Context: an optimization exercise on an open-source flow, tuned for small area. The choices shown serve that exercise and are no tape-out recipe.
RTL that was checked went through simulation tests only; none was proved equivalent to the original.
Not every run is shown, and edits may drop behaviour that the tests do not exercise.
No functional check of the RTL was part of runs 7 to 9.
Power is estimated from default activity; no workload was simulated.

**flow/flow/run.sh**
```bash
#!/bin/bash
# Standard synthesis and layout; the ports get the smallest buffer (buf_1)
# instead of the delay-cell buffer buffer_ports picks by default.
set -euo pipefail
bash standard.sh synth > synth.log 2>&1
export BUFFER_PORTS_ARGS="-buffer_cell sky130_fd_sc_hd__buf_1"
bash standard.sh > layout.log 2>&1
```
**flow/standard.sh**
```bash
#!/bin/bash
# synth_recipe.tcl (not shown) runs the flow's synth.tcl, then flattens the netlist and writes it again
# the make line also repeats each setting of config.mk as NAME=value (left out here)
make -C /OpenROAD-flow-scripts/flow DESIGN_CONFIG=/design/flow/config.mk WORK_HOME=/design/flow/orfs CLKGATE_MAP_FILE= SYNTH_SCRIPT=/design/flow/synth_recipe.tcl "${@:-finish}"
```
**flow/config.mk**
```make
export PLATFORM = sky130hd
export DESIGN_NAME = alu
export DESIGN_NICKNAME = alu
export VERILOG_FILES = /design/flow/design.v
export SDC_FILE = /design/flow/constraint.sdc
export NUM_CORES = 4
export LEC_CHECK = 0
export ABC_AREA = 1
export CAP_MARGIN = 20
export CORE_MARGIN = 2
export CORE_UTILIZATION = 40
export SLEW_MARGIN = 20
```
**flow/constraint.sdc**
```tcl
create_clock -name core_clock -period 6.0 [get_ports {clk}]
set_input_delay 1.2000 -clock core_clock [delete_from_list [all_inputs] [get_ports {clk}]]
set_output_delay 1.2000 -clock core_clock [all_outputs]
set_load 0.01 [all_outputs]
```
**flow/design.v**
```verilog
module alu #(
    parameter WIDTH     = 8,
    parameter BITS      = 64,
    parameter PRECISION = 2
) (
    input  logic                 clk, rst,
    input  logic [     BITS-1:0] a,
    input  logic [     BITS-1:0] b,
    output logic [     BITS-1:0] result_final,
    input  logic [PRECISION-1:0] precision,
    input  logic [          3:0] opcode,
    output logic                 carry
);
  logic sub;
  assign sub = (opcode[2] & opcode[1]) | (opcode[3] & opcode[0]) | (opcode[3] & opcode[1]);
  logic [7:0] split, top;
  assign split[0] = 1'b1;
  assign split[1] = ~precision[0] & ~precision[1];
  assign split[2] = ~precision[1];
  assign split[3] = ~precision[0] & ~precision[1];
  assign split[4] = ~(precision[0] & precision[1]);
  assign split[5] = ~precision[0] & ~precision[1];
  assign split[6] = ~precision[1];
  assign split[7] = ~precision[0] & ~precision[1];
  assign top = {1'b1, split[7:1]};
  logic op_and, op_or, op_xor, op_sum, op_eq, op_ne, op_avg, op_max, op_min;
  assign op_and = (opcode == 4'b0000);
  assign op_or  = (opcode == 4'b0001);
  assign op_xor = (opcode == 4'b0010);
  assign op_sum = (opcode == 4'b0011) | (opcode == 4'b0110);
  assign op_eq  = (opcode == 4'b0100);
  assign op_ne  = (opcode == 4'b0101);
  assign op_avg = (opcode == 4'b0111) | (opcode == 4'b1000);
  assign op_max = (opcode == 4'b1001);
  assign op_min = (opcode == 4'b1010);
  logic [63:0] bm, p, g;
  assign bm = b ^ {64{sub}};
  assign p  = a ^ bm;
  assign g  = a & bm;
  logic [63:0] G1, P1, G2, P2, G3, P3;
  for (genvar i = 0; i < 64; i++) begin : g_pre
    localparam int j = i % 8;
    if (j % 2 == 1) begin
      assign G1[i] = g[i] | (p[i] & g[i-1]);
      assign P1[i] = p[i] & p[i-1];
    end else begin
      assign G1[i] = g[i];
      assign P1[i] = p[i];
    end
    if (j % 4 >= 2) begin
      assign G2[i] = G1[i] | (P1[i] & G1[i - j % 4 + 1]);
      assign P2[i] = P1[i] & P1[i - j % 4 + 1];
    end else begin
      assign G2[i] = G1[i];
      assign P2[i] = P1[i];
    end
    if (j >= 4) begin
      assign G3[i] = G2[i] | (P2[i] & G2[i - j + 3]);
      assign P3[i] = P2[i] & P2[i - j + 3];
    end else begin
      assign G3[i] = G2[i];
      assign P3[i] = P2[i];
    end
  end
  logic [7:0] gb, pb;    
  logic [8:0] cb;        
  for (genvar k = 0; k < 8; k++) begin : g_byte
    if (k < 7) begin
      assign gb[k] = split[k+1] ? sub : G3[8*k+7];
      assign pb[k] = ~split[k+1] & P3[8*k+7];
    end else begin
      assign gb[k] = G3[63];
      assign pb[k] = P3[63];
    end
  end
  logic [7:0] bg1, bp1, bg2, bp2, bg3, bp3;
  for (genvar k = 0; k < 8; k++) begin : g_bpre
    if (k % 2 == 1) begin
      assign bg1[k] = gb[k] | (pb[k] & gb[k-1]);
      assign bp1[k] = pb[k] & pb[k-1];
    end else begin
      assign bg1[k] = gb[k];
      assign bp1[k] = pb[k];
    end
    if (k % 4 >= 2) begin
      assign bg2[k] = bg1[k] | (bp1[k] & bg1[k - k % 4 + 1]);
      assign bp2[k] = bp1[k] & bp1[k - k % 4 + 1];
    end else begin
      assign bg2[k] = bg1[k];
      assign bp2[k] = bp1[k];
    end
    if (k >= 4) begin
      assign bg3[k] = bg2[k] | (bp2[k] & bg2[3]);
      assign bp3[k] = bp2[k] & bp2[3];
    end else begin
      assign bg3[k] = bg2[k];
      assign bp3[k] = bp2[k];
    end
    assign cb[k+1] = bg3[k] | (bp3[k] & sub);
  end
  assign cb[0] = sub;
  logic [64:0] c;    
  logic [63:0] s;
  for (genvar i = 0; i < 64; i++) begin : g_sum
    if (i % 8 == 0) begin
      assign c[i] = cb[i/8];
    end else begin
      assign c[i] = G3[i-1] | (P3[i-1] & cb[i/8]);
    end
    assign s[i] = p[i] ^ c[i];
  end
  assign c[64] = cb[8];
  logic [7:0] zb, eql, ltb, ltl;
  for (genvar k = 0; k < 8; k++) begin : g_cmp
    assign zb[k]  = ~|p[8*k+7:8*k];    
    assign ltb[k] = (s[8*k+7] & bm[8*k+7]) | (a[8*k+7] & bm[8*k+7]) | (s[8*k+7] & a[8*k+7]);
  end
  always_comb begin
    unique case (precision)
      2'b00:   eql = zb;
      2'b01:   eql = {1'b0, &zb[7:6], 1'b0, &zb[5:4], 1'b0, &zb[3:2], 1'b0, &zb[1:0]};
      2'b10:   eql = {3'b0, &zb[7:4], 3'b0, &zb[3:0]};
      default: eql = {7'b0, &zb};
    endcase
  end
  always_comb begin
    unique case (precision)
      2'b00:   ltl = ltb;
      2'b01:   ltl = {{2{ltb[7]}}, {2{ltb[5]}}, {2{ltb[3]}}, {2{ltb[1]}}};
      2'b10:   ltl = {{4{ltb[7]}}, {4{ltb[3]}}};
      default: ltl = {8{ltb[7]}};
    endcase
  end
  logic kg, kp;
  assign kg = op_and | op_or;    
  assign kp = op_or | op_xor;    
  logic [63:0] res;
  for (genvar k = 0; k < 8; k++) begin : g_res
    logic tb_, ka, kb, kv;
    assign tb_ = ltl[k] ^ op_min;                  
    assign kb  = (op_max | op_min) & tb_;
    assign ka  = (op_max | op_min) & ~tb_;
    for (genvar j = 0; j < 8; j++) begin : g_bit
      localparam int i = 8 * k + j;
      logic sh, eqb;
      if (j == 7) begin
        if (k == 7) assign sh = 1'b0;
        else        assign sh = ~top[k] & s[i+1];
      end else begin
        assign sh = s[i+1];
      end
      if (j == 0) assign eqb = split[k] & ((op_eq & eql[k]) | (op_ne & ~eql[k]));
      else        assign eqb = 1'b0;
      assign res[i] = (kg & g[i]) | (kp & p[i]) | (op_sum & s[i]) | (op_avg & sh)
                    | (ka & a[i]) | (kb & b[i]) | eqb;
    end
  end
  logic [63:0] res_q;
  logic        co_q;
  always_ff @(posedge clk or posedge rst) begin
    if (rst) begin
      res_q        <= '0;
      co_q         <= 1'b0;
      result_final <= '0;
    end else begin
      res_q        <= res;
      co_q         <= c[64];
      result_final <= res_q;
    end
  end
  assign carry = co_q;
endmodule
```
==> impl_metrics.env, run 1 <==
export IMPL_coreArea_um2=25000
export IMPL_regArea_um2=3230
export IMPL_post_cts_resized=0
export IMPL_synth_area_per_cell_um2=7.50
export IMPL_netSwitchingPower_mw=1.25
export IMPL_nNetsFinal=1762
export IMPL_powerComb_mw=1.18
export IMPL_gp_congestion=0.927
export IMPL_start_util=0.405
export IMPL_ios=201
export IMPL_overflow=0
export IMPL_power_top_group="combinational logic"
export IMPL_clock_latency_ns=0.43
export IMPL_critPathMostFrequentCell="nand2_1"
export IMPL_mostFrequentLayoutCell="nand2_1"
export IMPL_cts_buffer_depth=2
export IMPL_layout_min_cycle_time_ns=5.54
export IMPL_nonClkBufAreaFrac=0.0760
export IMPL_worst_setup_path_start_kind="input pin"
export IMPL_p_seq_mw=1.08
export IMPL_hold_class="flip-flop to flip-flop"
export IMPL_rsz0062_at_grt="false"
export IMPL_power_density_nw_per_um2=280
export IMPL_viasPerCell=5.32
export IMPL_diodes=0
export IMPL_clk_pin_slew_ns=0.06
export IMPL_yosys_warnings=1
export IMPL_slew_headroom=0.337
export IMPL_fin_crit_sh=0.923
export IMPL_antenna_found_initial=0
export IMPL_seq_area_frac=0.272
export IMPL_cts_sinks=129
export IMPL_synth_cells=1348
export IMPL_worst_pin_slew_ns=0.994
export IMPL_critPathMaxStageDelay_ns=0.38
export IMPL_critPathKind="input pin to flip-flop"
export IMPL_tns_ns=0
export IMPL_max_cap_violations=0
export IMPL_h_tree_depth=4
export IMPL_finalMaxSlewViolations=0
export IMPL_hold_slack_ns=0.342
export IMPL_synth_largest_area_cell="dfrtp_1"
export IMPL_fp_dieW_um=163
export IMPL_wl_per_cell_um=17.1
export IMPL_track_usage=0.248
export IMPL_ys_seq_elements=129
export IMPL_r2r_slack_ns=5.48
export IMPL_met1_length_mm=14.1
export IMPL_grt_pass1_wl_mm=51.2
export IMPL_p_int_mw=2.07
export IMPL_dr_wl_met3_mm=1.86
export IMPL_core_rowCount=58
export IMPL_multi_input_gates=997
export IMPL_taps=330
export IMPL_yosysSeqAreaShare=0.319
export IMPL_combPwrFrac=0.356
export IMPL_cp_end_kind="flip-flop"
export IMPL_clkPwrFrac=0.317
export IMPL_dp_hpwl_mm=23.7
export IMPL_swShare=0.376
export IMPL_status="timing/DRC/antenna clean"
export IMPL_port_buffers=200
export IMPL_tritoncts="built"
export IMPL_drtIter0Drc=657
export IMPL_grt_max_degree=77
export IMPL_hold_violations=0
export IMPL_die_area_um2=26600
export IMPL_leakagePower_nw=5.78
export IMPL_crit_fanout=25
export IMPL_layout_common_cells="nand2_1, buf_1, inv_1, nand3_1, dfrtp_1"
export IMPL_die_y_um=163
export IMPL_highest_layer="met4"
export IMPL_syn_area_um2=10100
export IMPL_drt_antenna_violating_nets=0
export IMPL_fmax_ghz=0.181
export IMPL_final_setup_skew_ns=0.00733
export IMPL_crit_slowest_cell="fa_1"
export IMPL_largest_cell_class="multi-input gates"
export IMPL_seq_cell_count=129
export IMPL_vdd_drop_max_v=0.000134
export IMPL_ys_async_sr_fraction=1.00
export IMPL_yosysMostFrequentCell="nand2_1"
export IMPL_synth_fp_nets=1563
export IMPL_seqPwrFrac=0.326
export IMPL_grt_pass1_vias=9898
export IMPL_cts_hold_buf=0
run 1: final timing paths:
check | start | endpoint | depth (start not counted)
max in group asynchronous | rst | result_final[0] | 3
max | opcode[1] | res_q[32] | 31
min reg2reg | res_q[11] | result_final[11] | 0
min | res_q[11] | result_final[11] | 0
max reg2reg | res_q[43] | result_final[43] | 0
min in group asynchronous | rst | res_q[33] | 2
run 1: metal layers:
metal / track usage / up-vias
met5: 0 / -
met4: 0.0945 / 0
met3: 0.0415 / 68
met2: 0.421 / 341
met1: 0.316 / 4706
li1: - / 4936
run 1: flip-flops by register name (all words and copies together) (netlist names):
name          cells
co_q              1
result_final     64
res_q            64
run 1: metrics by stage:
stage	area, µm²	setup slack, ns	std cells
floorplan	10100	1.02	1348
global placement	11300	0.193	1858
detailed placement	11300	0.0806	1858
CTS	11900	0.481	1890
global route	11900	0.0662	1890
finish	11900	0.463	1890
run 1: kinds of logic (layout without fill, tap and decap cells):
logic type,Yosys count,in the layout,synth area share
xor gates and xnor gates,84,84,0.0728
and+or+nand+nor,613,613,0.267
adders and majority gates,79,79,0.109
buffers and inverters,222,434,0.0856
AOI/OAI and AO/OA,221,221,0.146
DFF,129,129,0.319
Run 1, cells by drive strength:
Scale: 4 px per µm.
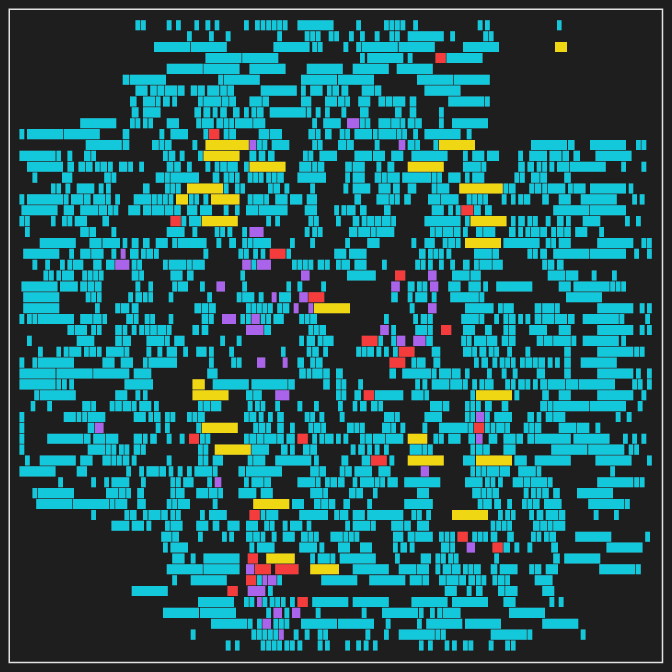
| colour | size | cells |
|---|---|---|
| red | drive 3 to 4 | 25 |
| purple | drive 2 | 42 |
| cyan | drive 1 or less | 1467 |
| yellow | drive 6 and up | 26 |
Synth-to-Final Area Change: 17.3%
post-route cell area: 11900 µm²
Non-clock buffers: 215
post-route setup slack: 0.463 ns

Run 1, signal wires on met3:
Scale: 3 px per µm. Cells faint in the background.
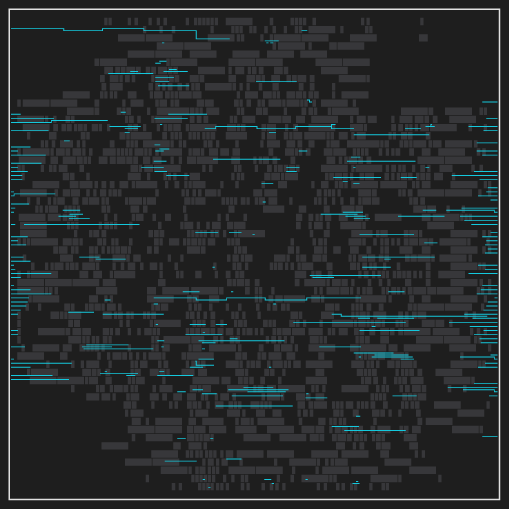
wire length on this layer: 1860 µm
share of all routed wire: 5.8%
nets with wire on the layer: 175
met3 Use GR: 0.0415
via count: 10100
Routed WL: 32.3 mm

Run 1, congestion heat map:
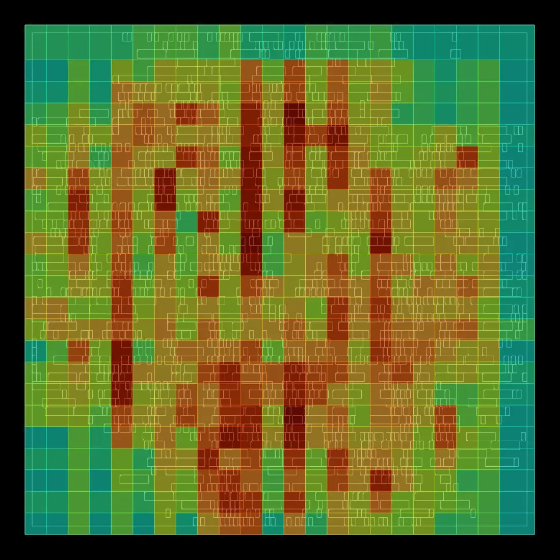
most used routing layer: met2
met1 Track Usage GR: 0.316
Core Util, Final: 0.475

Run 1, metal 1:
Scale: 2 px per µm.
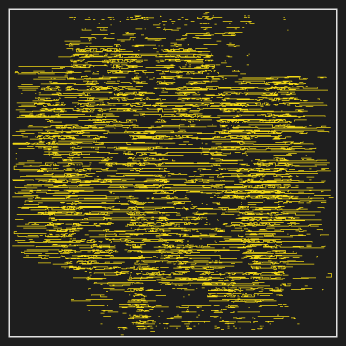

## Run 2: what changed since run 1
--- a/flow/config.mk
+++ b/flow/config.mk
@@ -7,3 +7,2 @@
 export LEC_CHECK = 0
-export ABC_AREA = 1
 export CAP_MARGIN = 20
Run 2, metal 1:
Scale: 2 px per µm.
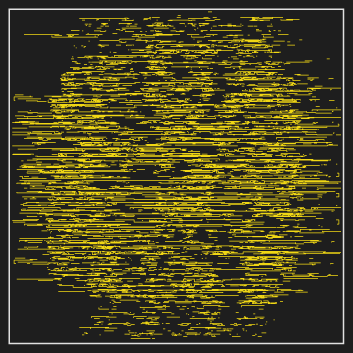
longest straight run: 62.8 µm
nets with wire on the layer: 1597
Routed WL: 36.8 mm
via count: 10700
met1 Track Usage GR: 0.345

Run 2, congestion heat map:
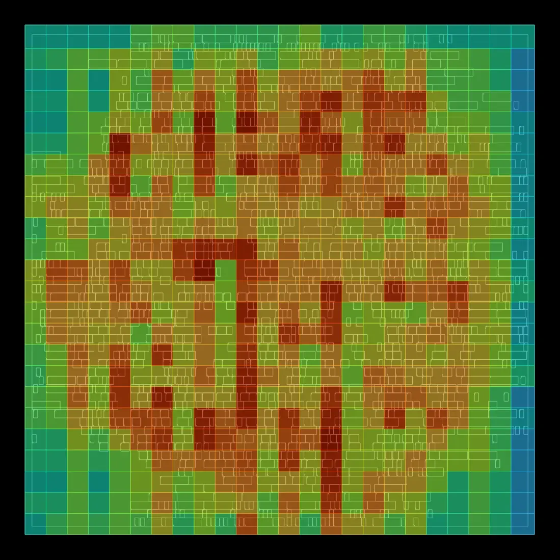
Core Util, Final: 0.540
Avg WL per Cell: 19.6 µm
met3 Use GR: 0.0472

==> run 2 against run 1 <==
Area after synthesis is 4.3% higher; combinational power is 51% higher; sequential power hardly changed; count of clock-buffer cells in the layout is 1 lower; maximum frequency is 3.3% lower; sequential cell count stayed put; clock power hardly changed; first-iteration DRC count is 55% higher; cell area is 18% higher; critical path type unchanged.
==> impl_metrics.env, run 2 <==
export IMPL_slew_headroom=0.495
export IMPL_critPathMaxStageDelay_ns=0.44
export IMPL_leakagePower_nw=6.15
export IMPL_clk_pin_slew_ns=0.06
export IMPL_h_tree_depth=4
export IMPL_p_int_mw=2.50
export IMPL_clkPwrFrac=0.267
export IMPL_nNetsFinal=1744
export IMPL_fmax_ghz=0.175
export IMPL_synth_largest_area_cell="dfrtp_1"
export IMPL_final_setup_skew_ns=0.00705
export IMPL_tritoncts="built"
export IMPL_yosysMostFrequentCell="dfrtp_1"
export IMPL_diodes=0
export IMPL_critical_path_top_delay_family="compound AO/OA/AOI/OAI gates"
export IMPL_power_top_group="combinational logic"
export IMPL_start_util=0.406
export IMPL_clock_area_frac=0.0411
export IMPL_busiest_layer="met2"
export IMPL_seq_cell_count=129
export IMPL_finalMaxSlewViolations=0
export IMPL_synthTopCellsByCount="dfrtp_1, xnor2_1, a21oi_1"
export IMPL_area_delta_synth_final_pct=33.1
export IMPL_overflow=0
export IMPL_antenna_found_initial=3
export IMPL_powerComb_mw=1.78
export IMPL_status="timing/DRC/antenna clean"
export IMPL_layout_drive_gt1_share=0.219
export IMPL_numCtsBuffers=17
export IMPL_mostFrequentLayoutCell="buf_4"
export IMPL_met1_length_mm=16.3
export IMPL_num_fill_cells=2445
export IMPL_power_density_nw_per_um2=281
export IMPL_cts_hold_buf=0
export IMPL_drtIter0Drc=1020
export IMPL_combPwrFrac=0.452
export IMPL_post_cts_resized=0
export IMPL_place_ws_ns=-0.311
export IMPL_critPathMostFrequentCell="buf_4"
export IMPL_viasPerCell=5.69
export IMPL_core_rowCount=59
export IMPL_n_all_inverters=43
export IMPL_drt_antenna_violating_nets=0
export IMPL_synth_fp_nets=1363
export IMPL_multi_input_area_share=0.500
export IMPL_fp_dieW_um=166
export IMPL_die_y_um=166
export IMPL_grt_max_degree=81
export IMPL_synth_cells=1148
export IMPL_vdd_drop_max_v=0.000179
export IMPL_layout_setup_ws_ns=0.274
export IMPL_grt_pass1_vias=10700
export IMPL_clock_latency_ns=0.43
export IMPL_critical_path_arrival_ns=6.04
export IMPL_cts_buffer_depth=2
export IMPL_fin_crit_sh=0.954
export IMPL_critPathKind="input pin to flip-flop"
export IMPL_cts_root_buffer="clkbuf_16"
export IMPL_swShare=0.367
export IMPL_dr_wl_met3_mm=2.28
export IMPL_ios=201
export IMPL_synthFlopType="dfrtp_1"
export IMPL_max_cap_violations=0
export IMPL_multi_input_gates=900
export IMPL_yosys_warnings=1
export IMPL_hold_violations=0
export IMPL_nonClkBufAreaFrac=0.187
export IMPL_ys_seq_elements=129
export IMPL_syn_area_um2=10500
export IMPL_layout_min_cycle_time_ns=5.73
export IMPL_coreArea_um2=26000
export IMPL_ys_async_sr_fraction=1.00
export IMPL_die_area_um2=27700
export IMPL_top_regs="res_q: 64 flops, result_final: 64 flops, co_q: 1 flops"
export IMPL_worst_setup_path_start_kind="input pin"
export IMPL_yosysSeqAreaShare=0.306
export IMPL_track_usage=0.259
export IMPL_taps=335
export IMPL_regArea_um2=3230
export IMPL_highest_layer="met5"
export IMPL_seq_area_frac=0.230
export IMPL_layout_common_cells="buf_4, buf_1, dfrtp_1, xnor2_1, a21oi_1"
export IMPL_crit_slowest_cell="fa_2"
export IMPL_netSwitchingPower_mw=1.45
export IMPL_multi_input_area_um2=7020
export IMPL_cts_sinks=129
export IMPL_cp_end_kind="flip-flop"
export IMPL_largest_cell_class="multi-input gates"
export IMPL_signal_buffers=438
export IMPL_hold_class="flip-flop to flip-flop"
export IMPL_grt_pass1_wl_mm=57.3
export IMPL_worst_pin_slew_ns=0.755
export IMPL_p_seq_mw=1.11
export IMPL_seqPwrFrac=0.281
export IMPL_nClkBuffers=18
export IMPL_synth_edf_count=0
export IMPL_met2_length_mm=17.2
export IMPL_required_ns=6.31
export IMPL_dp_hpwl_mm=27.3
export IMPL_use_met2=0.426
export IMPL_post_cts_buffers=0
export IMPL_ys_top_cells_by_area="dfrtp_1, xnor2_1, ha_1"
export IMPL_crit_fanout=8
export IMPL_synth_area_per_cell_um2=9.18
export IMPL_port_buffers=200
export IMPL_gp_congestion=0.890
export IMPL_p_clk_mw=1.05
run 2: per-stage QoR:
stage	instance area [µm²]	hold slack [ns]	instances	TNS, ns	total power [mW]
2_1_floorplan	10600	0.331	1148	0	2.17
3_3_place_gp	13200	0.331	1827	-2.13	2.83
3_5_place_dp	13200	0.335	1827	-7.12	2.84
4_1_cts	13800	0.343	1858	0	3.91
5_1_grt	14000	0.348	1876	-0.0102	4.18
6_report	14000	0.340	1876	0	3.95
run 2: logic make-up after synthesis:
logic type | after synthesis | synth area share
simple gates | 260 | 0.124
mux | 56 | 0.0541
fa+ha+maj | 79 | 0.104
xor+xnor | 113 | 0.0967
buf+inv | 119 | 0.0462
compound gates | 392 | 0.268
flops | 129 | 0.306
run 2: path summary, 6_finish.rpt:
kind | start | to | slack, ns | cells after the start
max | opcode[2] | res_q[5] | 0.27 | 27
max in group asynchronous | rst | res_q[47] | 4.01 | 3
min in group asynchronous | rst | result_final[20] | 0.88 | 2
min reg2reg | res_q[6] | result_final[6] | 0.34 | 0
min | res_q[6] | result_final[6] | 0.34 | 0
max reg2reg | res_q[16] | result_final[16] | 5.44 | 0
Run 2, signal wires on met3:
Scale: 3 px per µm. Cells faint in the background.
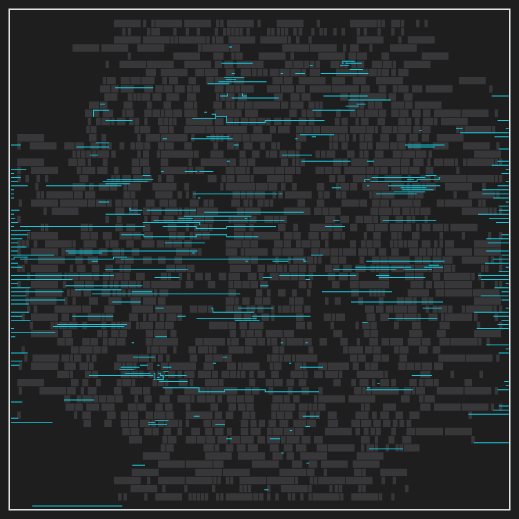

## Run 3: what changed since run 2
--- a/flow/config.mk
+++ b/flow/config.mk
@@ -7,2 +7,3 @@
 export LEC_CHECK = 0
+export ABC_AREA = 1
 export CAP_MARGIN = 20
@@ -10,2 +11,3 @@
 export CORE_UTILIZATION = 40
+export GPL_TIMING_DRIVEN = 0
 export SLEW_MARGIN = 20
Run 3, signal wires on met3:
Scale: 3 px per µm. Cells faint in the background.
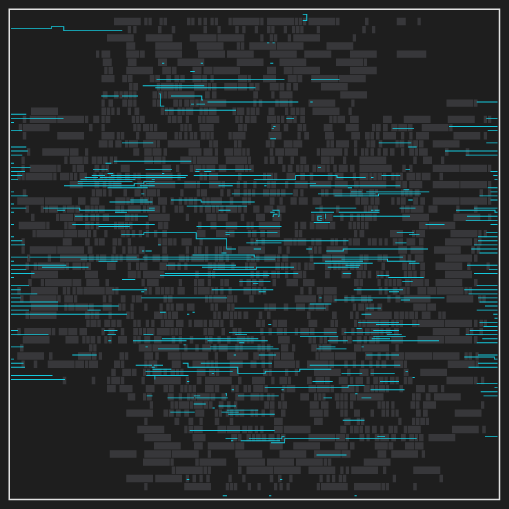
nets with wire on the layer: 227
wire length on this layer: 3290 µm
main direction: horizontal
Routed WL: 35.8 mm
met3 Use GR: 0.0586

==> run 3 against run 2 <==
Still clean on timing, DRC and antenna; wire length down 2.7%; count of clock-buffer cells in the layout increased by 3; cell count rose by 2.0%; sequential cell count is the same; sequential share of layout area grew 4.0 points; clock power about the same; cell area shrank 15%; die area shrank 4.1%; worst hold slack improved by 0.0015 ns; critical path depth rose by 7; highest routed layer is now met4.
==> impl_metrics.env, run 3 <==
export IMPL_status="timing/DRC/antenna clean"
export IMPL_worst_setup_path_start_kind="input pin"
export IMPL_p_int_mw=2.08
export IMPL_fin_crit_sh=0.944
export IMPL_nClkBuffers=21
export IMPL_critical_path_top_delay_family="simple AND/OR/NAND/NOR gates"
export IMPL_critical_path_arrival_ns=5.95
export IMPL_grt_pass1_wl_mm=54.2
export IMPL_fmax_ghz=0.177
export IMPL_synth_area_per_cell_um2=7.50
export IMPL_tns_ns=0
export IMPL_cts_sinks=129
export IMPL_drt_antenna_violating_nets=0
export IMPL_place_ws_ns=-0.447
export IMPL_start_util=0.405
export IMPL_track_usage=0.270
export IMPL_seq_cell_count=129
export IMPL_crit_end="res_q[32]"
export IMPL_ys_top_cells_by_area="dfrtp_1, nand2_1, ha_1"
export IMPL_synthTopCellsByCount="nand2_1, inv_1, nand3_1"
export IMPL_swShare=0.379
export IMPL_slew_headroom=0.262
export IMPL_combPwrFrac=0.359
export IMPL_vdd_drop_max_v=0.000140
export IMPL_diodes=3
export IMPL_coreArea_um2=25000
export IMPL_synth_fp_nets=1563
export IMPL_num_fill_cells=2597
export IMPL_power_total_mw=3.36
export IMPL_finalMaxSlewViolations=0
export IMPL_h_tree_depth=4
export IMPL_p_seq_mw=1.08
export IMPL_viasPerCell=5.49
export IMPL_max_cap_violations=0
export IMPL_powerComb_mw=1.20
export IMPL_antenna_found_initial=2
export IMPL_port_buffers=200
export IMPL_synthFlopType="dfrtp_1"
export IMPL_synth_cells=1348
export IMPL_hold_slack_ns=0.342
export IMPL_placed_cells=1879
export IMPL_layout_min_cycle_time_ns=5.66
export IMPL_drtIter0Drc=736
export IMPL_clkPwrFrac=0.320
export IMPL_overflow=0
export IMPL_regArea_um2=3230
export IMPL_dp_hpwl_mm=26.8
export IMPL_synth_edf_count=0
export IMPL_critPathKind="input pin to flip-flop"
export IMPL_startpoint="opcode[0]"
export IMPL_seqPwrFrac=0.321
export IMPL_grt_pass1_vias=9962
export IMPL_cp_end_kind="flip-flop"
export IMPL_nNetsFinal=1783
export IMPL_numCtsBuffers=17
export IMPL_seq_area_frac=0.270
export IMPL_synth_largest_area_cell="dfrtp_1"
export IMPL_required_ns=6.29
export IMPL_yosysSeqAreaShare=0.319
export IMPL_die_area_um2=26600
export IMPL_tritoncts="built"
export IMPL_cts_hold_buf=0
export IMPL_hold_violations=0
export IMPL_timing_rr_start="res_q[4]"
export IMPL_final_setup_skew_ns=0.00671
export IMPL_nonClkBufAreaFrac=0.0818
export IMPL_hold_class="flip-flop to flip-flop"
export IMPL_via_count=10500
export IMPL_crit_slowest_cell="fa_1"
export IMPL_ff2ff_path_depth=0
export IMPL_clk_pin_slew_ns=0.06
export IMPL_layout_setup_ws_ns=0.338
export IMPL_taps=330
export IMPL_p_clk_mw=1.08
export IMPL_r2r_slack_ns=5.51
export IMPL_syn_area_um2=10100
export IMPL_power_top_group="combinational logic"
export IMPL_leakagePower_nw=5.80
export IMPL_rr_endpoint="result_final[4]"
export IMPL_ys_async_sr_fraction=1.00
export IMPL_worstHoldStart="res_q[37]"
export IMPL_layout_common_cells="nand2_1, buf_1, inv_1, nand3_1, dfrtp_1"
export IMPL_multi_input_area_um2=6020
export IMPL_hold_depth=0
export IMPL_n_all_inverters=187
export IMPL_stdcell_count=1914
export IMPL_cts_root_buffer="clkbuf_16"
export IMPL_gp_congestion=0.936
export IMPL_fin_util=0.479
export IMPL_crit_cells=34
export IMPL_ys_seq_elements=129
export IMPL_ios=201
export IMPL_critPathMostFrequentCell="nand2_1"
export IMPL_die_y_um=163
export IMPL_largest_cell_class="multi-input gates"
export IMPL_clock_area_frac=0.0494
export IMPL_dpl_cell_area_um2=11300
export IMPL_mostFrequentLayoutCell="nand2_1"
export IMPL_fp_dieW_um=163
export IMPL_yosysMostFrequentCell="nand2_1"
Run 3, cells by drive strength:
Scale: 4 px per µm.
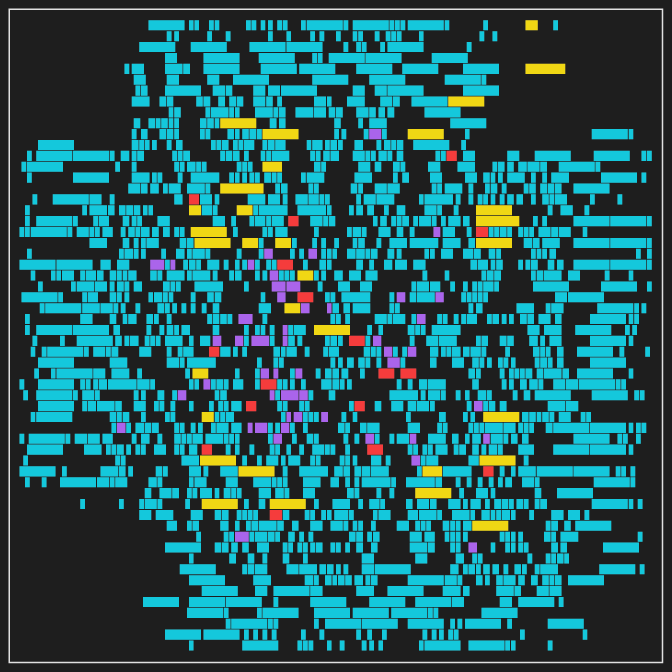
| colour | size | cells |
|---|---|---|
| purple | drive 2 | 49 |
| yellow | drive 6 and up | 31 |
| red | drive 3 to 4 | 17 |
| cyan | drive 1 or less | 1484 |
Non-clock buffers: 236
post-route cell area: 11900 µm²
Synth-to-Final Area Change: 18.2%

## run 3: cell count changes in the layout (fill, tap and decap cells not counted), sizes merged, moves of 18 or more
cell | previous run | this run
a21o | 19 | 1
mux2i | 51 | 0
a21oi | 88 | 56
xnor2 | 93 | 7
o21ai | 78 | 44
o22ai | 1 | 25
a221o | 21 | 0
inv | 45 | 188
o221ai | 22 | 3
nand3 | 14 | 154
nand2 | 67 | 331
buf | 435 | 220
xor2 | 20 | 77
a221oi | 14 | 43
## run 3: routing by layer
layer	track usage	wire, µm	part of all wire	vias up
met4	0.134	1570	0.044	0
met1	0.347	14800	0.41	4890
met2	0.430	16200	0.45	508
li1	-	-	-	4992
met3	0.0586	3290	0.092	113
met5	0	0	0	-
## run 3: repair_timing
item | 4_1_cts | 5_1_grt
setup endpoints to repair | 0 | 61
resized for setup | 0 | 23
setup buffers | 0 | 0
## run 3: cell families (layout without fill, tap and decap cells)
family                   Yosys count  count (layout)  synth area share
AO/OA/AOI/OAI                    221             221             0.146
XOR/XNOR                          84              84            0.0728
adder cells (fa/ha/maj)           79              79             0.109
buffers and inverters            222             455            0.0856
flip-flops                       129             129             0.319
other                              0               3                 0
AND/OR/NAND/NOR                  613             613             0.267
Run 3, congestion heat map:
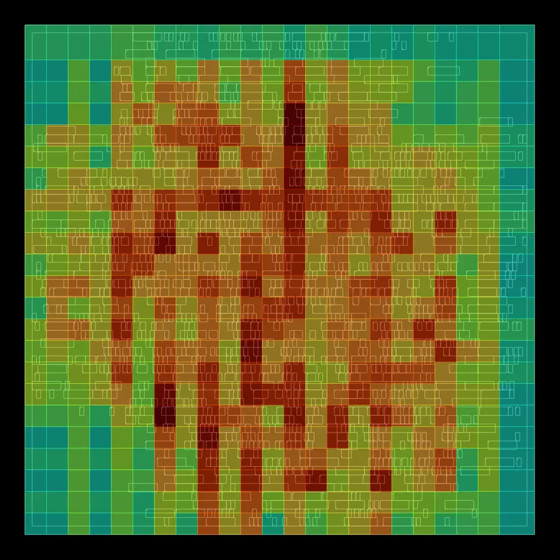

## Run 4: what changed since run 3
==> flow/run.sh (new file) <==
#!/bin/bash
# synth_recipe.tcl (not shown) runs the flow's synth.tcl, then flattens the netlist and writes it again
# the make line also repeats each setting of config.mk as NAME=value (left out here)
make -C /OpenROAD-flow-scripts/flow DESIGN_CONFIG=/design/flow/config.mk WORK_HOME=/design/flow/orfs CLKGATE_MAP_FILE= SYNTH_SCRIPT=/design/flow/synth_recipe.tcl finish
--- a/flow/config.mk
+++ b/flow/config.mk
@@ -7,3 +7,2 @@
 export LEC_CHECK = 0
-export ABC_AREA = 1
 export CAP_MARGIN = 20
removed: flow/flow/run.sh
removed: flow/standard.sh
Run 4, congestion heat map:
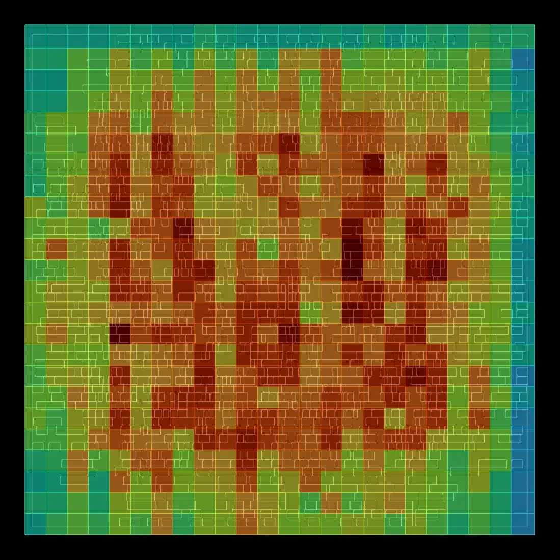
GRT met2 Usage: 0.485
Core Util, Final: 0.594
met3 Use GR: 0.0591

==> run 4 against run 3 <==
Now fails the layout checks on setup timing; sequential share of layout area shrank 6.1 points; cell area grew 29%; critical path depth shrank 7; largest cell class unchanged; utilization grew 11 points; clock power grew 8%; synthesized cell count shrank 15%; highest routed layer is now met5; sequential cell count is the same.
==> impl_metrics.env, run 4 <==
export IMPL_ys_seq_elements=129
export IMPL_dpl_cell_area_um2=13100
export IMPL_viasPerCell=6.16
export IMPL_r2r_slack_ns=5.51
export IMPL_startpoint="opcode[3]"
export IMPL_final_area_um2=15400
export IMPL_synth_edf_count=0
export IMPL_setup_viol=27
export IMPL_drtIter0Drc=1312
export IMPL_layout_setup_ws_ns=-0.125
export IMPL_fmax_ghz=0.163
export IMPL_p_int_mw=2.79
export IMPL_die_area_um2=27700
export IMPL_antenna_found_initial=1
export IMPL_tritoncts="built"
export IMPL_critPathKind="input pin to flip-flop"
export IMPL_ys_top_cells_by_area="dfrtp_1, xnor2_1, ha_1"
export IMPL_rr_endpoint="result_final[32]"
export IMPL_crit_end="res_q[54]"
export IMPL_synth_area_per_cell_um2=9.18
export IMPL_nNetsFinal=1681
export IMPL_fp_dieW_um=166
export IMPL_violations="setup timing"
export IMPL_slew_headroom=0.186
export IMPL_synth_fp_nets=1363
export IMPL_grt_pass1_wl_mm=64.9
export IMPL_hold_class="flip-flop to flip-flop"
export IMPL_ys_async_sr_fraction=1.00
export IMPL_synth_cells=1148
export IMPL_grt_pass1_vias=10700
export IMPL_gp_congestion=0.965
export IMPL_syn_area_um2=10500
export IMPL_worst_setup_path_start_kind="input pin"
export IMPL_start_util=0.406
export IMPL_crit_slowest_cell="or4_4"
export IMPL_synthXorXnorAreaFrac=0.0967
export IMPL_layout_min_cycle_time_ns=6.12
export IMPL_track_usage=0.307
export IMPL_clk_pin_slew_ns=0.06
export IMPL_yosysSeqAreaShare=0.306
export IMPL_diodes=0
export IMPL_placed_cells=1684
export IMPL_layout_common_cells="clkdlybuf4s50_1, dfrtp_1, buf_4, xnor2_1, a21oi_1"
export IMPL_power_total_mw=4.35
export IMPL_synth_compound_gate_area_share=0.268
export IMPL_status="failed layout checks"
export IMPL_mostFrequentLayoutCell="clkdlybuf4s50_1"
Run 4, metal 1:
Scale: 2 px per µm.
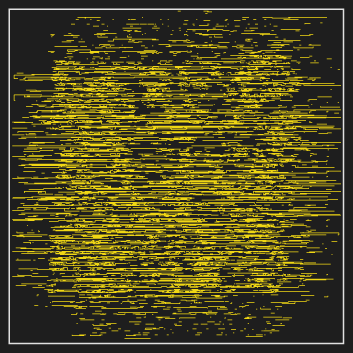
wire length on this layer: 17900 µm
main direction: horizontal
nets with wire on the layer: 1566
Routed WL: 43.9 mm
via count: 11200

## run 4: cell types whose count changed in the layout (fill, tap and decap cells not counted), sizes merged, moves of 32 or more
cell	change
a21oi	+32
buf	-90
clkdlybuf4s50	+196
inv	-141
mux2i	+51
nand2	-264
nand3	-140
o21ai	+34
xnor2	+86
xor2	-57
## run 4: what timing repair did
item / 4_1_cts / 5_1_grt
setup buffers: 56 / 48
endpoints found under the setup margin: 64 / 60
endpoints found under the hold margin: 0 / 0
hold buffers: 0 / 0
pin swaps: 40 / 46
cloned: 2 / 0
gates resized for setup: 125 / 82
## run 4: metal layers
layer	track usage	wire (µm)
met5	0	12
met3	0.0591	4120
met4	0.133	2040
met1	0.413	17900
met2	0.485	19900
## run 4: area by class of cell
type	instances	area, µm²
clock inverters	14	204
multi-input cells	900	7540
inverters	43	166
plain buffers	69	460
well taps	335	419
clock buffers	18	439
flip-flops and latches	129	3230
fillers	2315	10600
repair buffers	306	2970
## run 4: power groups by stage
stage,registers [mW],clock network (mW),logic (mW)
finish,1.11,1.17,2.08
floorplan,1.17,0,0.999
global route,1.13,1.21,2.21
detailed placement,1.13,0,1.68
CTS,1.11,1.18,1.88
global placement,1.12,0,1.67
Run 4, signal wires on met3:
Scale: 3 px per µm. Cells faint in the background.
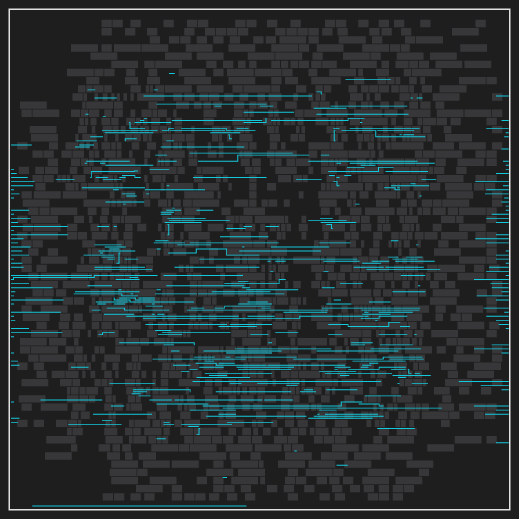

## Run 5: what changed since run 4
--- a/flow/config.mk
+++ b/flow/config.mk
@@ -10,3 +10,2 @@
 export CORE_UTILIZATION = 40
-export GPL_TIMING_DRIVEN = 0
 export SLEW_MARGIN = 20
Run 5, signal wires on met3:
Scale: 3 px per µm. Cells faint in the background.
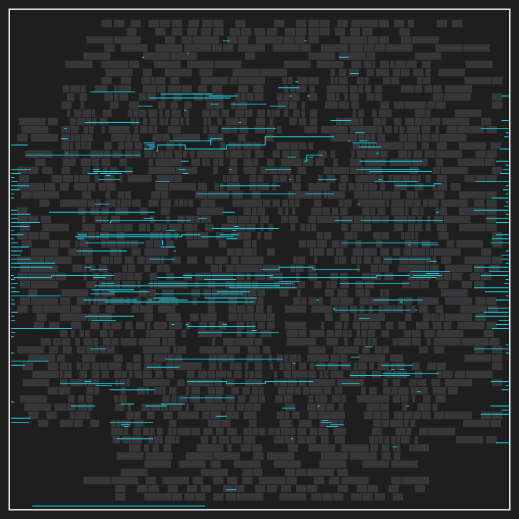
nets with wire on the layer: 200
main direction: horizontal
Routed WL: 37.4 mm
met3 Use GR: 0.0415
via count: 10900

==> run 5 against run 4 <==
Largest cell class unchanged; worst hold slack got worse by 0.0014 ns; now clean on timing, DRC and antenna; combinational power about the same; wire length decreased by 15%.
==> impl_metrics.env, run 5 <==
export IMPL_status="timing/DRC/antenna clean"
export IMPL_rr_endpoint="result_final[16]"
export IMPL_fin_util=0.603
export IMPL_nNetsFinal=1781
export IMPL_synth_area_per_cell_um2=9.18
export IMPL_layout_min_cycle_time_ns=5.81
export IMPL_tritoncts="built"
export IMPL_final_area_um2=15700
export IMPL_critical_path_arrival_ns=6.09
export IMPL_num_fill_cells=2241
export IMPL_gp_congestion=0.902
export IMPL_power_top_group="combinational logic"
export IMPL_die_area_um2=27700
export IMPL_dpl_cell_area_um2=14700
export IMPL_layout_setup_ws_ns=0.194
export IMPL_synth_cells=1148
export IMPL_diodes=0
export IMPL_syn_area_um2=10500
export IMPL_post_cts_buffers=8
export IMPL_drtIter0Drc=905
export IMPL_p_seq_mw=1.11
export IMPL_fin_crit_sh=0.968
export IMPL_swShare=0.347
export IMPL_ys_top_cells_by_area="dfrtp_1, xnor2_1, ha_1"
export IMPL_stdcell_count=1912
export IMPL_synth_edf_count=0
export IMPL_synthXorXnorAreaFrac=0.0967
export IMPL_startpoint="opcode[3]"
export IMPL_ys_seq_elements=129
export IMPL_viasPerCell=5.69
export IMPL_critPathKind="input pin to flip-flop"
export IMPL_yosysSeqAreaShare=0.306
export IMPL_crit_end="res_q[53]"
export IMPL_ys_async_sr_fraction=1.00
export IMPL_hold_class="flip-flop to flip-flop"
export IMPL_antenna_found_initial=1
export IMPL_grt_pass1_vias=11100
export IMPL_r2r_slack_ns=5.48
export IMPL_first_pass_iters=7
export IMPL_powerComb_mw=2.07
export IMPL_mostFrequentLayoutCell="buf_4"
export IMPL_synth_largest_area_cell="dfrtp_1"
export IMPL_synth_compound_gate_area_share=0.268
export IMPL_cts_hold_buf=0
export IMPL_clk_pin_slew_ns=0.06
export IMPL_hold_end="result_final[22]"
export IMPL_start_util=0.406
export IMPL_placed_cells=1856
export IMPL_slew_headroom=0.277
export IMPL_p_clk_mw=1.04
export IMPL_layout_common_cells="buf_4, clkdlybuf4s50_1, dfrtp_1, xnor2_1, a21oi_1"
export IMPL_crit_slowest_cell="fa_2"
export IMPL_synth_fp_nets=1363
export IMPL_power_total_mw=4.22
export IMPL_setup_viol=0
export IMPL_fp_dieW_um=166
export IMPL_post_cts_resized=20
export IMPL_synth_top_family_by_area="compound AO/OA/AOI/OAI gates"
export IMPL_h_tree_depth=4
export IMPL_required_ns=6.29
Run 5, signal metal coverage by tile:
Scale: 2 px per µm. 33 x 33 tiles, from dark purple (low) to yellow (high), scaled to the fullest tile. Values are wire area over tile area, all layers added.
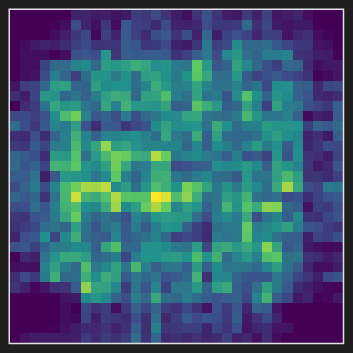
nearly empty tiles: 7.3%
fullest tile: 0.68
mean over tiles: 0.22
tiles over half the peak: 21%
densest ninth of the die: centre
Avg WL per Cell: 19.6 µm
Total GRT Usage: 0.265

[run 5: cell count changes in the layout (fill, tap and decap cells not counted), moves of 5 or more]
| cell | delta |
|---|---|
| ha_1 | +12 |
| ha_2 | -5 |
| buf_2 | -8 |
| buf_6 | -10 |
| buf_4 | +173 |
| xnor2_1 | +7 |
| o21ai_0 | +16 |
| ha_4 | -7 |
| o21ai_1 | -12 |
| clkbuf_1 | -37 |
[run 5: metal layers]
layer	track usage	wire (µm)	part of all wire	up-vias
met4	0.0832	942	0.025	2
met1	0.354	16500	0.44	5222
met3	0.0415	2330	0.062	69
met5	0	14	0.00037	-
met2	0.443	17700	0.47	430
li1	-	-	-	5161
[run 5: layout make-up]
cell class                 count  area, µm²  area share
tap                          335        419      0.0267
multi-input combinational    900       7110       0.454
timing repair buffer         475       4190       0.267
inverter                      43        164      0.0105
clock buffer                  21        450      0.0287
sequential                   129       3230       0.206
clock inverter                 9        110     0.00703
[run 5: cell families (layout without fill, tap and decap cells)]
logic type	Yosys count	after routing
AO/OA/AOI/OAI	392	392
XOR/XNOR	113	113
adder cells (fa/ha/maj)	79	79
buffers and inverters	119	548
flip-flops	129	129
multiplexers	56	56
AND/OR/NAND/NOR	260	260
Run 5, metal 1:
Scale: 2 px per µm.
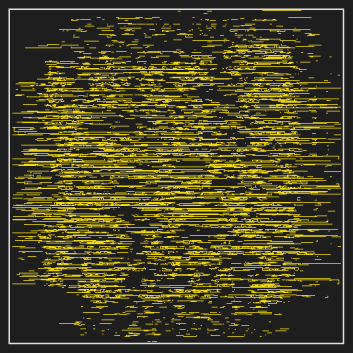

## Run 6: what changed since run 5
--- a/flow/config.mk
+++ b/flow/config.mk
@@ -7,2 +7,3 @@
 export LEC_CHECK = 0
+export ABC_AREA = 1
 export CAP_MARGIN = 20
Run 6, metal 1:
Scale: 2 px per µm.
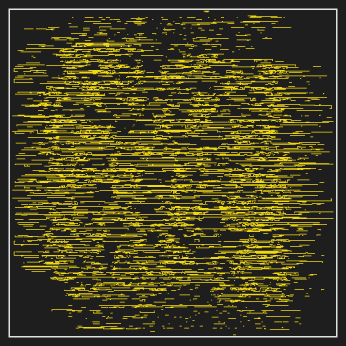
Routed WL: 33.8 mm
met1 Track Usage GR: 0.337
via count: 10500

Run 6, cells by drive strength:
Scale: 4 px per µm.
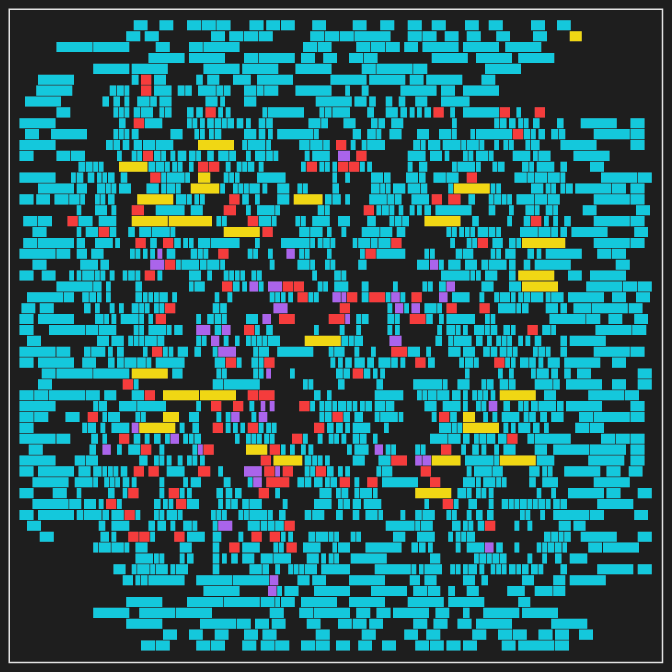
| colour | size | cells | most used |
|---|---|---|---|
| cyan | drive 1 or less | 1465 | nand2_1 |
| yellow | drive 6 and up | 29 | clkbuf_16 |
| purple | drive 2 | 42 | nor2_2 |
| red | drive 3 to 4 | 110 | buf_4 |
post-route setup slack: 0.330 ns
Synth-to-Final Area Change: 36.5%
Non-clock buffers: 301

==> run 6 against run 5 <==
Still clean on timing, DRC and antenna; synthesized cell count up 17%; first-iteration DRC count shrank 14%; power down 14%; utilization is 5.1 points lower; non-clock buffer count shrank 174; critical path type unchanged; largest cell class unchanged; highest routed layer is now met4.
==> impl_metrics.env, run 6 <==
export IMPL_yosys_warnings=1
export IMPL_final_setup_skew_ns=0.00870
export IMPL_clk_pin_slew_ns=0.06
export IMPL_use_met3=0.0385
export IMPL_use_met2=0.444
export IMPL_grt_pass1_vias=10500
export IMPL_fmax_ghz=0.176
export IMPL_busiest_layer="met2"
export IMPL_critPathMostFrequentCell="nand2_1"
export IMPL_port_buffers=200
export IMPL_layout_common_cells="nand2_1, clkdlybuf4s50_1, inv_1, nand3_1, dfrtp_1"
export IMPL_power_density_nw_per_um2=262
export IMPL_slew_headroom=0.344
export IMPL_hold_slack_ns=0.338
export IMPL_setup_viol=0
export IMPL_worst_pin_slew_ns=0.984
export IMPL_power_top_group="combinational logic"
export IMPL_power_total_mw=3.61
export IMPL_drtIter0Drc=782
export IMPL_highest_layer="met4"
export IMPL_nNetsFinal=1848
export IMPL_hold_class="flip-flop to flip-flop"
export IMPL_worst_setup_path_start_kind="input pin"
export IMPL_drc=0
export IMPL_crit_buf_inv=7
export IMPL_synth_top_area_share=0.319
export IMPL_synth_fp_nets=1563
export IMPL_critical_path_arrival_ns=5.93
export IMPL_fp_dieW_um=163
export IMPL_layout_min_cycle_time_ns=5.67
export IMPL_p_clk_mw=1.06
export IMPL_cts_hold_buf=0
export IMPL_die_y_um=163
export IMPL_synth_largest_area_cell="dfrtp_1"
export IMPL_leakagePower_nw=6.74
export IMPL_dr_wl_met3_mm=1.85
export IMPL_synthTopCellsByCount="nand2_1, inv_1, nand3_1"
export IMPL_ys_seq_elements=129
export IMPL_critPathKind="input pin to flip-flop"
export IMPL_r2r_slack_ns=5.50
export IMPL_status="timing/DRC/antenna clean"
export IMPL_tns_ns=0
export IMPL_required_ns=6.26
export IMPL_mostFrequentLayoutCell="nand2_1"
export IMPL_rsz0062_at_grt="false"
export IMPL_coreArea_um2=25000
export IMPL_gp_congestion=0.927
export IMPL_grt_pass1_wl_mm=54.3
export IMPL_yosysUniqueCellTypes=51
export IMPL_synth_edf_count=0
export IMPL_hold_violations=0
export IMPL_die_area_um2=26600
export IMPL_ys_async_sr_fraction=1.00
export IMPL_synthFlopType="dfrtp_1"
export IMPL_diodes=0
export IMPL_met2_length_mm=16.3
export IMPL_cts_root_buffer="clkbuf_16"
export IMPL_stdcell_count=1976
export IMPL_crit_fanout=14
export IMPL_numCtsBuffers=17
export IMPL_drt_antenna_violating_nets=0
export IMPL_combPwrFrac=0.407
export IMPL_viasPerCell=5.30
export IMPL_wl_per_cell_um=17.1
export IMPL_met1_length_mm=14.7
export IMPL_yosysSeqAreaShare=0.319
export IMPL_crit_slowest_cell="clkdlybuf4s50_1"
export IMPL_vdd_drop_max_v=0.000177
export IMPL_track_usage=0.261
export IMPL_grt_max_degree=94
export IMPL_cts_sinks=129
export IMPL_p_seq_mw=1.08
export IMPL_fin_util=0.552
export IMPL_swShare=0.357
export IMPL_dp_hpwl_mm=25.5
export IMPL_clock_latency_ns=0.43
export IMPL_post_cts_buffers=0
export IMPL_start_util=0.405
export IMPL_post_cts_resized=0
export IMPL_final_area_um2=13800
export IMPL_synth_area_per_cell_um2=7.50
export IMPL_h_tree_depth=4
export IMPL_cts_buffer_depth=2
export IMPL_fin_crit_sh=0.945
export IMPL_finalMaxSlewViolations=0
export IMPL_top_regs="res_q: 64 flops, result_final: 64 flops, co_q: 1 flops"
export IMPL_first_pass_iters=5
export IMPL_syn_area_um2=10100
export IMPL_placed_cells=1943
export IMPL_antenna_found_initial=0
export IMPL_powerComb_mw=1.47
export IMPL_dpl_cell_area_um2=13200
export IMPL_seqPwrFrac=0.299
export IMPL_synth_cells=1348
export IMPL_ys_top_cells_by_area="dfrtp_1, nand2_1, ha_1"
export IMPL_tritoncts="built"
run 6: cell count changes after synthesis, moves of 18 or more:
cell,previous run,this run
o221ai_1,22,3
a221o_1,21,0
a221oi_1,13,43
a21oi_1,86,54
clkbuf_1,51,16
o21ai_0,72,38
xor2_1,17,77
a21o_1,19,1
nand2_1,66,318
xnor2_1,92,7
mux2i_1,51,0
nand3_1,13,150
inv_1,43,178
o22ai_1,1,25
run 6: final timing paths:
check,from,end,cells after the start
worst max-delay path,opcode[3],res_q[20],33
worst min-delay path,res_q[9],result_final[9],0
worst max register to register,res_q[47],result_final[47],0
worst min register to register,res_q[9],result_final[9],0
max in group asynchronous,rst,result_final[7],3
min in group asynchronous,rst,result_final[10],2
run 6: kinds of logic after synthesis:
logic type | synth area share
AOI/OAI and AO/OA | 0.146
xor gates and xnor gates | 0.0728
adders and majority gates | 0.109
buffers and inverters | 0.0856
DFF | 0.319
and+or+nand+nor | 0.267
run 6: final cells by class:
type	count	area, µm²
tap	330	413
clock buffer	18	429
timing repair buffer	301	2830
sequential	129	3230
multi-input combinational	997	6030
inverter	187	707
fill	2422	11200
clock inverter	14	156
Run 6, signal wires on met3:
Scale: 3 px per µm. Cells faint in the background.
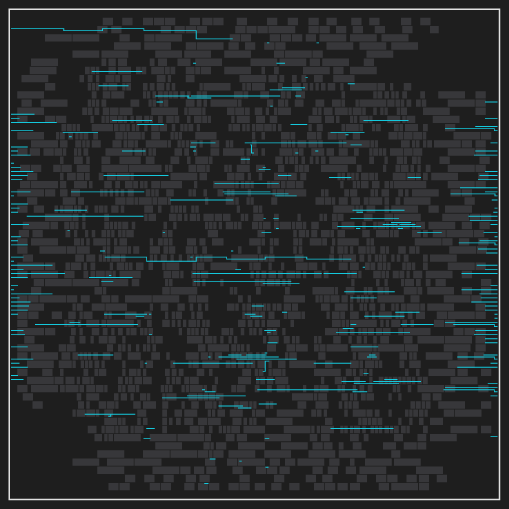

## Run 7: what changed since run 6
==> flow/design.v (replaced) <==
module alu #(
    parameter WIDTH     = 8,
    parameter BITS      = 64,
    parameter PRECISION = 2
) (
    input  logic                 clk, rst,
    input  logic [     BITS-1:0] a,
    input  logic [     BITS-1:0] b,
    output logic [     BITS-1:0] result_final,
    input  logic [PRECISION-1:0] precision,
    input  logic [          3:0] opcode,
    output logic                 carry
);
  logic        sub;
  logic [7:0]  split;      
  logic [63:0] bm;
  logic [71:0] xa, xb;
  logic [72:0] xs;
  logic [63:0] s;
  logic        co;
  logic [63:0] res;
  logic [63:0] res_q;
  logic        co_q;
  assign sub = (opcode[2] & opcode[1]) | (opcode[3] & opcode[0]) | (opcode[3] & opcode[1]);
  always_comb begin
    unique case (precision)
      2'b00:   split = 8'b1111_1111;
      2'b01:   split = 8'b0101_0101;
      2'b10:   split = 8'b0001_0001;
      default: split = 8'b0000_0001;
    endcase
  end
  assign bm = b ^ {64{sub}};
  for (genvar k = 0; k < 8; k++) begin : g_sp
    assign xa[9*k]          = split[k] ? sub : 1'b1;
    assign xb[9*k]          = split[k] ? sub : 1'b0;
    assign xa[9*k+8:9*k+1]  = a[8*k+7:8*k];
    assign xb[9*k+8:9*k+1]  = bm[8*k+7:8*k];
    assign s[8*k+7:8*k]     = xs[9*k+8:9*k+1];
  end
  assign xs = {1'b0, xa} + {1'b0, xb};
  assign co = xs[72];
  logic [7:0] top;
  assign top = {1'b1, split[7:1]};
  logic [7:0] zb, eql;
  for (genvar k = 0; k < 8; k++) begin : g_eq
    assign zb[k] = (a[8*k+7:8*k] == b[8*k+7:8*k]);
  end
  always_comb begin
    unique case (precision)
      2'b00:   eql = zb;
      2'b01:   eql = {1'b0, &zb[7:6], 1'b0, &zb[5:4], 1'b0, &zb[3:2], 1'b0, &zb[1:0]};
      2'b10:   eql = {3'b0, &zb[7:4], 3'b0, &zb[3:0]};
      default: eql = {7'b0, &zb};
    endcase
  end
  logic [7:0] ltb, ltl;
  for (genvar k = 0; k < 8; k++) begin : g_lt
    assign ltb[k] = (s[8*k+7] & bm[8*k+7]) | (a[8*k+7] & bm[8*k+7]) | (s[8*k+7] & a[8*k+7]);
  end
  always_comb begin
    unique case (precision)
      2'b00:   ltl = ltb;
      2'b01:   ltl = {{2{ltb[7]}}, {2{ltb[5]}}, {2{ltb[3]}}, {2{ltb[1]}}};
      2'b10:   ltl = {{4{ltb[7]}}, {4{ltb[3]}}};
      default: ltl = {8{ltb[7]}};
    endcase
  end
  logic [63:0] avg, setu, setnu, maxo, mino;
  for (genvar k = 0; k < 8; k++) begin : g_res
    assign avg[8*k+7:8*k] = {top[k] ? 1'b0 : s[8*k+8 < 64 ? 8*k+8 : 63], s[8*k+7:8*k+1]};
    assign setu[8*k+7:8*k]  = {7'b0,  split[k] & eql[k]};
    assign setnu[8*k+7:8*k] = {7'b0,  split[k] & ~eql[k]};
    assign maxo[8*k+7:8*k] = ltl[k] ? b[8*k+7:8*k] : a[8*k+7:8*k];
    assign mino[8*k+7:8*k] = ltl[k] ? a[8*k+7:8*k] : b[8*k+7:8*k];
  end
  always_comb begin
    unique case (opcode)
      4'b0000: res = a & b;
      4'b0001: res = a | b;
      4'b0010: res = a ^ b;
      4'b0011: res = s;
      4'b0100: res = setu;
      4'b0101: res = setnu;
      4'b0110: res = s;
      4'b0111: res = avg;
      4'b1000: res = avg;
      4'b1001: res = maxo;
      4'b1010: res = mino;
      default: res = '0;
    endcase
  end
  always_ff @(posedge clk or posedge rst) begin
    if (rst) begin
      res_q        <= '0;
      co_q         <= 1'b0;
      result_final <= '0;
    end else begin
      res_q        <= res;
      co_q         <= co;
      result_final <= res_q;
    end
  end
  assign carry = co_q;
endmodule
--- a/flow/config.mk
+++ b/flow/config.mk
@@ -7,3 +7,2 @@
 export LEC_CHECK = 0
-export ABC_AREA = 1
 export CAP_MARGIN = 20
Run 7, signal wires on met3:
Scale: 2 px per µm. Cells faint in the background.
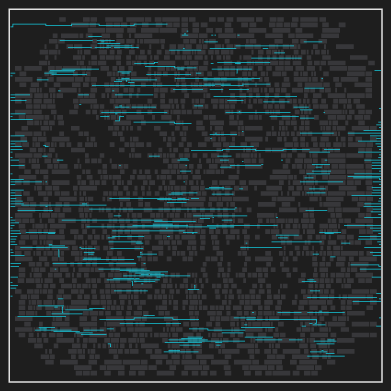
main direction: horizontal
wire length on this layer: 3450 µm
longest straight run: 73.6 µm
nets with wire on the layer: 277
Routed WL: 53.6 mm
via count: 14700
met3 Use GR: 0.0485

Run 7, congestion heat map:
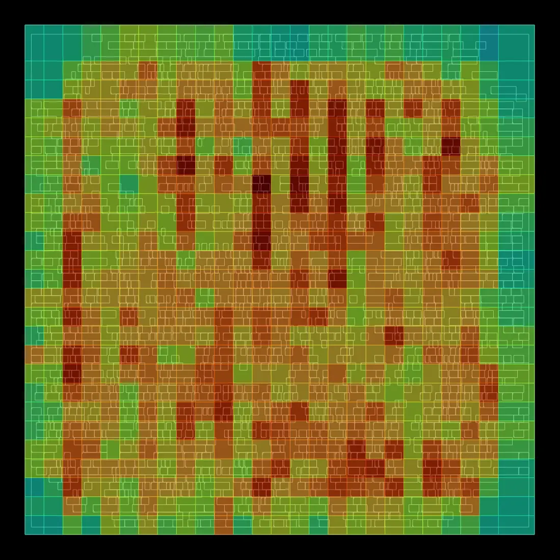
GRT met2 Usage: 0.472
Total GRT Usage: 0.305
met1 Track Usage GR: 0.424
Avg WL per Cell: 20.7 µm
Core Util, Final: 0.616

==> run 7 against run 6 <==
Still clean; sequential cell count unchanged; power increased by 25%; worst hold slack improved by 0.0099 ns; critical path depth decreased by 10; sequential power about the same; utilization increased by 6.3 points; combinational power increased by 61%; die area increased by 30%; setup slack got worse by 0.22 ns; global-route usage increased by 4.3 points; wire length increased by 58%; critical endpoint is now res_q[5].
==> impl_metrics.env, run 7 <==
export IMPL_status="timing/DRC/antenna clean"
export IMPL_h_tree_depth=4
export IMPL_synth_area_per_cell_um2=8.68
export IMPL_gp_congestion=0.961
export IMPL_diodes=0
export IMPL_crit_buf_inv=7
export IMPL_drtIter0Drc=1099
export IMPL_slew_headroom=0.218
export IMPL_synthSimpleGateAreaFrac=0.110
export IMPL_layout_min_cycle_time_ns=5.89
export IMPL_start_util=0.406
export IMPL_core_rowCount=66
export IMPL_layout_drive_gt1_share=0.267
export IMPL_yosysUniqueCellTypes=75
export IMPL_worst_setup_path_start_kind="input pin"
export IMPL_worstPathCellList="clkdlybuf4s15_1 -> a21oi_4 -> nor2_4 -> buf_4 -> clkbuf_16 -> buf_12 -> clkbuf_16 -> xnor2_1 -> ha_1 -> nand4_1 -> o41ai_4 -> a41oi_4 -> buf_4 -> o21ai_0 -> a31oi_1 -> fa_1 -> nor2_1 -> a21oi_2 -> a21o_1 -> mux2i_2 -> buf_4 -> a221oi_1 -> o221ai_1"
export IMPL_die_y_um=186
export IMPL_dpl_cell_area_um2=18800
export IMPL_critPathMaxStageDelay_ns=0.51
export IMPL_cts_sinks=129
export IMPL_synthXorXnorAreaFrac=0.0836
export IMPL_yosys_warnings=1
export IMPL_drc=0
export IMPL_tns_ns=0
export IMPL_fp_dieW_um=186
export IMPL_required_ns=6.28
export IMPL_synth_fa_ha_area_frac=0.194
export IMPL_final_setup_skew_ns=0.0178
export IMPL_dp_hpwl_mm=41.6
export IMPL_critPathMostFrequentCell="buf_4"
export IMPL_fmax_ghz=0.170
export IMPL_max_cap_violations=0
export IMPL_nNetsFinal=2464
export IMPL_crit_slowest_cell="fa_1"
export IMPL_cts_hold_buf=0
export IMPL_top_regs="res_q: 64 flops, result_final: 64 flops, co_q: 1 flops"
export IMPL_synthTopCellsByCount="ha_1, inv_1, dfrtp_1"
export IMPL_worst_pin_slew_ns=1.17
export IMPL_ios=201
export IMPL_synthMuxAreaShare=0.0152
export IMPL_hold_class="flip-flop to flip-flop"
export IMPL_overflow=0
export IMPL_ys_seq_elements=129
export IMPL_synth_largest_area_cell="dfrtp_1"
export IMPL_layout_common_cells="buf_4, clkdlybuf4s50_1, ha_1, inv_1, dfrtp_1"
export IMPL_leakagePower_nw=9.61
export IMPL_cts_buffer_depth=2
export IMPL_ys_top_cells_by_area="dfrtp_1, ha_1, xnor2_1"
export IMPL_synth_cells=1520
export IMPL_tritoncts="built"
export IMPL_critPathKind="input pin to flip-flop"
export IMPL_power_total_mw=4.53
export IMPL_vdd_drop_max_v=0.000212
export IMPL_synth_fp_nets=1856
export IMPL_port_buffers=200
export IMPL_post_cts_buffers=2
export IMPL_crit_fanout=9
export IMPL_hold_slack_ns=0.348
export IMPL_grt_pass1_wl_mm=79.9
export IMPL_cts_root_buffer="clkbuf_16"
export IMPL_yosysMostFrequentCell="ha_1"
export IMPL_fin_crit_sh=0.982
export IMPL_hold_violations=0
export IMPL_viasPerCell=5.68
export IMPL_first_pass_iters=5
export IMPL_clk_pin_slew_ns=0.06
export IMPL_grt_pass1_vias=14300
export IMPL_area_delta_synth_final_pct=51.9
export IMPL_final_area_um2=20000
export IMPL_placed_cells=2525
export IMPL_mostFrequentLayoutCell="buf_4"
export IMPL_setup_viol=0
export IMPL_coreArea_um2=32500
export IMPL_synth_top_area_share=0.245
export IMPL_layout_setup_ws_ns=0.109
export IMPL_syn_area_um2=13200
export IMPL_finalMaxSlewViolations=0
export IMPL_critical_path_top_delay_family="compound AO/OA/AOI/OAI gates"
export IMPL_synth_top_family_by_area="compound AO/OA/AOI/OAI gates"
export IMPL_cp_end_kind="flip-flop"
export IMPL_die_area_um2=34500
export IMPL_synth_edf_count=0
export IMPL_numCtsBuffers=17
export IMPL_synthFlopType="dfrtp_1"
export IMPL_stdcell_count=2583
export IMPL_post_cts_resized=25
export IMPL_synth_compound_gate_area_share=0.286
export IMPL_power_density_nw_per_um2=226
export IMPL_drt_antenna_violating_nets=0
export IMPL_ys_async_sr_fraction=1.00
export IMPL_yosysSeqAreaShare=0.245
export IMPL_place_ws_ns=-1.12
export IMPL_clock_latency_ns=0.46
export IMPL_critical_path_arrival_ns=6.17
export IMPL_grt_max_degree=53
export IMPL_antenna_found_initial=0
run 7: where the power goes:
group | total [mW] | switching (mW) | internal, mW
Combinational | 2.37 | 1.19 | 1.18
Clock | 1.07 | 0.511 | 0.556
Sequential | 1.09 | 0.0555 | 1.04
Total | 4.53 | 1.75 | 2.78
run 7: area by class of cell:
cell class / count / area (µm²)
Clock inverter: 15 / 158
Sequential cell: 129 / 3230
Timing Repair Buffer: 670 / 5660
Tap cell: 442 / 553
Fill cell: 2925 / 12500
Clock buffer: 17 / 425
Inverter: 149 / 564
Multi-Input combinational cell: 1161 / 9450
run 7: final timing paths:
path / from / endpoint / slack [ns] / cells after the start
setup / recovery: opcode[0] / res_q[5] / 0.11 / 23
hold / removal: res_q[5] / result_final[5] / 0.35 / 0
setup reg to reg: res_q[36] / result_final[36] / 5.44 / 0
hold reg to reg: res_q[5] / result_final[5] / 0.35 / 0
max in group asynchronous: rst / result_final[21] / 3.93 / 3
min in group asynchronous: rst / res_q[2] / 1.08 / 2
run 7: layer usage:
metal  up-vias  track usage  share of wire
met5         -            0              0
met4         0        0.118          0.029
met3        79       0.0485          0.064
met2       591        0.472           0.44
met1      7126        0.424           0.46
li1       6882            -              -
Run 7, metal 1:
Scale: 2 px per µm.
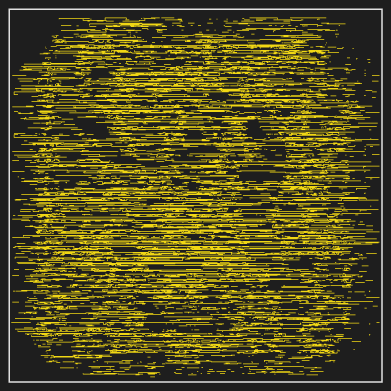

## Run 8: files that changed since run 7, shown whole
removed: flow/run.sh
==> flow/design.v <==
module alu #(
    parameter WIDTH     = 8,
    parameter BITS      = 64,
    parameter PRECISION = 2
) (
    input  logic                 clk, rst,
    input  logic [     BITS-1:0] a,
    input  logic [     BITS-1:0] b,
    output logic [     BITS-1:0] result_final,
    input  logic [PRECISION-1:0] precision,
    input  logic [          3:0] opcode,
    output logic                 carry
);
  logic sub;
  assign sub = (opcode[2] & opcode[1]) | (opcode[3] & opcode[0]) | (opcode[3] & opcode[1]);
  logic [7:0] split, top;
  assign split[0] = 1'b1;
  assign split[1] = ~precision[0] & ~precision[1];
  assign split[2] = ~precision[1];
  assign split[3] = ~precision[0] & ~precision[1];
  assign split[4] = ~(precision[0] & precision[1]);
  assign split[5] = ~precision[0] & ~precision[1];
  assign split[6] = ~precision[1];
  assign split[7] = ~precision[0] & ~precision[1];
  assign top = {1'b1, split[7:1]};
  logic op_and, op_or, op_xor, op_sum, op_eq, op_ne, op_avg, op_max, op_min, op_mm;
  assign op_and = (opcode == 4'b0000);
  assign op_or  = (opcode == 4'b0001);
  assign op_xor = (opcode == 4'b0010);
  assign op_sum = (opcode == 4'b0011) | (opcode == 4'b0110);
  assign op_eq  = (opcode == 4'b0100);
  assign op_ne  = (opcode == 4'b0101);
  assign op_avg = (opcode == 4'b0111) | (opcode == 4'b1000);
  assign op_max = (opcode == 4'b1001);
  assign op_min = (opcode == 4'b1010);
  assign op_mm  = op_max | op_min;
  logic [63:0] p, g, s;
  logic [7:0]  ngb, npb, nc7, cb, ncb;
  for (genvar k = 0; k < 8; k++) begin : g_byte
    byte_add u_add (
        .a(a[8*k+7:8*k]), .b(b[8*k+7:8*k]), .sub(sub), .cb(cb[k]), .ncb(ncb[k]),
        .p(p[8*k+7:8*k]), .g(g[8*k+7:8*k]), .s(s[8*k+7:8*k]),
        .ngb(ngb[k]), .npb(npb[k]), .nc7(nc7[k])
    );
  end
  logic [7:0] gb, pb;
  for (genvar k = 0; k < 8; k++) begin : g_bgp
    if (k < 7) begin
      assign gb[k] = split[k+1] ? sub : ~ngb[k];
      assign pb[k] = ~split[k+1] & ~npb[k];
    end else begin
      assign gb[k] = ~ngb[k];
      assign pb[k] = ~npb[k];
    end
  end
  logic [8:0] cbx;
  assign cbx[0] = sub;
  for (genvar k = 0; k < 8; k++) begin : g_bc
    logic [k:0] term;
    always_comb begin
      cbx[k+1] = sub & (&pb[k:0]);
      for (int j = 0; j <= k; j++) begin
        logic t;
        t = gb[j];
        for (int m = j + 1; m <= k; m++) t = t & pb[m];
        cbx[k+1] = cbx[k+1] | t;
      end
    end
  end
  assign cb  = cbx[7:0];
  assign ncb = ~cbx[7:0];
  logic [7:0] zb, eql, ltb, ltl;
  for (genvar k = 0; k < 8; k++) begin : g_cmp
    assign zb[k]  = ~|p[8*k+7:8*k];    
    assign ltb[k] = g[8*k+7] | (p[8*k+7] & nc7[k]);
  end
  always_comb begin
    unique case (precision)
      2'b00:   eql = zb;
      2'b01:   eql = {1'b0, &zb[7:6], 1'b0, &zb[5:4], 1'b0, &zb[3:2], 1'b0, &zb[1:0]};
      2'b10:   eql = {3'b0, &zb[7:4], 3'b0, &zb[3:0]};
      default: eql = {7'b0, &zb};
    endcase
  end
  always_comb begin
    unique case (precision)
      2'b00:   ltl = ltb;
      2'b01:   ltl = {{2{ltb[7]}}, {2{ltb[5]}}, {2{ltb[3]}}, {2{ltb[1]}}};
      2'b10:   ltl = {{4{ltb[7]}}, {4{ltb[3]}}};
      default: ltl = {8{ltb[7]}};
    endcase
  end
  logic [63:0] res;
  for (genvar k = 0; k < 8; k++) begin : g_res
    logic tb_, ka, kb, kv7, neqb;
    assign tb_  = ltl[k] ^ op_min;                  
    assign kb   = op_or | (op_mm & tb_);
    assign ka   = op_or | (op_mm & ~tb_);
    assign kv7  = op_avg & ~top[k];
    assign neqb = ~(split[k] & ((op_eq & eql[k]) | (op_ne & ~eql[k])));
    for (genvar j = 0; j < 8; j++) begin : g_bit
      localparam int i = 8 * k + j;
      logic r0n, r1n;
      c_aoi222 u_r0 (.a1(op_and), .a2(g[i]), .b1(op_xor), .b2(p[i]), .c1(op_sum), .c2(s[i]), .y(r0n));
      if (i == 63) begin
        c_aoi22 u_r1 (.a1(ka), .a2(a[i]), .b1(kb), .b2(b[i]), .y(r1n));
      end else begin
        c_aoi222 u_r1 (.a1(j == 7 ? kv7 : op_avg), .a2(s[i+1]), .b1(ka), .b2(a[i]), .c1(kb), .c2(b[i]), .y(r1n));
      end
      if (j == 0) c_nand3 u_r2 (.a(r0n), .b(r1n), .c(neqb), .y(res[i]));
      else        c_nand2 u_r2 (.a(r0n), .b(r1n), .y(res[i]));
    end
  end
  logic [63:0] res_q;
  logic        co_q;
  always_ff @(posedge clk or posedge rst) begin
    if (rst) begin
      res_q        <= '0;
      co_q         <= 1'b0;
      result_final <= '0;
    end else begin
      res_q        <= res;
      co_q         <= cbx[8];
      result_final <= res_q;
    end
  end
  assign carry = co_q;
endmodule
module byte_add (
    input  logic [7:0] a, b,
    input  logic       sub, cb, ncb,
    output logic [7:0] p, g, s,
    output logic       ngb, npb, nc7
);
  logic [7:0] bm, k;
  logic [7:0] gc;    
  logic [7:0] pc;    
  logic [7:0] c;     
  for (genvar j = 0; j < 8; j++) begin : g_bit
    c_xor2 u_bm (.a(b[j]), .b(sub), .y(bm[j]));
    c_ha   u_ha (.a(a[j]), .b(bm[j]), .s(p[j]), .c(g[j]));
    if (j == 2 || j == 4 || j == 6) c_nor2 u_k (.a(a[j]), .b(bm[j]), .y(k[j]));
    else assign k[j] = 1'b0;
  end
  assign gc[0] = g[0];
  assign pc[0] = p[0];
  for (genvar j = 1; j < 8; j++) begin : g_rip
    if (j % 2 == 1) begin
      c_aoi21 u_g (.a1(p[j]), .a2(gc[j-1]), .b1(g[j]), .y(gc[j]));    
      c_nand2 u_p (.a(p[j]), .b(pc[j-1]), .y(pc[j]));                 
    end else begin
      c_aoi21 u_g (.a1(p[j]), .a2(gc[j-1]), .b1(k[j]), .y(gc[j]));    
      c_nor2b u_p (.a(pc[j-1]), .bn(p[j]), .y(pc[j]));                
    end
  end
  assign ngb = gc[7];
  assign npb = pc[7];
  c_xor2 u_s0 (.a(p[0]), .b(cb), .y(s[0]));
  for (genvar j = 1; j < 8; j++) begin : g_sum
    if ((j - 1) % 2 == 0) begin
      c_aoi21 u_c (.a1(pc[j-1]), .a2(cb), .b1(gc[j-1]), .y(c[j]));
      c_xnor2 u_s (.a(p[j]), .b(c[j]), .y(s[j]));
    end else begin
      c_o21ai u_c (.a1(pc[j-1]), .a2(ncb), .b1(gc[j-1]), .y(c[j]));
      c_xor2  u_s (.a(p[j]), .b(c[j]), .y(s[j]));
    end
  end
  assign c[0] = cb;
  assign nc7 = c[7];    
endmodule
module c_xor2 (input logic a, b, output logic y);
  assign y = a ^ b;
endmodule
module c_xnor2 (input logic a, b, output logic y);
  assign y = ~(a ^ b);
endmodule
module c_ha (input logic a, b, output logic s, c);
  assign s = a ^ b;
  assign c = a & b;
endmodule
module c_nor2 (input logic a, b, output logic y);
  assign y = ~(a | b);
endmodule
module c_nor2b (input logic a, bn, output logic y);
  assign y = ~(a | ~bn);
endmodule
module c_nand2 (input logic a, b, output logic y);
  assign y = ~(a & b);
endmodule
module c_nand3 (input logic a, b, c, output logic y);
  assign y = ~(a & b & c);
endmodule
module c_aoi21 (input logic a1, a2, b1, output logic y);
  assign y = ~((a1 & a2) | b1);
endmodule
module c_o21ai (input logic a1, a2, b1, output logic y);
  assign y = ~((a1 | a2) & b1);
endmodule
module c_aoi22 (input logic a1, a2, b1, b2, output logic y);
  assign y = ~((a1 & a2) | (b1 & b2));
endmodule
module c_aoi222 (input logic a1, a2, b1, b2, c1, c2, output logic y);
  assign y = ~((a1 & a2) | (b1 & b2) | (c1 & c2));
endmodule
==> flow/flow/run.sh <==
#!/bin/bash
# Standard synthesis, then every combinational cell is set to its smallest
# drive strength (the layout's repair steps size up what timing needs), then
# the standard layout with the ports buffered by buf_1.
set -euo pipefail
bash standard.sh synth > synth.log 2>&1
openroad -no_init -exit flow/downsize.tcl > downsize.log 2>&1
export BUFFER_PORTS_ARGS="-buffer_cell sky130_fd_sc_hd__buf_1"
bash standard.sh > layout.log 2>&1
==> flow/flow/downsize.tcl <==
# Swap each combinational cell of the synthesized netlist to the _1 (or _0)
# drive strength of the same cell, when that is smaller.
set odb_file orfs/results/sky130hd/alu/base/1_synth.odb
read_db $odb_file
set db [ord::get_db]
set n 0
foreach inst [[ord::get_db_block] getInsts] {
  set m [$inst getMaster]
  set name [$m getName]
  if { ![regexp {^(sky130_fd_sc_hd__[a-z0-9]+)_([0-9]+)$} $name -> base drive] } { continue }
  if { [regexp {__(df|dl|sdf|edf|conb|tap|fill|decap|clkdlybuf|dlygate|dlymetal)} $base] } { continue }
  set best $m
  foreach d {0 1} {
    set cand [$db findMaster ${base}_$d]
    if { $cand ne "NULL" && [expr {[$cand getWidth] < [[set best] getWidth]}] } { set best $cand }
  }
  if { $best ne $m } {
    $inst swapMaster $best
    incr n
  }
}
puts "downsized $n instances"
write_db $odb_file
==> flow/standard.sh <==
#!/bin/bash
# synth_recipe.tcl (not shown) runs the flow's synth.tcl, then flattens the netlist and writes it again
# the make line also repeats each setting of config.mk as NAME=value (left out here)
make -C /OpenROAD-flow-scripts/flow DESIGN_CONFIG=/design/flow/config.mk WORK_HOME=/design/flow/orfs CLKGATE_MAP_FILE= SYNTH_SCRIPT=/design/flow/synth_recipe.tcl "${@:-finish}"
==> flow/config.mk <==
export PLATFORM = sky130hd
export DESIGN_NAME = alu
export DESIGN_NICKNAME = alu
export VERILOG_FILES = /design/flow/design.v
export SDC_FILE = /design/flow/constraint.sdc
export NUM_CORES = 4
export LEC_CHECK = 0
export CAP_MARGIN = 20
export CORE_MARGIN = 2
export CORE_UTILIZATION = 40
export SLEW_MARGIN = 20
export SYNTH_HIERARCHICAL = 1
export SYNTH_MINIMUM_KEEP_SIZE = 0
Run 8, metal 1:
Scale: 2 px per µm.
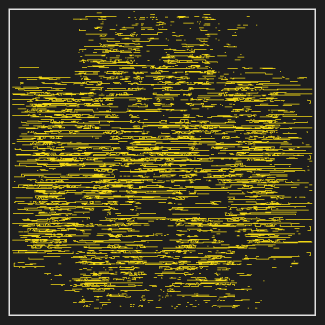
Routed WL: 29.1 mm
via count: 9111
met1 Track Usage GR: 0.312

Run 8, signal wires on met3:
Scale: 3 px per µm. Cells faint in the background.
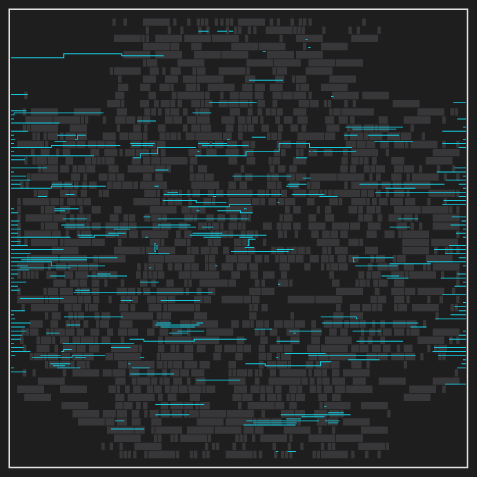
met3 Use GR: 0.0523

==> run 8 against run 7 <==
Non-clock buffer count down 359; sequential share of layout area up 12 points; register-to-register slack better by 0.04 ns; utilization down 7.9 points; setup slack better by 0.18 ns; clock power up 6%; worst hold slack worse by 0.0042 ns; clock skew down 0.013 ns; first-iteration DRC count down 5.6%; cell count down 41%; count of clock-buffer cells in the layout up 2; sequential power about the same; largest cell class unchanged.
==> impl_metrics.env, run 8 <==
export IMPL_diodes=1
export IMPL_hold_class="flip-flop to flip-flop"
export IMPL_area_delta_synth_final_pct=32.4
export IMPL_drt_antenna_violating_nets=0
export IMPL_track_usage=0.246
export IMPL_fmax_ghz=0.175
export IMPL_grt_pass1_wl_mm=46.4
export IMPL_nNetsFinal=1418
export IMPL_cts_root_buffer="clkbuf_16"
export IMPL_max_cap_violations=0
export IMPL_place_ws_ns=-0.266
export IMPL_multi_input_area_share=0.495
export IMPL_critPathMaxStageDelay_ns=0.34
export IMPL_startpoint="opcode[0]"
export IMPL_tritoncts="built"
export IMPL_synth_cells=916
export IMPL_clock_latency_ns=0.42
export IMPL_wl_per_cell_um=19.3
export IMPL_port_buffers=200
export IMPL_final_setup_skew_ns=0.00500
export IMPL_critPathMostFrequentCell="a21oi_2"
export IMPL_n_all_inverters=10
export IMPL_netSwitchingPower_mw=1.23
export IMPL_combPwrFrac=0.374
export IMPL_layout_drive_gt1_share=0.171
export IMPL_start_util=0.405
export IMPL_gp_congestion=0.892
export IMPL_worstHoldStart="res_q[22]"
export IMPL_hold_violations=0
export IMPL_highest_layer="met5"
export IMPL_multi_input_area_um2=5770
export IMPL_dpl_cell_area_um2=10800
export IMPL_clk_pin_slew_ns=0.06
export IMPL_signal_buffers=311
export IMPL_yosys_warnings=7
export IMPL_nClkBuffers=19
export IMPL_top_regs="res_q: 64 flops, result_final: 64 flops, co_q: 1 flops"
export IMPL_cp_end_kind="flip-flop"
export IMPL_syn_area_um2=8790
export IMPL_coreArea_um2=21700
export IMPL_ios=201
export IMPL_nonClkBufAreaFrac=0.139
export IMPL_die_area_um2=23200
export IMPL_mostFrequentLayoutCell="buf_1"
export IMPL_powerComb_mw=1.33
export IMPL_overflow=0
export IMPL_grt_max_degree=67
export IMPL_synth_area_per_cell_um2=9.60
export IMPL_num_fill_cells=2026
export IMPL_antenna_found_initial=2
export IMPL_worst_pin_slew_ns=0.856
export IMPL_fin_crit_sh=0.953
export IMPL_drc=0
export IMPL_layout_setup_ws_ns=0.285
export IMPL_crit_slowest_cell="ha_2"
export IMPL_seqPwrFrac=0.309
export IMPL_clock_area_frac=0.0547
export IMPL_slew_headroom=0.429
export IMPL_taps=280
export IMPL_layout_min_cycle_time_ns=5.72
export IMPL_numCtsBuffers=17
export IMPL_fp_dieW_um=152
export IMPL_crit_fanout=8
export IMPL_cts_buffer_depth=2
export IMPL_status="timing/DRC/antenna clean"
export IMPL_p_int_mw=2.33
export IMPL_power_top_group="combinational logic"
export IMPL_clkPwrFrac=0.318
export IMPL_crit_buf_inv=5
export IMPL_cts_hold_buf=0
export IMPL_dp_hpwl_mm=20.7
export IMPL_h_tree_depth=4
export IMPL_largest_cell_class="multi-input gates"
export IMPL_synth_fp_nets=1116
export IMPL_finalMaxSlewViolations=0
export IMPL_worst_setup_path_start_kind="input pin"
export IMPL_critical_path_top_delay_family="compound AO/OA/AOI/OAI gates"
export IMPL_first_pass_iters=6
export IMPL_p_clk_mw=1.13
export IMPL_drtIter0Drc=1038
export IMPL_vdd_drop_max_v=0.000189
export IMPL_cts_sinks=129
export IMPL_regArea_um2=3230
export IMPL_setup_viol=0
export IMPL_critical_path_arrival_ns=5.99
export IMPL_swShare=0.346
export IMPL_seq_area_frac=0.277
export IMPL_viasPerCell=6.03
export IMPL_dr_wl_met3_mm=2.17
export IMPL_timing_rr_start="res_q[8]"
[run 8: per-stage QoR]
stage | TNS, ns | total power [mW] | hold WS (ns) | utilization | cells
3_3_place_gp | -1.07 | 2.38 | 0.332 | 0.498 | 1473
3_5_place_dp | -7.74 | 2.39 | 0.335 | 0.498 | 1473
5_1_grt | 0 | 3.76 | 0.353 | 0.537 | 1511
4_1_cts | 0 | 3.54 | 0.345 | 0.528 | 1505
6_report | 0 | 3.56 | 0.344 | 0.537 | 1512
2_1_floorplan | -39.79 | 1.94 | 0.331 | - | 916
[run 8: worst paths after layout]
kind | slack (ns) | depth (start not counted) | to
setup / recovery | 0.28 | 27 | res_q[38]
hold / removal | 0.34 | 0 | result_final[22]
setup reg to reg | 5.48 | 0 | result_final[8]
hold reg to reg | 0.34 | 0 | result_final[22]
max in group asynchronous | 3.83 | 3 | res_q[47]
min in group asynchronous | 0.85 | 2 | result_final[50]
[run 8: what timing repair did]
action,CTS,global route
setup buffers,0,5
setup endpoints to repair,0,56
gates resized for setup,0,34
[run 8: routing by layer]
layer | GRT usage | vias to the layer above
met5 | 0 | -
met4 | 0.0917 | 4
met3 | 0.0523 | 49
met2 | 0.414 | 416
met1 | 0.312 | 4400
li1 | - | 4242
Run 8, cells by drive strength:
Scale: 4 px per µm.
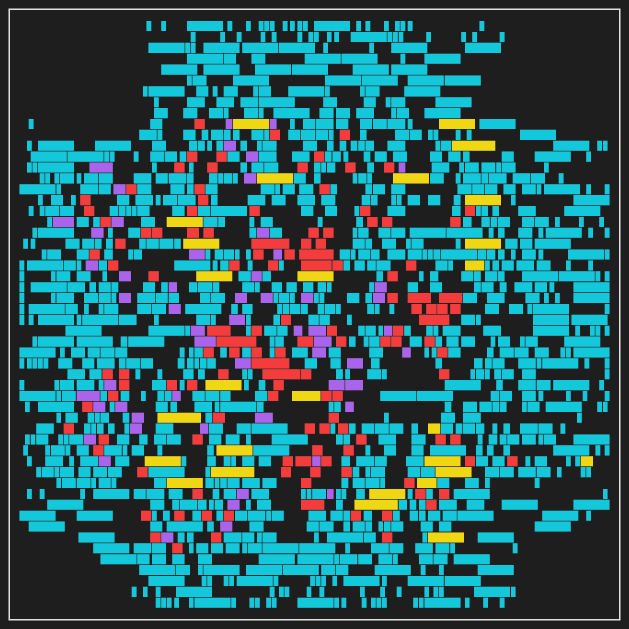

## Run 9: what changed since run 8
--- a/flow/config.mk
+++ b/flow/config.mk
@@ -9,3 +9,5 @@
 export CORE_MARGIN = 2
-export CORE_UTILIZATION = 40
+export CORE_UTILIZATION = 60
+export CTS_BUF_LIST = sky130_fd_sc_hd__clkbuf_4 sky130_fd_sc_hd__clkbuf_8
+export GPL_TIMING_DRIVEN = 0
 export SLEW_MARGIN = 20
Run 9, cells by drive strength:
Scale: 6 px per µm.
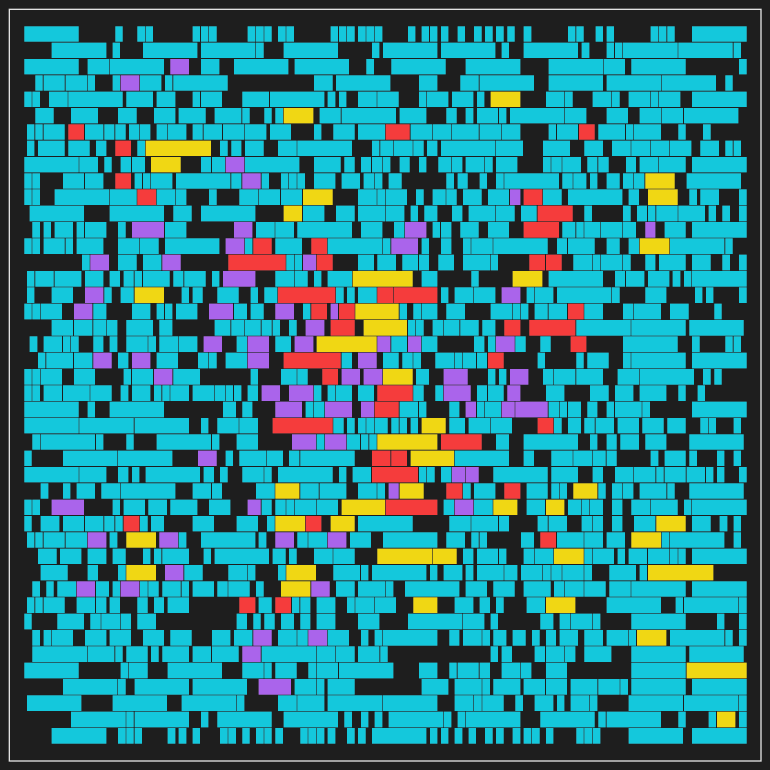
| colour | size | cells | most used |
|---|---|---|---|
| cyan | drive 1 or less | 1028 | buf_1 |
| purple | drive 2 | 68 | a21oi_2 |
| yellow | drive 6 and up | 42 | clkbuf_8 |
| red | drive 3 to 4 | 44 | buf_4 |
post-route cell area: 11000 µm²
Synth-to-Final Area Change: 25.6%
Non-clock buffers: 262

Run 9, signal wires on met3:
Scale: 4 px per µm. Cells faint in the background.
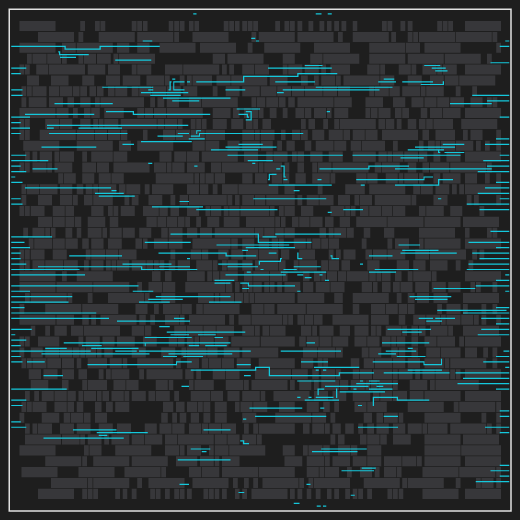
Routed WL: 26.7 mm
met3 Use GR: 0.0762

==> run 9 against run 8 <==
Wire length shrank 8.3%; area after synthesis is the same; highest routed layer is now met4; via count about the same; still clean; synthesized cell count did not move; non-clock buffer count is 49 lower; count of clock-buffer cells in the layout grew 2; die area decreased by 33%; register-to-register slack barely moved; sequential cell count is the same; critical path type unchanged; maximum frequency fell by 2.2%.
==> impl_metrics.env, run 9 <==
export IMPL_worst_setup_path_start_kind="input pin"
export IMPL_ios=201
export IMPL_numCtsBuffers=17
export IMPL_critPathMaxStageDelay_ns=0.36
export IMPL_tritoncts="built"
export IMPL_crit_fanout=20
export IMPL_track_usage=0.334
export IMPL_die_area_um2=15600
export IMPL_synth_fp_nets=1116
export IMPL_place_ws_ns=-1.20
export IMPL_multi_input_area_um2=5820
export IMPL_cp_end_kind="flip-flop"
export IMPL_synth_area_per_cell_um2=9.60
export IMPL_power_total_mw=3.14
export IMPL_status="timing/DRC/antenna clean"
export IMPL_post_cts_buffers=8
export IMPL_start_util=0.610
export IMPL_nNetsFinal=1369
export IMPL_drc=0
export IMPL_critPathMostFrequentCell="a21oi_1"
export IMPL_fp_dieW_um=125
export IMPL_h_tree_depth=4
export IMPL_mostFrequentLayoutCell="buf_1"
export IMPL_post_cts_resized=11
export IMPL_highest_layer="met4"
export IMPL_cts_root_buffer="clkbuf_8"
export IMPL_fmax_ghz=0.171
export IMPL_worst_pin_slew_ns=0.885
export IMPL_num_fill_cells=1080
export IMPL_regArea_um2=3230
export IMPL_via_count=9108
export IMPL_busiest_layer="met2"
export IMPL_antenna_found_initial=0
export IMPL_placed_cells=1315
export IMPL_dr_wl_met3_mm=2.50
export IMPL_layout_setup_ws_ns=0.156
export IMPL_setup_viol=0
export IMPL_fin_util=0.766
export IMPL_wl_per_cell_um=19.6
export IMPL_vdd_drop_max_v=0.000167
export IMPL_stdcell_count=1366
export IMPL_overflow=0
export IMPL_port_buffers=198
export IMPL_clock_latency_ns=0.47
export IMPL_max_cap_violations=0
export IMPL_hold_class="flip-flop to flip-flop"
export IMPL_layout_drive_gt1_share=0.130
export IMPL_hold_slack_ns=0.346
export IMPL_crit_buf_inv=3
export IMPL_finalMaxSlewViolations=0
export IMPL_drtIter0Drc=1400
export IMPL_gp_congestion=0.919
export IMPL_syn_area_um2=8790
export IMPL_grt_max_degree=78
export IMPL_hold_violations=0
export IMPL_cts_buffer_depth=2
export IMPL_dp_hpwl_mm=18.5
export IMPL_top_regs="res_q: 64 flops, result_final: 64 flops, co_q: 1 flops"
export IMPL_final_setup_skew_ns=0.00951
export IMPL_viasPerCell=6.67
export IMPL_diodes=0
export IMPL_cts_hold_buf=0
export IMPL_first_pass_iters=11
export IMPL_cts_sinks=129
export IMPL_tns_ns=0
export IMPL_coreArea_um2=14400
export IMPL_layout_min_cycle_time_ns=5.84
export IMPL_use_met1=0.427
export IMPL_clk_pin_slew_ns=0.08
export IMPL_crit_slowest_cell="a211o_1"
export IMPL_use_met2=0.549
[run 9: changes by cell type in the layout (fill, tap and decap cells not counted), sizes merged]
cell and change:
clkinv -1, buf -53, bufinv -2, diode -1, inv +1, clkbuf +6
[run 9: layout make-up]
| class | instances | area share |
|---|---|---|
| repair buffers | 234 | 0.106 |
| flip-flops and latches | 129 | 0.292 |
| well taps | 184 | 0.0208 |
| multi-input cells | 749 | 0.527 |
| clock inverters | 11 | 0.0117 |
| plain buffers | 28 | 0.0121 |
| clock buffers | 21 | 0.0256 |
| inverters | 10 | 0.00419 |
[run 9: worst paths after layout]
path,slack [ns],cells after the start,startpoint,endpoint
max,0.16,27,opcode[3],res_q[32]
min,0.35,0,res_q[37],result_final[37]
max reg2reg,5.49,0,res_q[24],result_final[24]
min reg2reg,0.35,0,res_q[37],result_final[37]
max in group asynchronous,4.49,3,rst,result_final[31]
min in group asynchronous,0.77,2,rst,res_q[46]
[run 9: report_power, final]
group	internal (mW)	total, mW	switching, mW
logic	0.508	1.27	0.759
registers	1.04	1.09	0.0483
clock network	0.409	0.782	0.373
Run 9, signal metal coverage by tile:
Scale: 3 px per µm. 25 x 25 tiles, from dark purple (low) to yellow (high), scaled to the fullest tile. Values are wire area over tile area, all layers added.
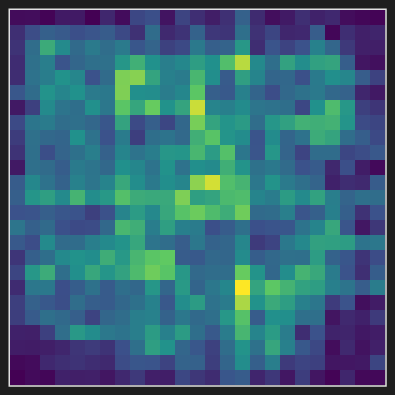

## Run 10: what changed since run 9
--- a/flow/design.v
+++ b/flow/design.v
@@ -45,32 +45,48 @@
   end
-  logic [7:0] gb, pb;
-  for (genvar k = 0; k < 8; k++) begin : g_bgp
-    if (k < 7) begin
-      assign gb[k] = split[k+1] ? sub : ~ngb[k];
-      assign pb[k] = ~split[k+1] & ~npb[k];
-    end else begin
-      assign gb[k] = ~ngb[k];
-      assign pb[k] = ~npb[k];
-    end
-  end
-  logic [8:0] cbx;
-  assign cbx[0] = sub;
-  for (genvar k = 0; k < 8; k++) begin : g_bc
-    logic [k:0] term;
-    always_comb begin
-      cbx[k+1] = sub & (&pb[k:0]);
-      for (int j = 0; j <= k; j++) begin
-        logic t;
-        t = gb[j];
-        for (int m = j + 1; m <= k; m++) t = t & pb[m];
-        cbx[k+1] = cbx[k+1] | t;
-      end
-    end
-  end
-  assign cb  = cbx[7:0];
-  assign ncb = ~cbx[7:0];
-  logic [7:0] zb, eql, ltb, ltl;
+  logic nsub;
+  logic [7:0] e1n;                  
+  logic [7:0] eg, ep;               
+  assign nsub = ~sub;
+  for (genvar e = 1; e < 8; e++) begin : g_el
+    assign e1n[e] = ~(split[e] & sub);
+    c_o21ai u_g (.a1(ngb[e-1]), .a2(split[e]), .b1(e1n[e]), .y(eg[e]));
+    c_nor2  u_p (.a(npb[e-1]), .b(split[e]), .y(ep[e]));
+  end
+  logic [7:0] n1g, n1p;
+  c_aoi21 u_l1g1 (.a1(ep[1]), .a2(sub), .b1(eg[1]), .y(n1g[1]));
+  for (genvar e = 2; e < 8; e++) begin : g_l1
+    c_aoi21 u_g (.a1(ep[e]), .a2(eg[e-1]), .b1(eg[e]), .y(n1g[e]));
+    c_nand2 u_p (.a(ep[e]), .b(ep[e-1]), .y(n1p[e]));
+  end
+  logic [7:0] l2g, l2p;
+  c_o21ai u_l2g2 (.a1(n1p[2]), .a2(nsub), .b1(n1g[2]), .y(l2g[2]));
+  for (genvar e = 3; e < 8; e++) begin : g_l2
+    c_o21ai u_g (.a1(n1p[e]), .a2(n1g[e-2]), .b1(n1g[e]), .y(l2g[e]));
+    if (e >= 4) c_nor2 u_p (.a(n1p[e]), .b(n1p[e-2]), .y(l2p[e]));
+  end
+  logic cb1;
+  c_inv u_cb1 (.a(n1g[1]), .y(cb1));
+  logic [7:0] n3g;
+  c_aoi21 u_l3g4 (.a1(l2p[4]), .a2(sub),    .b1(l2g[4]), .y(n3g[4]));
+  c_aoi21 u_l3g5 (.a1(l2p[5]), .a2(cb1),    .b1(l2g[5]), .y(n3g[5]));
+  c_aoi21 u_l3g6 (.a1(l2p[6]), .a2(l2g[2]), .b1(l2g[6]), .y(n3g[6]));
+  c_aoi21 u_l3g7 (.a1(l2p[7]), .a2(l2g[3]), .b1(l2g[7]), .y(n3g[7]));
+  assign cb[0]  = sub;
+  assign ncb[0] = nsub;
+  assign cb[1]  = cb1;
+  assign ncb[1] = n1g[1];
+  assign cb[2]  = l2g[2];
+  c_inv u_ncb2 (.a(l2g[2]), .y(ncb[2]));
+  assign cb[3]  = l2g[3];
+  c_inv u_ncb3 (.a(l2g[3]), .y(ncb[3]));
+  for (genvar e = 4; e < 8; e++) begin : g_cb
+    assign ncb[e] = n3g[e];
+    c_inv u_cb (.a(n3g[e]), .y(cb[e]));
+  end
+  logic co;
+  c_o21ai u_co (.a1(npb[7]), .a2(ncb[7]), .b1(ngb[7]), .y(co));
+  logic [7:0] zb, eql, ltb;
   for (genvar k = 0; k < 8; k++) begin : g_cmp
     assign zb[k]  = ~|p[8*k+7:8*k];    
-    assign ltb[k] = g[8*k+7] | (p[8*k+7] & nc7[k]);
+    c_a21o u_lt (.a1(p[8*k+7]), .a2(nc7[k]), .b1(g[8*k+7]), .y(ltb[k]));
   end
@@ -84,10 +100,25 @@
   end
-  always_comb begin
-    unique case (precision)
-      2'b00:   ltl = ltb;
-      2'b01:   ltl = {{2{ltb[7]}}, {2{ltb[5]}}, {2{ltb[3]}}, {2{ltb[1]}}};
-      2'b10:   ltl = {{4{ltb[7]}}, {4{ltb[3]}}};
-      default: ltl = {8{ltb[7]}};
-    endcase
-  end
+  logic d0, d1, d2, d3;
+  assign d0 = ~precision[1] & ~precision[0];
+  assign d1 = ~precision[1] &  precision[0];
+  assign d2 =  precision[1] & ~precision[0];
+  assign d3 =  precision[1] &  precision[0];
+  logic [7:0] nltl;
+  logic ll0a, ll0b, ll0;
+  c_aoi22  u_ll0a (.a1(d0), .a2(ltb[0]), .b1(d1), .b2(ltb[1]), .y(ll0a));
+  c_aoi22  u_ll0b (.a1(d2), .a2(ltb[3]), .b1(d3), .b2(ltb[7]), .y(ll0b));
+  c_nand2  u_ll0  (.a(ll0a), .b(ll0b), .y(ll0));
+  c_inv    u_nl0  (.a(ll0), .y(nltl[0]));
+  logic d23, d12, d13;
+  assign d23 = precision[1];
+  assign d12 = precision[1] ^ precision[0];
+  assign d13 = precision[0];
+  c_aoi222 u_nl1 (.a1(~precision[0] & ~precision[1] | precision[0] & ~precision[1]), .a2(ltb[1]),
+                  .b1(d2), .b2(ltb[3]), .c1(d3), .c2(ltb[7]), .y(nltl[1]));
+  c_aoi222 u_nl2 (.a1(d0), .a2(ltb[2]), .b1(d1 | d2), .b2(ltb[3]), .c1(d3), .c2(ltb[7]), .y(nltl[2]));
+  c_aoi22  u_nl3 (.a1(~d3), .a2(ltb[3]), .b1(d3), .b2(ltb[7]), .y(nltl[3]));
+  c_aoi222 u_nl4 (.a1(d0), .a2(ltb[4]), .b1(d1), .b2(ltb[5]), .c1(d23), .c2(ltb[7]), .y(nltl[4]));
+  c_aoi22  u_nl5 (.a1(~d23), .a2(ltb[5]), .b1(d23), .b2(ltb[7]), .y(nltl[5]));
+  c_aoi22  u_nl6 (.a1(d0), .a2(ltb[6]), .b1(~d0), .b2(ltb[7]), .y(nltl[6]));
+  assign nltl[7] = ltb[7];    
   logic [63:0] res;
@@ -95,5 +126,14 @@
     logic tb_, ka, kb, kv7, neqb;
-    assign tb_  = ltl[k] ^ op_min;                  
-    assign kb   = op_or | (op_mm & tb_);
-    assign ka   = op_or | (op_mm & ~tb_);
+    logic kbl, kbn, kal, kan;
+    assign kbl = op_or | op_max;
+    assign kbn = op_or | op_min;
+    assign kal = op_or | op_min;
+    assign kan = op_or | op_max;
+    if (k == 7) begin
+      c_mux2 u_kb (.a0(kbn), .a1(kbl), .s(nltl[k]), .y(kb));
+      c_mux2 u_ka (.a0(kan), .a1(kal), .s(nltl[k]), .y(ka));
+    end else begin
+      c_mux2 u_kb (.a0(kbl), .a1(kbn), .s(nltl[k]), .y(kb));
+      c_mux2 u_ka (.a0(kal), .a1(kan), .s(nltl[k]), .y(ka));
+    end
     assign kv7  = op_avg & ~top[k];
@@ -122,3 +162,3 @@
       res_q        <= res;
-      co_q         <= cbx[8];
+      co_q         <= co;
       result_final <= res_q;
@@ -204 +244,10 @@
 endmodule
+module c_inv (input logic a, output logic y);
+  assign y = ~a;
+endmodule
+module c_a21o (input logic a1, a2, b1, output logic y);
+  assign y = (a1 & a2) | b1;
+endmodule
+module c_mux2 (input logic a0, a1, s, output logic y);
+  assign y = s ? a1 : a0;
+endmodule
--- a/flow/config.mk
+++ b/flow/config.mk
@@ -9,4 +9,3 @@
 export CORE_MARGIN = 2
-export CORE_UTILIZATION = 60
-export CTS_BUF_LIST = sky130_fd_sc_hd__clkbuf_4 sky130_fd_sc_hd__clkbuf_8
+export CORE_UTILIZATION = 40
 export GPL_TIMING_DRIVEN = 0
Run 10, signal metal coverage by tile:
Scale: 2 px per µm. 30 x 30 tiles, from dark purple (low) to yellow (high), scaled to the fullest tile. Values are wire area over tile area, all layers added.
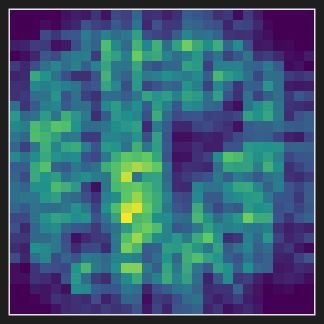
Total GRT Usage: 0.240
Avg WL per Cell: 19.8 µm
via count: 8653

==> run 10 against run 9 <==
Still clean on timing, DRC and antenna; die area grew 48%; sequential cell count unchanged; wire length grew 6.1%; cell area rose by 1.3%; setup slack improved by 0.053 ns; sequential share of layout area decreased by 0.38 points; count of clock-buffer cells in the layout is 2 higher; clock power increased by about 30%; register-to-register slack about the same; sequential power about the same.
==> impl_metrics.env, run 10 <==
export IMPL_setup_viol=0
export IMPL_status="timing/DRC/antenna clean"
export IMPL_drtIter0Drc=1019
export IMPL_coreArea_um2=21700
export IMPL_ios=201
export IMPL_antenna_found_initial=0
export IMPL_multi_input_gates=733
export IMPL_tns_ns=0
export IMPL_top_regs="res_q: 64 flops, result_final: 64 flops, co_q: 1 flops"
export IMPL_viasPerCell=6.03
export IMPL_multi_input_area_share=0.509
export IMPL_h_tree_depth=4
export IMPL_fin_util=0.516
export IMPL_cts_hold_buf=0
export IMPL_p_clk_mw=1.02
export IMPL_netSwitchingPower_mw=1.19
export IMPL_clk_pin_slew_ns=0.05
export IMPL_numCtsBuffers=17
export IMPL_die_area_um2=23100
export IMPL_hold_slack_ns=0.344
export IMPL_port_buffers=198
export IMPL_taps=280
export IMPL_clock_area_frac=0.0501
export IMPL_syn_area_um2=8760
export IMPL_power_top_group="combinational logic"
export IMPL_crit_fanout=16
export IMPL_overflow=0
export IMPL_nonClkBufAreaFrac=0.115
export IMPL_diodes=0
export IMPL_combPwrFrac=0.374
export IMPL_power_total_mw=3.40
export IMPL_critPathMaxStageDelay_ns=0.52
export IMPL_critPathMostFrequentCell="a21oi_2"
export IMPL_num_fill_cells=2032
export IMPL_start_util=0.404
export IMPL_tritoncts="built"
export IMPL_hold_depth=0
export IMPL_first_pass_iters=8
export IMPL_hold_violations=0
export IMPL_drc=0
export IMPL_post_cts_buffers=2
export IMPL_regArea_um2=3230
export IMPL_mostFrequentLayoutCell="buf_1"
export IMPL_cts_root_buffer="clkbuf_16"
export IMPL_clock_latency_ns=0.41
export IMPL_nNetsFinal=1350
export IMPL_stdcell_count=1435
export IMPL_n_all_inverters=15
export IMPL_gp_congestion=0.810
export IMPL_seq_area_frac=0.289
export IMPL_post_cts_resized=14
export IMPL_cp_end_kind="flip-flop"
export IMPL_p_int_mw=2.21
export IMPL_seq_cell_count=129
export IMPL_powerComb_mw=1.27
export IMPL_finalMaxSlewViolations=0
export IMPL_max_cap_violations=0
export IMPL_fmax_ghz=0.173
export IMPL_layout_min_cycle_time_ns=5.79
export IMPL_layout_drive_gt1_share=0.117
export IMPL_cts_buffer_depth=2
export IMPL_area_delta_synth_final_pct=27.7
export IMPL_placed_cells=1394
export IMPL_synth_area_per_cell_um2=9.78
export IMPL_crit_slowest_cell="mux2_1"
export IMPL_synth_fp_nets=1101
export IMPL_final_setup_skew_ns=0.00552
export IMPL_grt_max_degree=81
Run 10, metal 1:
Scale: 2 px per µm.
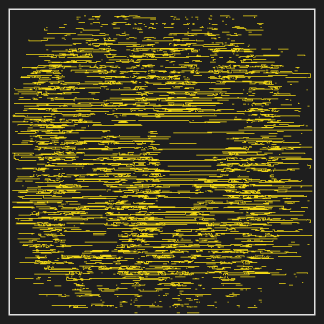
Routed WL: 28.4 mm
met1 Track Usage GR: 0.326

## run 10: per-layer routing
metal	wire length, µm	global-route usage
met1	12500	0.326
met2	13300	0.387
met3	2000	0.0511
met4	532	0.0708
met5	0	0
## run 10: stage by stage
| stage | setup WS (ns) | cell area [µm²] |
|---|---|---|
| global placement | -2.92 | 9940 |
| detailed placement | -1.58 | 10300 |
| floorplan | -0.768 | 8850 |
| finish | 0.209 | 11200 |
| CTS | 0.0128 | 10900 |
| global route | -0.0453 | 11200 |
## run 10: worst paths after layout
kind,from,endpoint,slack (ns)
min,res_q[18],result_final[18],0.34
min reg2reg,res_q[18],result_final[18],0.34
max in group asynchronous,rst,res_q[39],4.46
min in group asynchronous,rst,result_final[4],0.80
max,opcode[3],res_q[14],0.21
max reg2reg,res_q[8],result_final[8],5.49
## run 10: worst max-delay path: cells and delay by family
family	cells	cell delay (ns)
AO/OA/AOI/OAI	16	2.65
buffers and inverters	5	0.85
multiplexers	1	0.52
adder cells (fa/ha/maj)	1	0.39
AND/OR/NAND/NOR	2	0.33
XOR/XNOR	1	0.09
Run 10, congestion heat map:
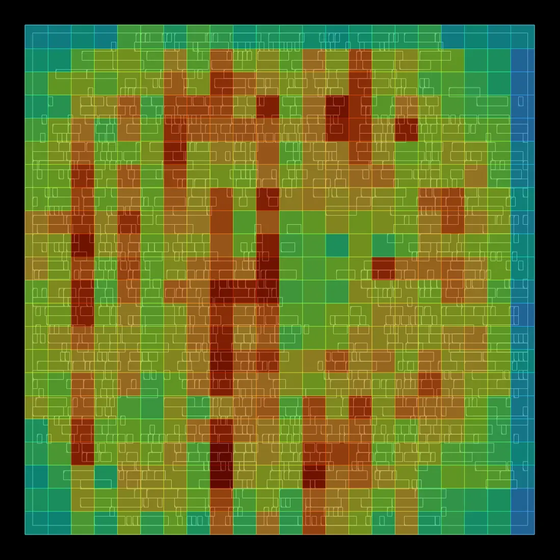

## Run 11: what changed since run 10
--- a/flow/config.mk
+++ b/flow/config.mk
@@ -9,3 +9,4 @@
 export CORE_MARGIN = 2
-export CORE_UTILIZATION = 40
+export CORE_UTILIZATION = 60
+export CTS_BUF_LIST = sky130_fd_sc_hd__clkbuf_4 sky130_fd_sc_hd__clkbuf_8
 export GPL_TIMING_DRIVEN = 0
Run 11, congestion heat map:
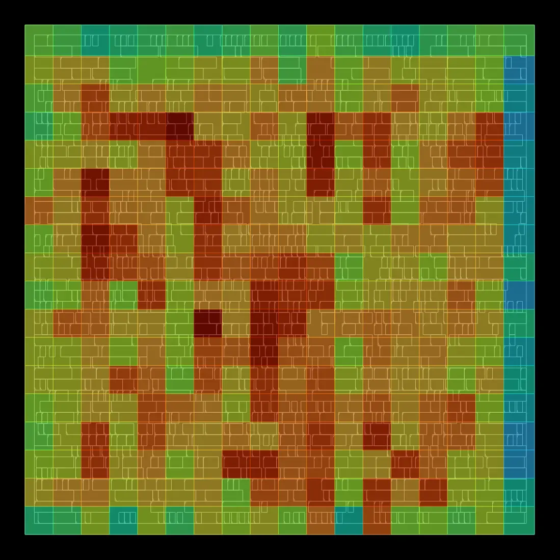
Avg WL per Cell: 19.1 µm
met1 Track Usage GR: 0.439
Core Util, Final: 0.741
GRT met2 Usage: 0.522
met3 Use GR: 0.0709

Run 11, signal wires on met3:
Scale: 4 px per µm. Cells faint in the background.
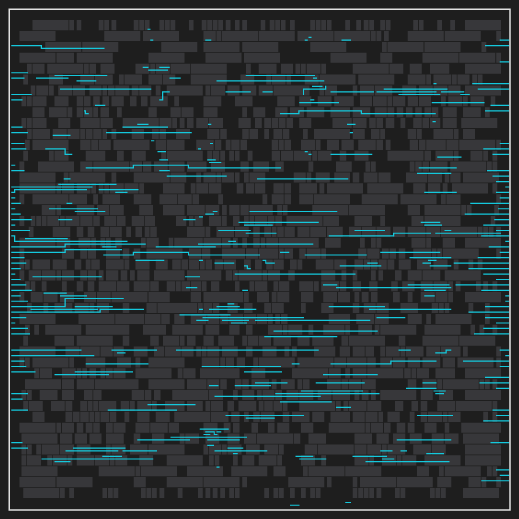
nets with wire on the layer: 225
longest straight run: 35.4 µm
wire length on this layer: 2350 µm
share of all routed wire: 9.2%
Routed WL: 25.5 mm
via count: 8830

==> run 11 against run 10 <==
Still clean; clock skew hardly changed; die area is 33% lower; synthesized cell count stayed put; critical path depth is 1 lower; global-route usage is 8.5 points higher; power is 9.3% lower; worst hold slack better by 0.0024 ns; area after synthesis stayed put; cell count is 7.2% lower; non-clock buffer count is 10 lower; via count is 2.0% higher; critical endpoint is now res_q[32].
==> impl_metrics.env, run 11 <==
export IMPL_diodes=0
export IMPL_first_pass_iters=8
export IMPL_cts_root_buffer="clkbuf_8"
export IMPL_critPathMaxStageDelay_ns=0.52
export IMPL_mostFrequentLayoutCell="buf_1"
export IMPL_synth_area_per_cell_um2=9.78
export IMPL_h_tree_depth=4
export IMPL_multi_input_area_share=0.523
export IMPL_grt_max_degree=82
export IMPL_crit_buf_inv=4
export IMPL_track_usage=0.325
export IMPL_met1_length_mm=10.6
export IMPL_ios=201
export IMPL_startpoint="opcode[3]"
export IMPL_tns_ns=0
export IMPL_status="timing/DRC/antenna clean"
export IMPL_crit_fanout=16
export IMPL_syn_area_um2=8760
export IMPL_n_all_inverters=15
export IMPL_synth_fp_nets=1101
export IMPL_post_cts_buffers=3
export IMPL_stdcell_count=1332
export IMPL_layout_drive_gt1_share=0.0923
export IMPL_area_delta_synth_final_pct=22.0
export IMPL_cts_buffer_depth=2
export IMPL_multi_input_gates=733
export IMPL_seq_cell_count=129
export IMPL_antenna_found_initial=0
export IMPL_top_regs="res_q: 64 flops, result_final: 64 flops, co_q: 1 flops"
export IMPL_fmax_ghz=0.173
export IMPL_drc=0
export IMPL_clk_pin_slew_ns=0.07
export IMPL_nonClkBufAreaFrac=0.111
export IMPL_drtIter0Drc=1314
export IMPL_tritoncts="built"
export IMPL_regArea_um2=3230
export IMPL_cts_hold_buf=0
export IMPL_start_util=0.607
export IMPL_rr_endpoint="result_final[40]"
export IMPL_setup_viol=0
==> run 11: metrics by stage <==
stage	hold slack [ns]	worst slack (ns)	total power, mW
after floorplan	0.331	-0.768	1.95
after global placement	0.332	-2.74	2.25
after detailed placement	0.335	-1.23	2.30
after CTS	0.347	0.0838	3.06
after global routing	0.353	-0.0844	3.28
final	0.346	0.215	3.09
==> run 11: worst min-delay path by stage <==
stage | from | to | slack (ns) | cells after the start
2_1_floorplan | res_q[0] | result_final[0] | 0.33 | 0
3_5_place_dp | res_q[18] | result_final[18] | 0.33 | 0
4_1_cts | res_q[47] | result_final[47] | 0.35 | 0
3_3_place_gp | res_q[26] | result_final[26] | 0.33 | 0
6_report | res_q[47] | result_final[47] | 0.35 | 0
5_1_grt | res_q[35] | result_final[35] | 0.35 | 0
==> run 11: power groups by stage <==
stage / sequential (mW) / clock (mW) / combinational [mW]
floorplan: 1.17 / 0 / 0.781
global placement: 1.13 / 0 / 1.13
detailed placement: 1.13 / 0 / 1.17
CTS: 1.11 / 0.755 / 1.19
global route: 1.13 / 0.800 / 1.35
finish: 1.11 / 0.745 / 1.23
Run 11, signal metal coverage by tile:
Scale: 3 px per µm. 25 x 25 tiles, from dark purple (low) to yellow (high), scaled to the fullest tile. Values are wire area over tile area, all layers added.
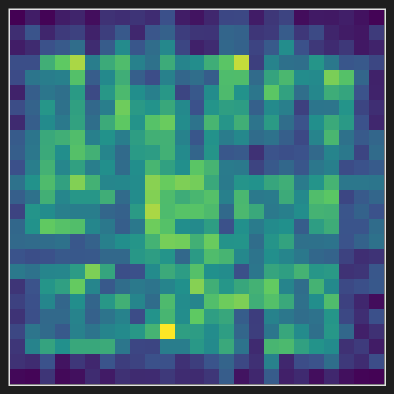

## Run 12: what changed since run 11
--- a/flow/config.mk
+++ b/flow/config.mk
@@ -10,3 +10,4 @@
 export CORE_UTILIZATION = 60
-export CTS_BUF_LIST = sky130_fd_sc_hd__clkbuf_4 sky130_fd_sc_hd__clkbuf_8
+export CTS_BUF_LIST = sky130_fd_sc_hd__clkbuf_2 sky130_fd_sc_hd__clkbuf_4
+export CTS_CLUSTER_SIZE = 50
 export GPL_TIMING_DRIVEN = 0
Run 12, signal metal coverage by tile:
Scale: 3 px per µm. 25 x 25 tiles, from dark purple (low) to yellow (high), scaled to the fullest tile. Values are wire area over tile area, all layers added.
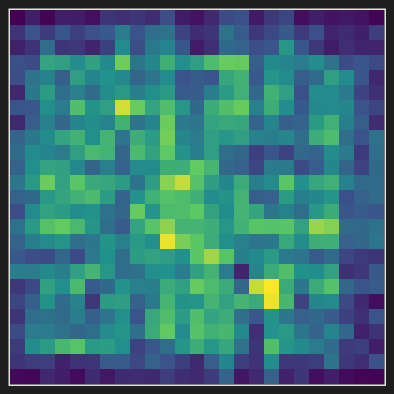
Routed WL: 25.1 mm
Avg WL per Cell: 18.8 µm
Total GRT Usage: 0.320
via count: 8674

Run 12, cells by drive strength:
Scale: 6 px per µm.
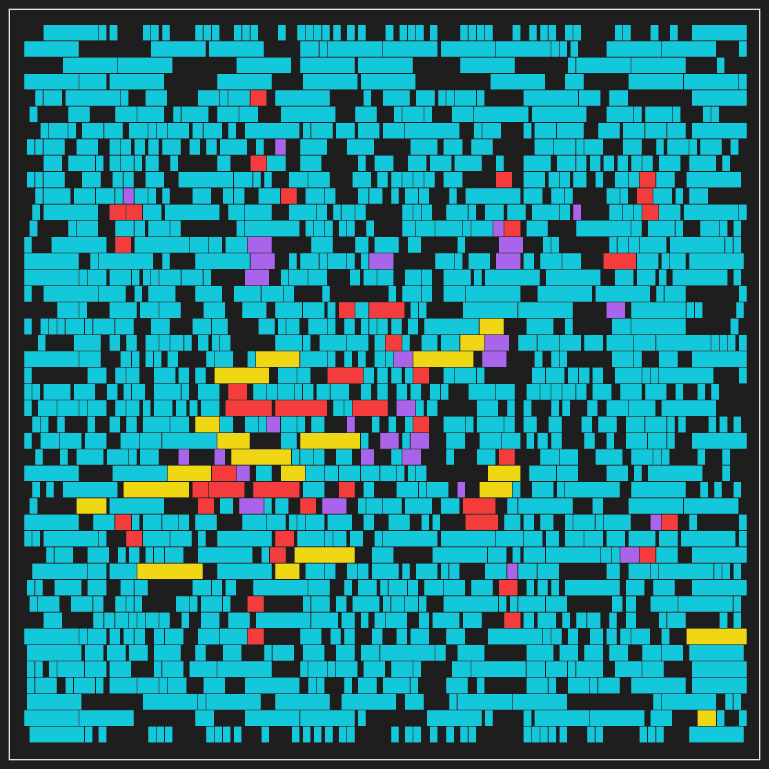
| colour | size | cells |
|---|---|---|
| purple | drive 2 | 30 |
| yellow | drive 6 and up | 20 |
| cyan | drive 1 or less | 1056 |
| red | drive 3 to 4 | 42 |
Non-clock buffers: 239
Synth-to-Final Area Change: 20.0%
post-route setup slack: 0.316 ns
post-route cell area: 10500 µm²

==> run 12 against run 11 <==
Global-route usage fell by 0.42 points; highest routed layer unchanged; maximum frequency rose by 1.8%; non-clock buffer count did not move; largest power group unchanged; die area did not move.
==> impl_metrics.env, run 12 <==
export IMPL_cts_hold_buf=0
export IMPL_synth_fp_nets=1101
export IMPL_tritoncts="built"
export IMPL_leakagePower_nw=4.55
export IMPL_finalMaxSlewViolations=0
export IMPL_grt_max_degree=82
export IMPL_use_met3=0.0786
export IMPL_max_cap_violations=0
export IMPL_clk_pin_slew_ns=0.11
export IMPL_power_top_group="combinational logic"
export IMPL_drtIter0Drc=1098
export IMPL_final_setup_skew_ns=0.00949
export IMPL_critPathMostFrequentCell="nand2_1"
export IMPL_layout_common_cells="buf_1, a222oi_1, dfrtp_1, nand2_1, xor2_1"
export IMPL_first_pass_iters=8
export IMPL_met1_length_mm=10.5
export IMPL_antenna_found_initial=0
export IMPL_fin_util=0.729
export IMPL_setup_viol=0
export IMPL_syn_area_um2=8760
export IMPL_h_tree_depth=4
export IMPL_crit_fanout=13
export IMPL_mostFrequentLayoutCell="buf_1"
export IMPL_hold_slack_ns=0.349
export IMPL_crit_slowest_cell="mux2_1"
export IMPL_use_met2=0.517
export IMPL_p_clk_mw=0.576
export IMPL_critPathMaxStageDelay_ns=0.51
export IMPL_dp_hpwl_mm=18.2
export IMPL_use_met1=0.430
export IMPL_seqPwrFrac=0.383
export IMPL_post_cts_buffers=2
export IMPL_cts_root_buffer="clkbuf_4"
export IMPL_drc=0
export IMPL_layout_drive_gt1_share=0.0801
export IMPL_diodes=0
export IMPL_clkPwrFrac=0.199
export IMPL_top_regs="res_q: 64 flops, result_final: 64 flops, co_q: 1 flops"
export IMPL_ios=201
export IMPL_hold_class="flip-flop to flip-flop"
export IMPL_powerComb_mw=1.21
export IMPL_status="timing/DRC/antenna clean"
export IMPL_crit_buf_inv=5
export IMPL_start_util=0.607
export IMPL_cts_buffer_depth=2
export IMPL_fmax_ghz=0.176
export IMPL_netSwitchingPower_mw=1.10
export IMPL_p_seq_mw=1.11
export IMPL_p_int_mw=1.79
export IMPL_synth_area_per_cell_um2=9.78
==> run 12: worst paths after layout <==
path / start / end / slack (ns) / cells past startpoint
min: res_q[56] / result_final[56] / 0.35 / 0
min reg2reg: res_q[56] / result_final[56] / 0.35 / 0
max: opcode[3] / res_q[32] / 0.32 / 26
min in group asynchronous: rst / result_final[4] / 0.67 / 2
max reg2reg: res_q[40] / result_final[40] / 5.47 / 0
max in group asynchronous: rst / result_final[40] / 4.59 / 3
==> run 12: through the flow <==
step,cell area [µm²],std cells,power (mW),setup slack [ns],TNS (ns)
after detailed placement,10200,1295,2.30,-1.23,-69.54
after CTS,10500,1329,2.88,0.0118,0
final,10500,1332,2.90,0.316,0
after global placement,9820,1278,2.25,-2.74,-160.57
after global routing,10500,1332,3.09,-0.00505,-0.00630
after floorplan,8850,896,1.95,-0.768,-38.40
==> run 12: cell type report <==
type	count	area [µm²]
fillers	1154	3910
flip-flops and latches	129	3230
clock inverters	12	118
repair buffers	220	1080
plain buffers	19	103
inverters	15	61.3
multi-input cells	733	5550
well taps	184	230
clock buffers	20	150

## Gallery

Metal 1.
Plate I
Scale: 3 px per µm.
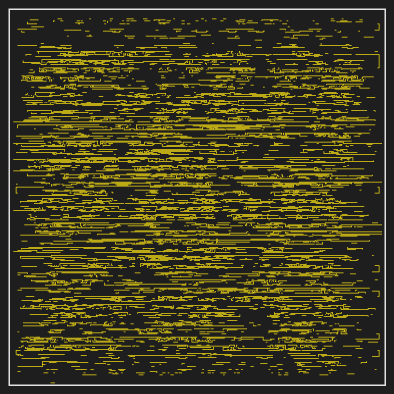
Plate II
Scale: 3 px per µm.
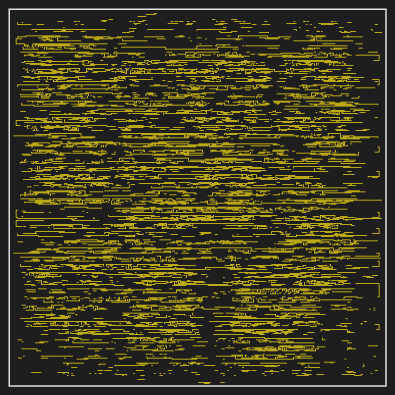
Plate III
Scale: 2 px per µm.
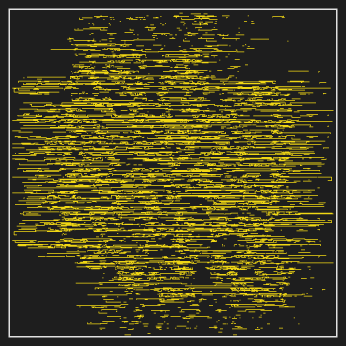
| from | picture |
|---|---|
| run 9 | Plate II |
| run 3 | Plate III |
| run 11 | Plate I |

Key to Plate III:
nets with wire on the layer: 1616
share of all routed wire: 41%


## Gallery

Signal metal coverage by tile.
image #1
Scale: 2 px per µm. 33 x 33 tiles, from dark purple (low) to yellow (high), scaled to the fullest tile. Values are wire area over tile area, all layers added.
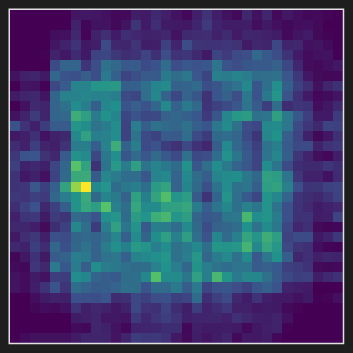
image #2
Scale: 2 px per µm. 33 x 33 tiles, from dark purple (low) to yellow (high), scaled to the fullest tile. Values are wire area over tile area, all layers added.
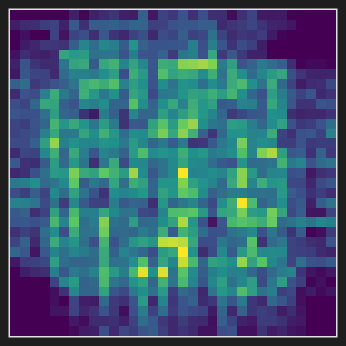
image #3
Scale: 2 px per µm. 30 x 30 tiles, from dark purple (low) to yellow (high), scaled to the fullest tile. Values are wire area over tile area, all layers added.
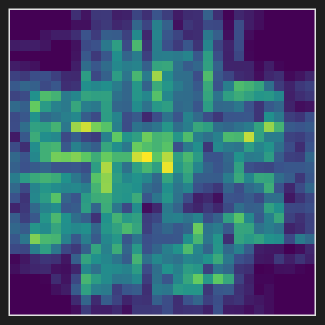
image #4
Scale: 2 px per µm. 37 x 37 tiles, from dark purple (low) to yellow (high), scaled to the fullest tile. Values are wire area over tile area, all layers added.
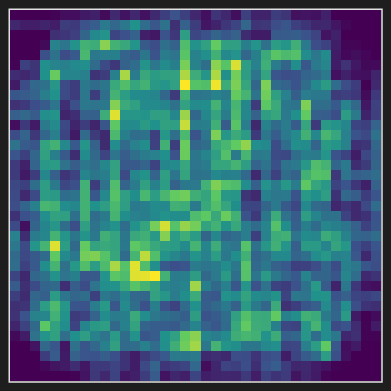
image #5
Scale: 2 px per µm. 33 x 33 tiles, from dark purple (low) to yellow (high), scaled to the fullest tile. Values are wire area over tile area, all layers added.
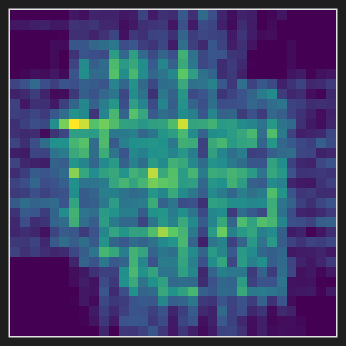
image #6
Scale: 2 px per µm. 33 x 33 tiles, from dark purple (low) to yellow (high), scaled to the fullest tile. Values are wire area over tile area, all layers added.
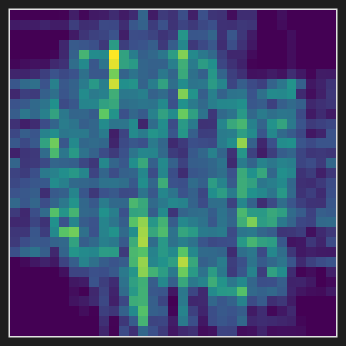
- run 7 = image #4
- run 1 = image #6
- run 8 = image #3
- run 3 = image #5
- run 4 = image #1
- run 6 = image #2

[static timing again, ports no longer ideal]
The results above use ideal ports. As a check the final layouts listed here were re-extracted and re-timed, cells and wires unchanged.
Step 1 sets driving cells, clkbuf_16 on the clock port and buf_2 on the other inputs (assumed; they add their load-dependent delay and slew).
Step 2 also shifts input and output timing later by t, the mid clock arrival at the registers, as if the neighbouring blocks saw the same clock.
Three values: ideal ports, drivers, drivers and shift; two values: the first two.
run | t, ns | slack for setup (ns) | latest minus earliest clock arrival (ns) | slew at the worst register clock pin (ns)
run 1 | 0.477 | 0.463 / 0.489 / 0.011 | 0.009 / 0.009 | 0.07 / 0.07
run 2 | 0.479 | 0.274 / 0.272 / -0.207 | 0.010 / 0.010 | 0.06 / 0.06
run 3 | 0.485 | 0.338 / 0.325 / -0.161 | 0.009 / 0.009 | 0.06 / 0.06
run 4 | 0.480 | -0.125 / -0.147 / -0.627 | 0.009 / 0.009 | 0.07 / 0.07
run 5 | 0.472 | 0.194 / 0.185 / -0.287 | 0.013 / 0.013 | 0.06 / 0.06
run 6 | 0.475 | 0.330 / 0.347 / -0.128 | 0.013 / 0.014 | 0.07 / 0.07
run 7 | 0.505 | 0.109 / 0.135 / -0.370 | 0.021 / 0.020 | 0.08 / 0.08
run 8 | 0.463 | 0.285 / 0.292 / -0.171 | 0.009 / 0.009 | 0.06 / 0.06
run 9 | 0.504 | 0.156 / 0.149 / -0.355 | 0.014 / 0.014 | 0.08 / 0.08
run 10 | 0.457 | 0.209 / 0.213 / -0.244 | 0.008 / 0.008 | 0.06 / 0.06
run 11 | 0.495 | 0.215 / 0.211 / -0.284 | 0.008 / 0.008 | 0.07 / 0.07
run 12 | 0.581 | 0.316 / 0.300 / -0.281 | 0.014 / 0.014 | 0.11 / 0.11
With both steps, setup timing fails in 10 of these runs, where it was met with ideal ports. For run 12, which loses most, drivers alone change the setup slack by -0.016 ns; drivers and shift together by -0.597 ns.
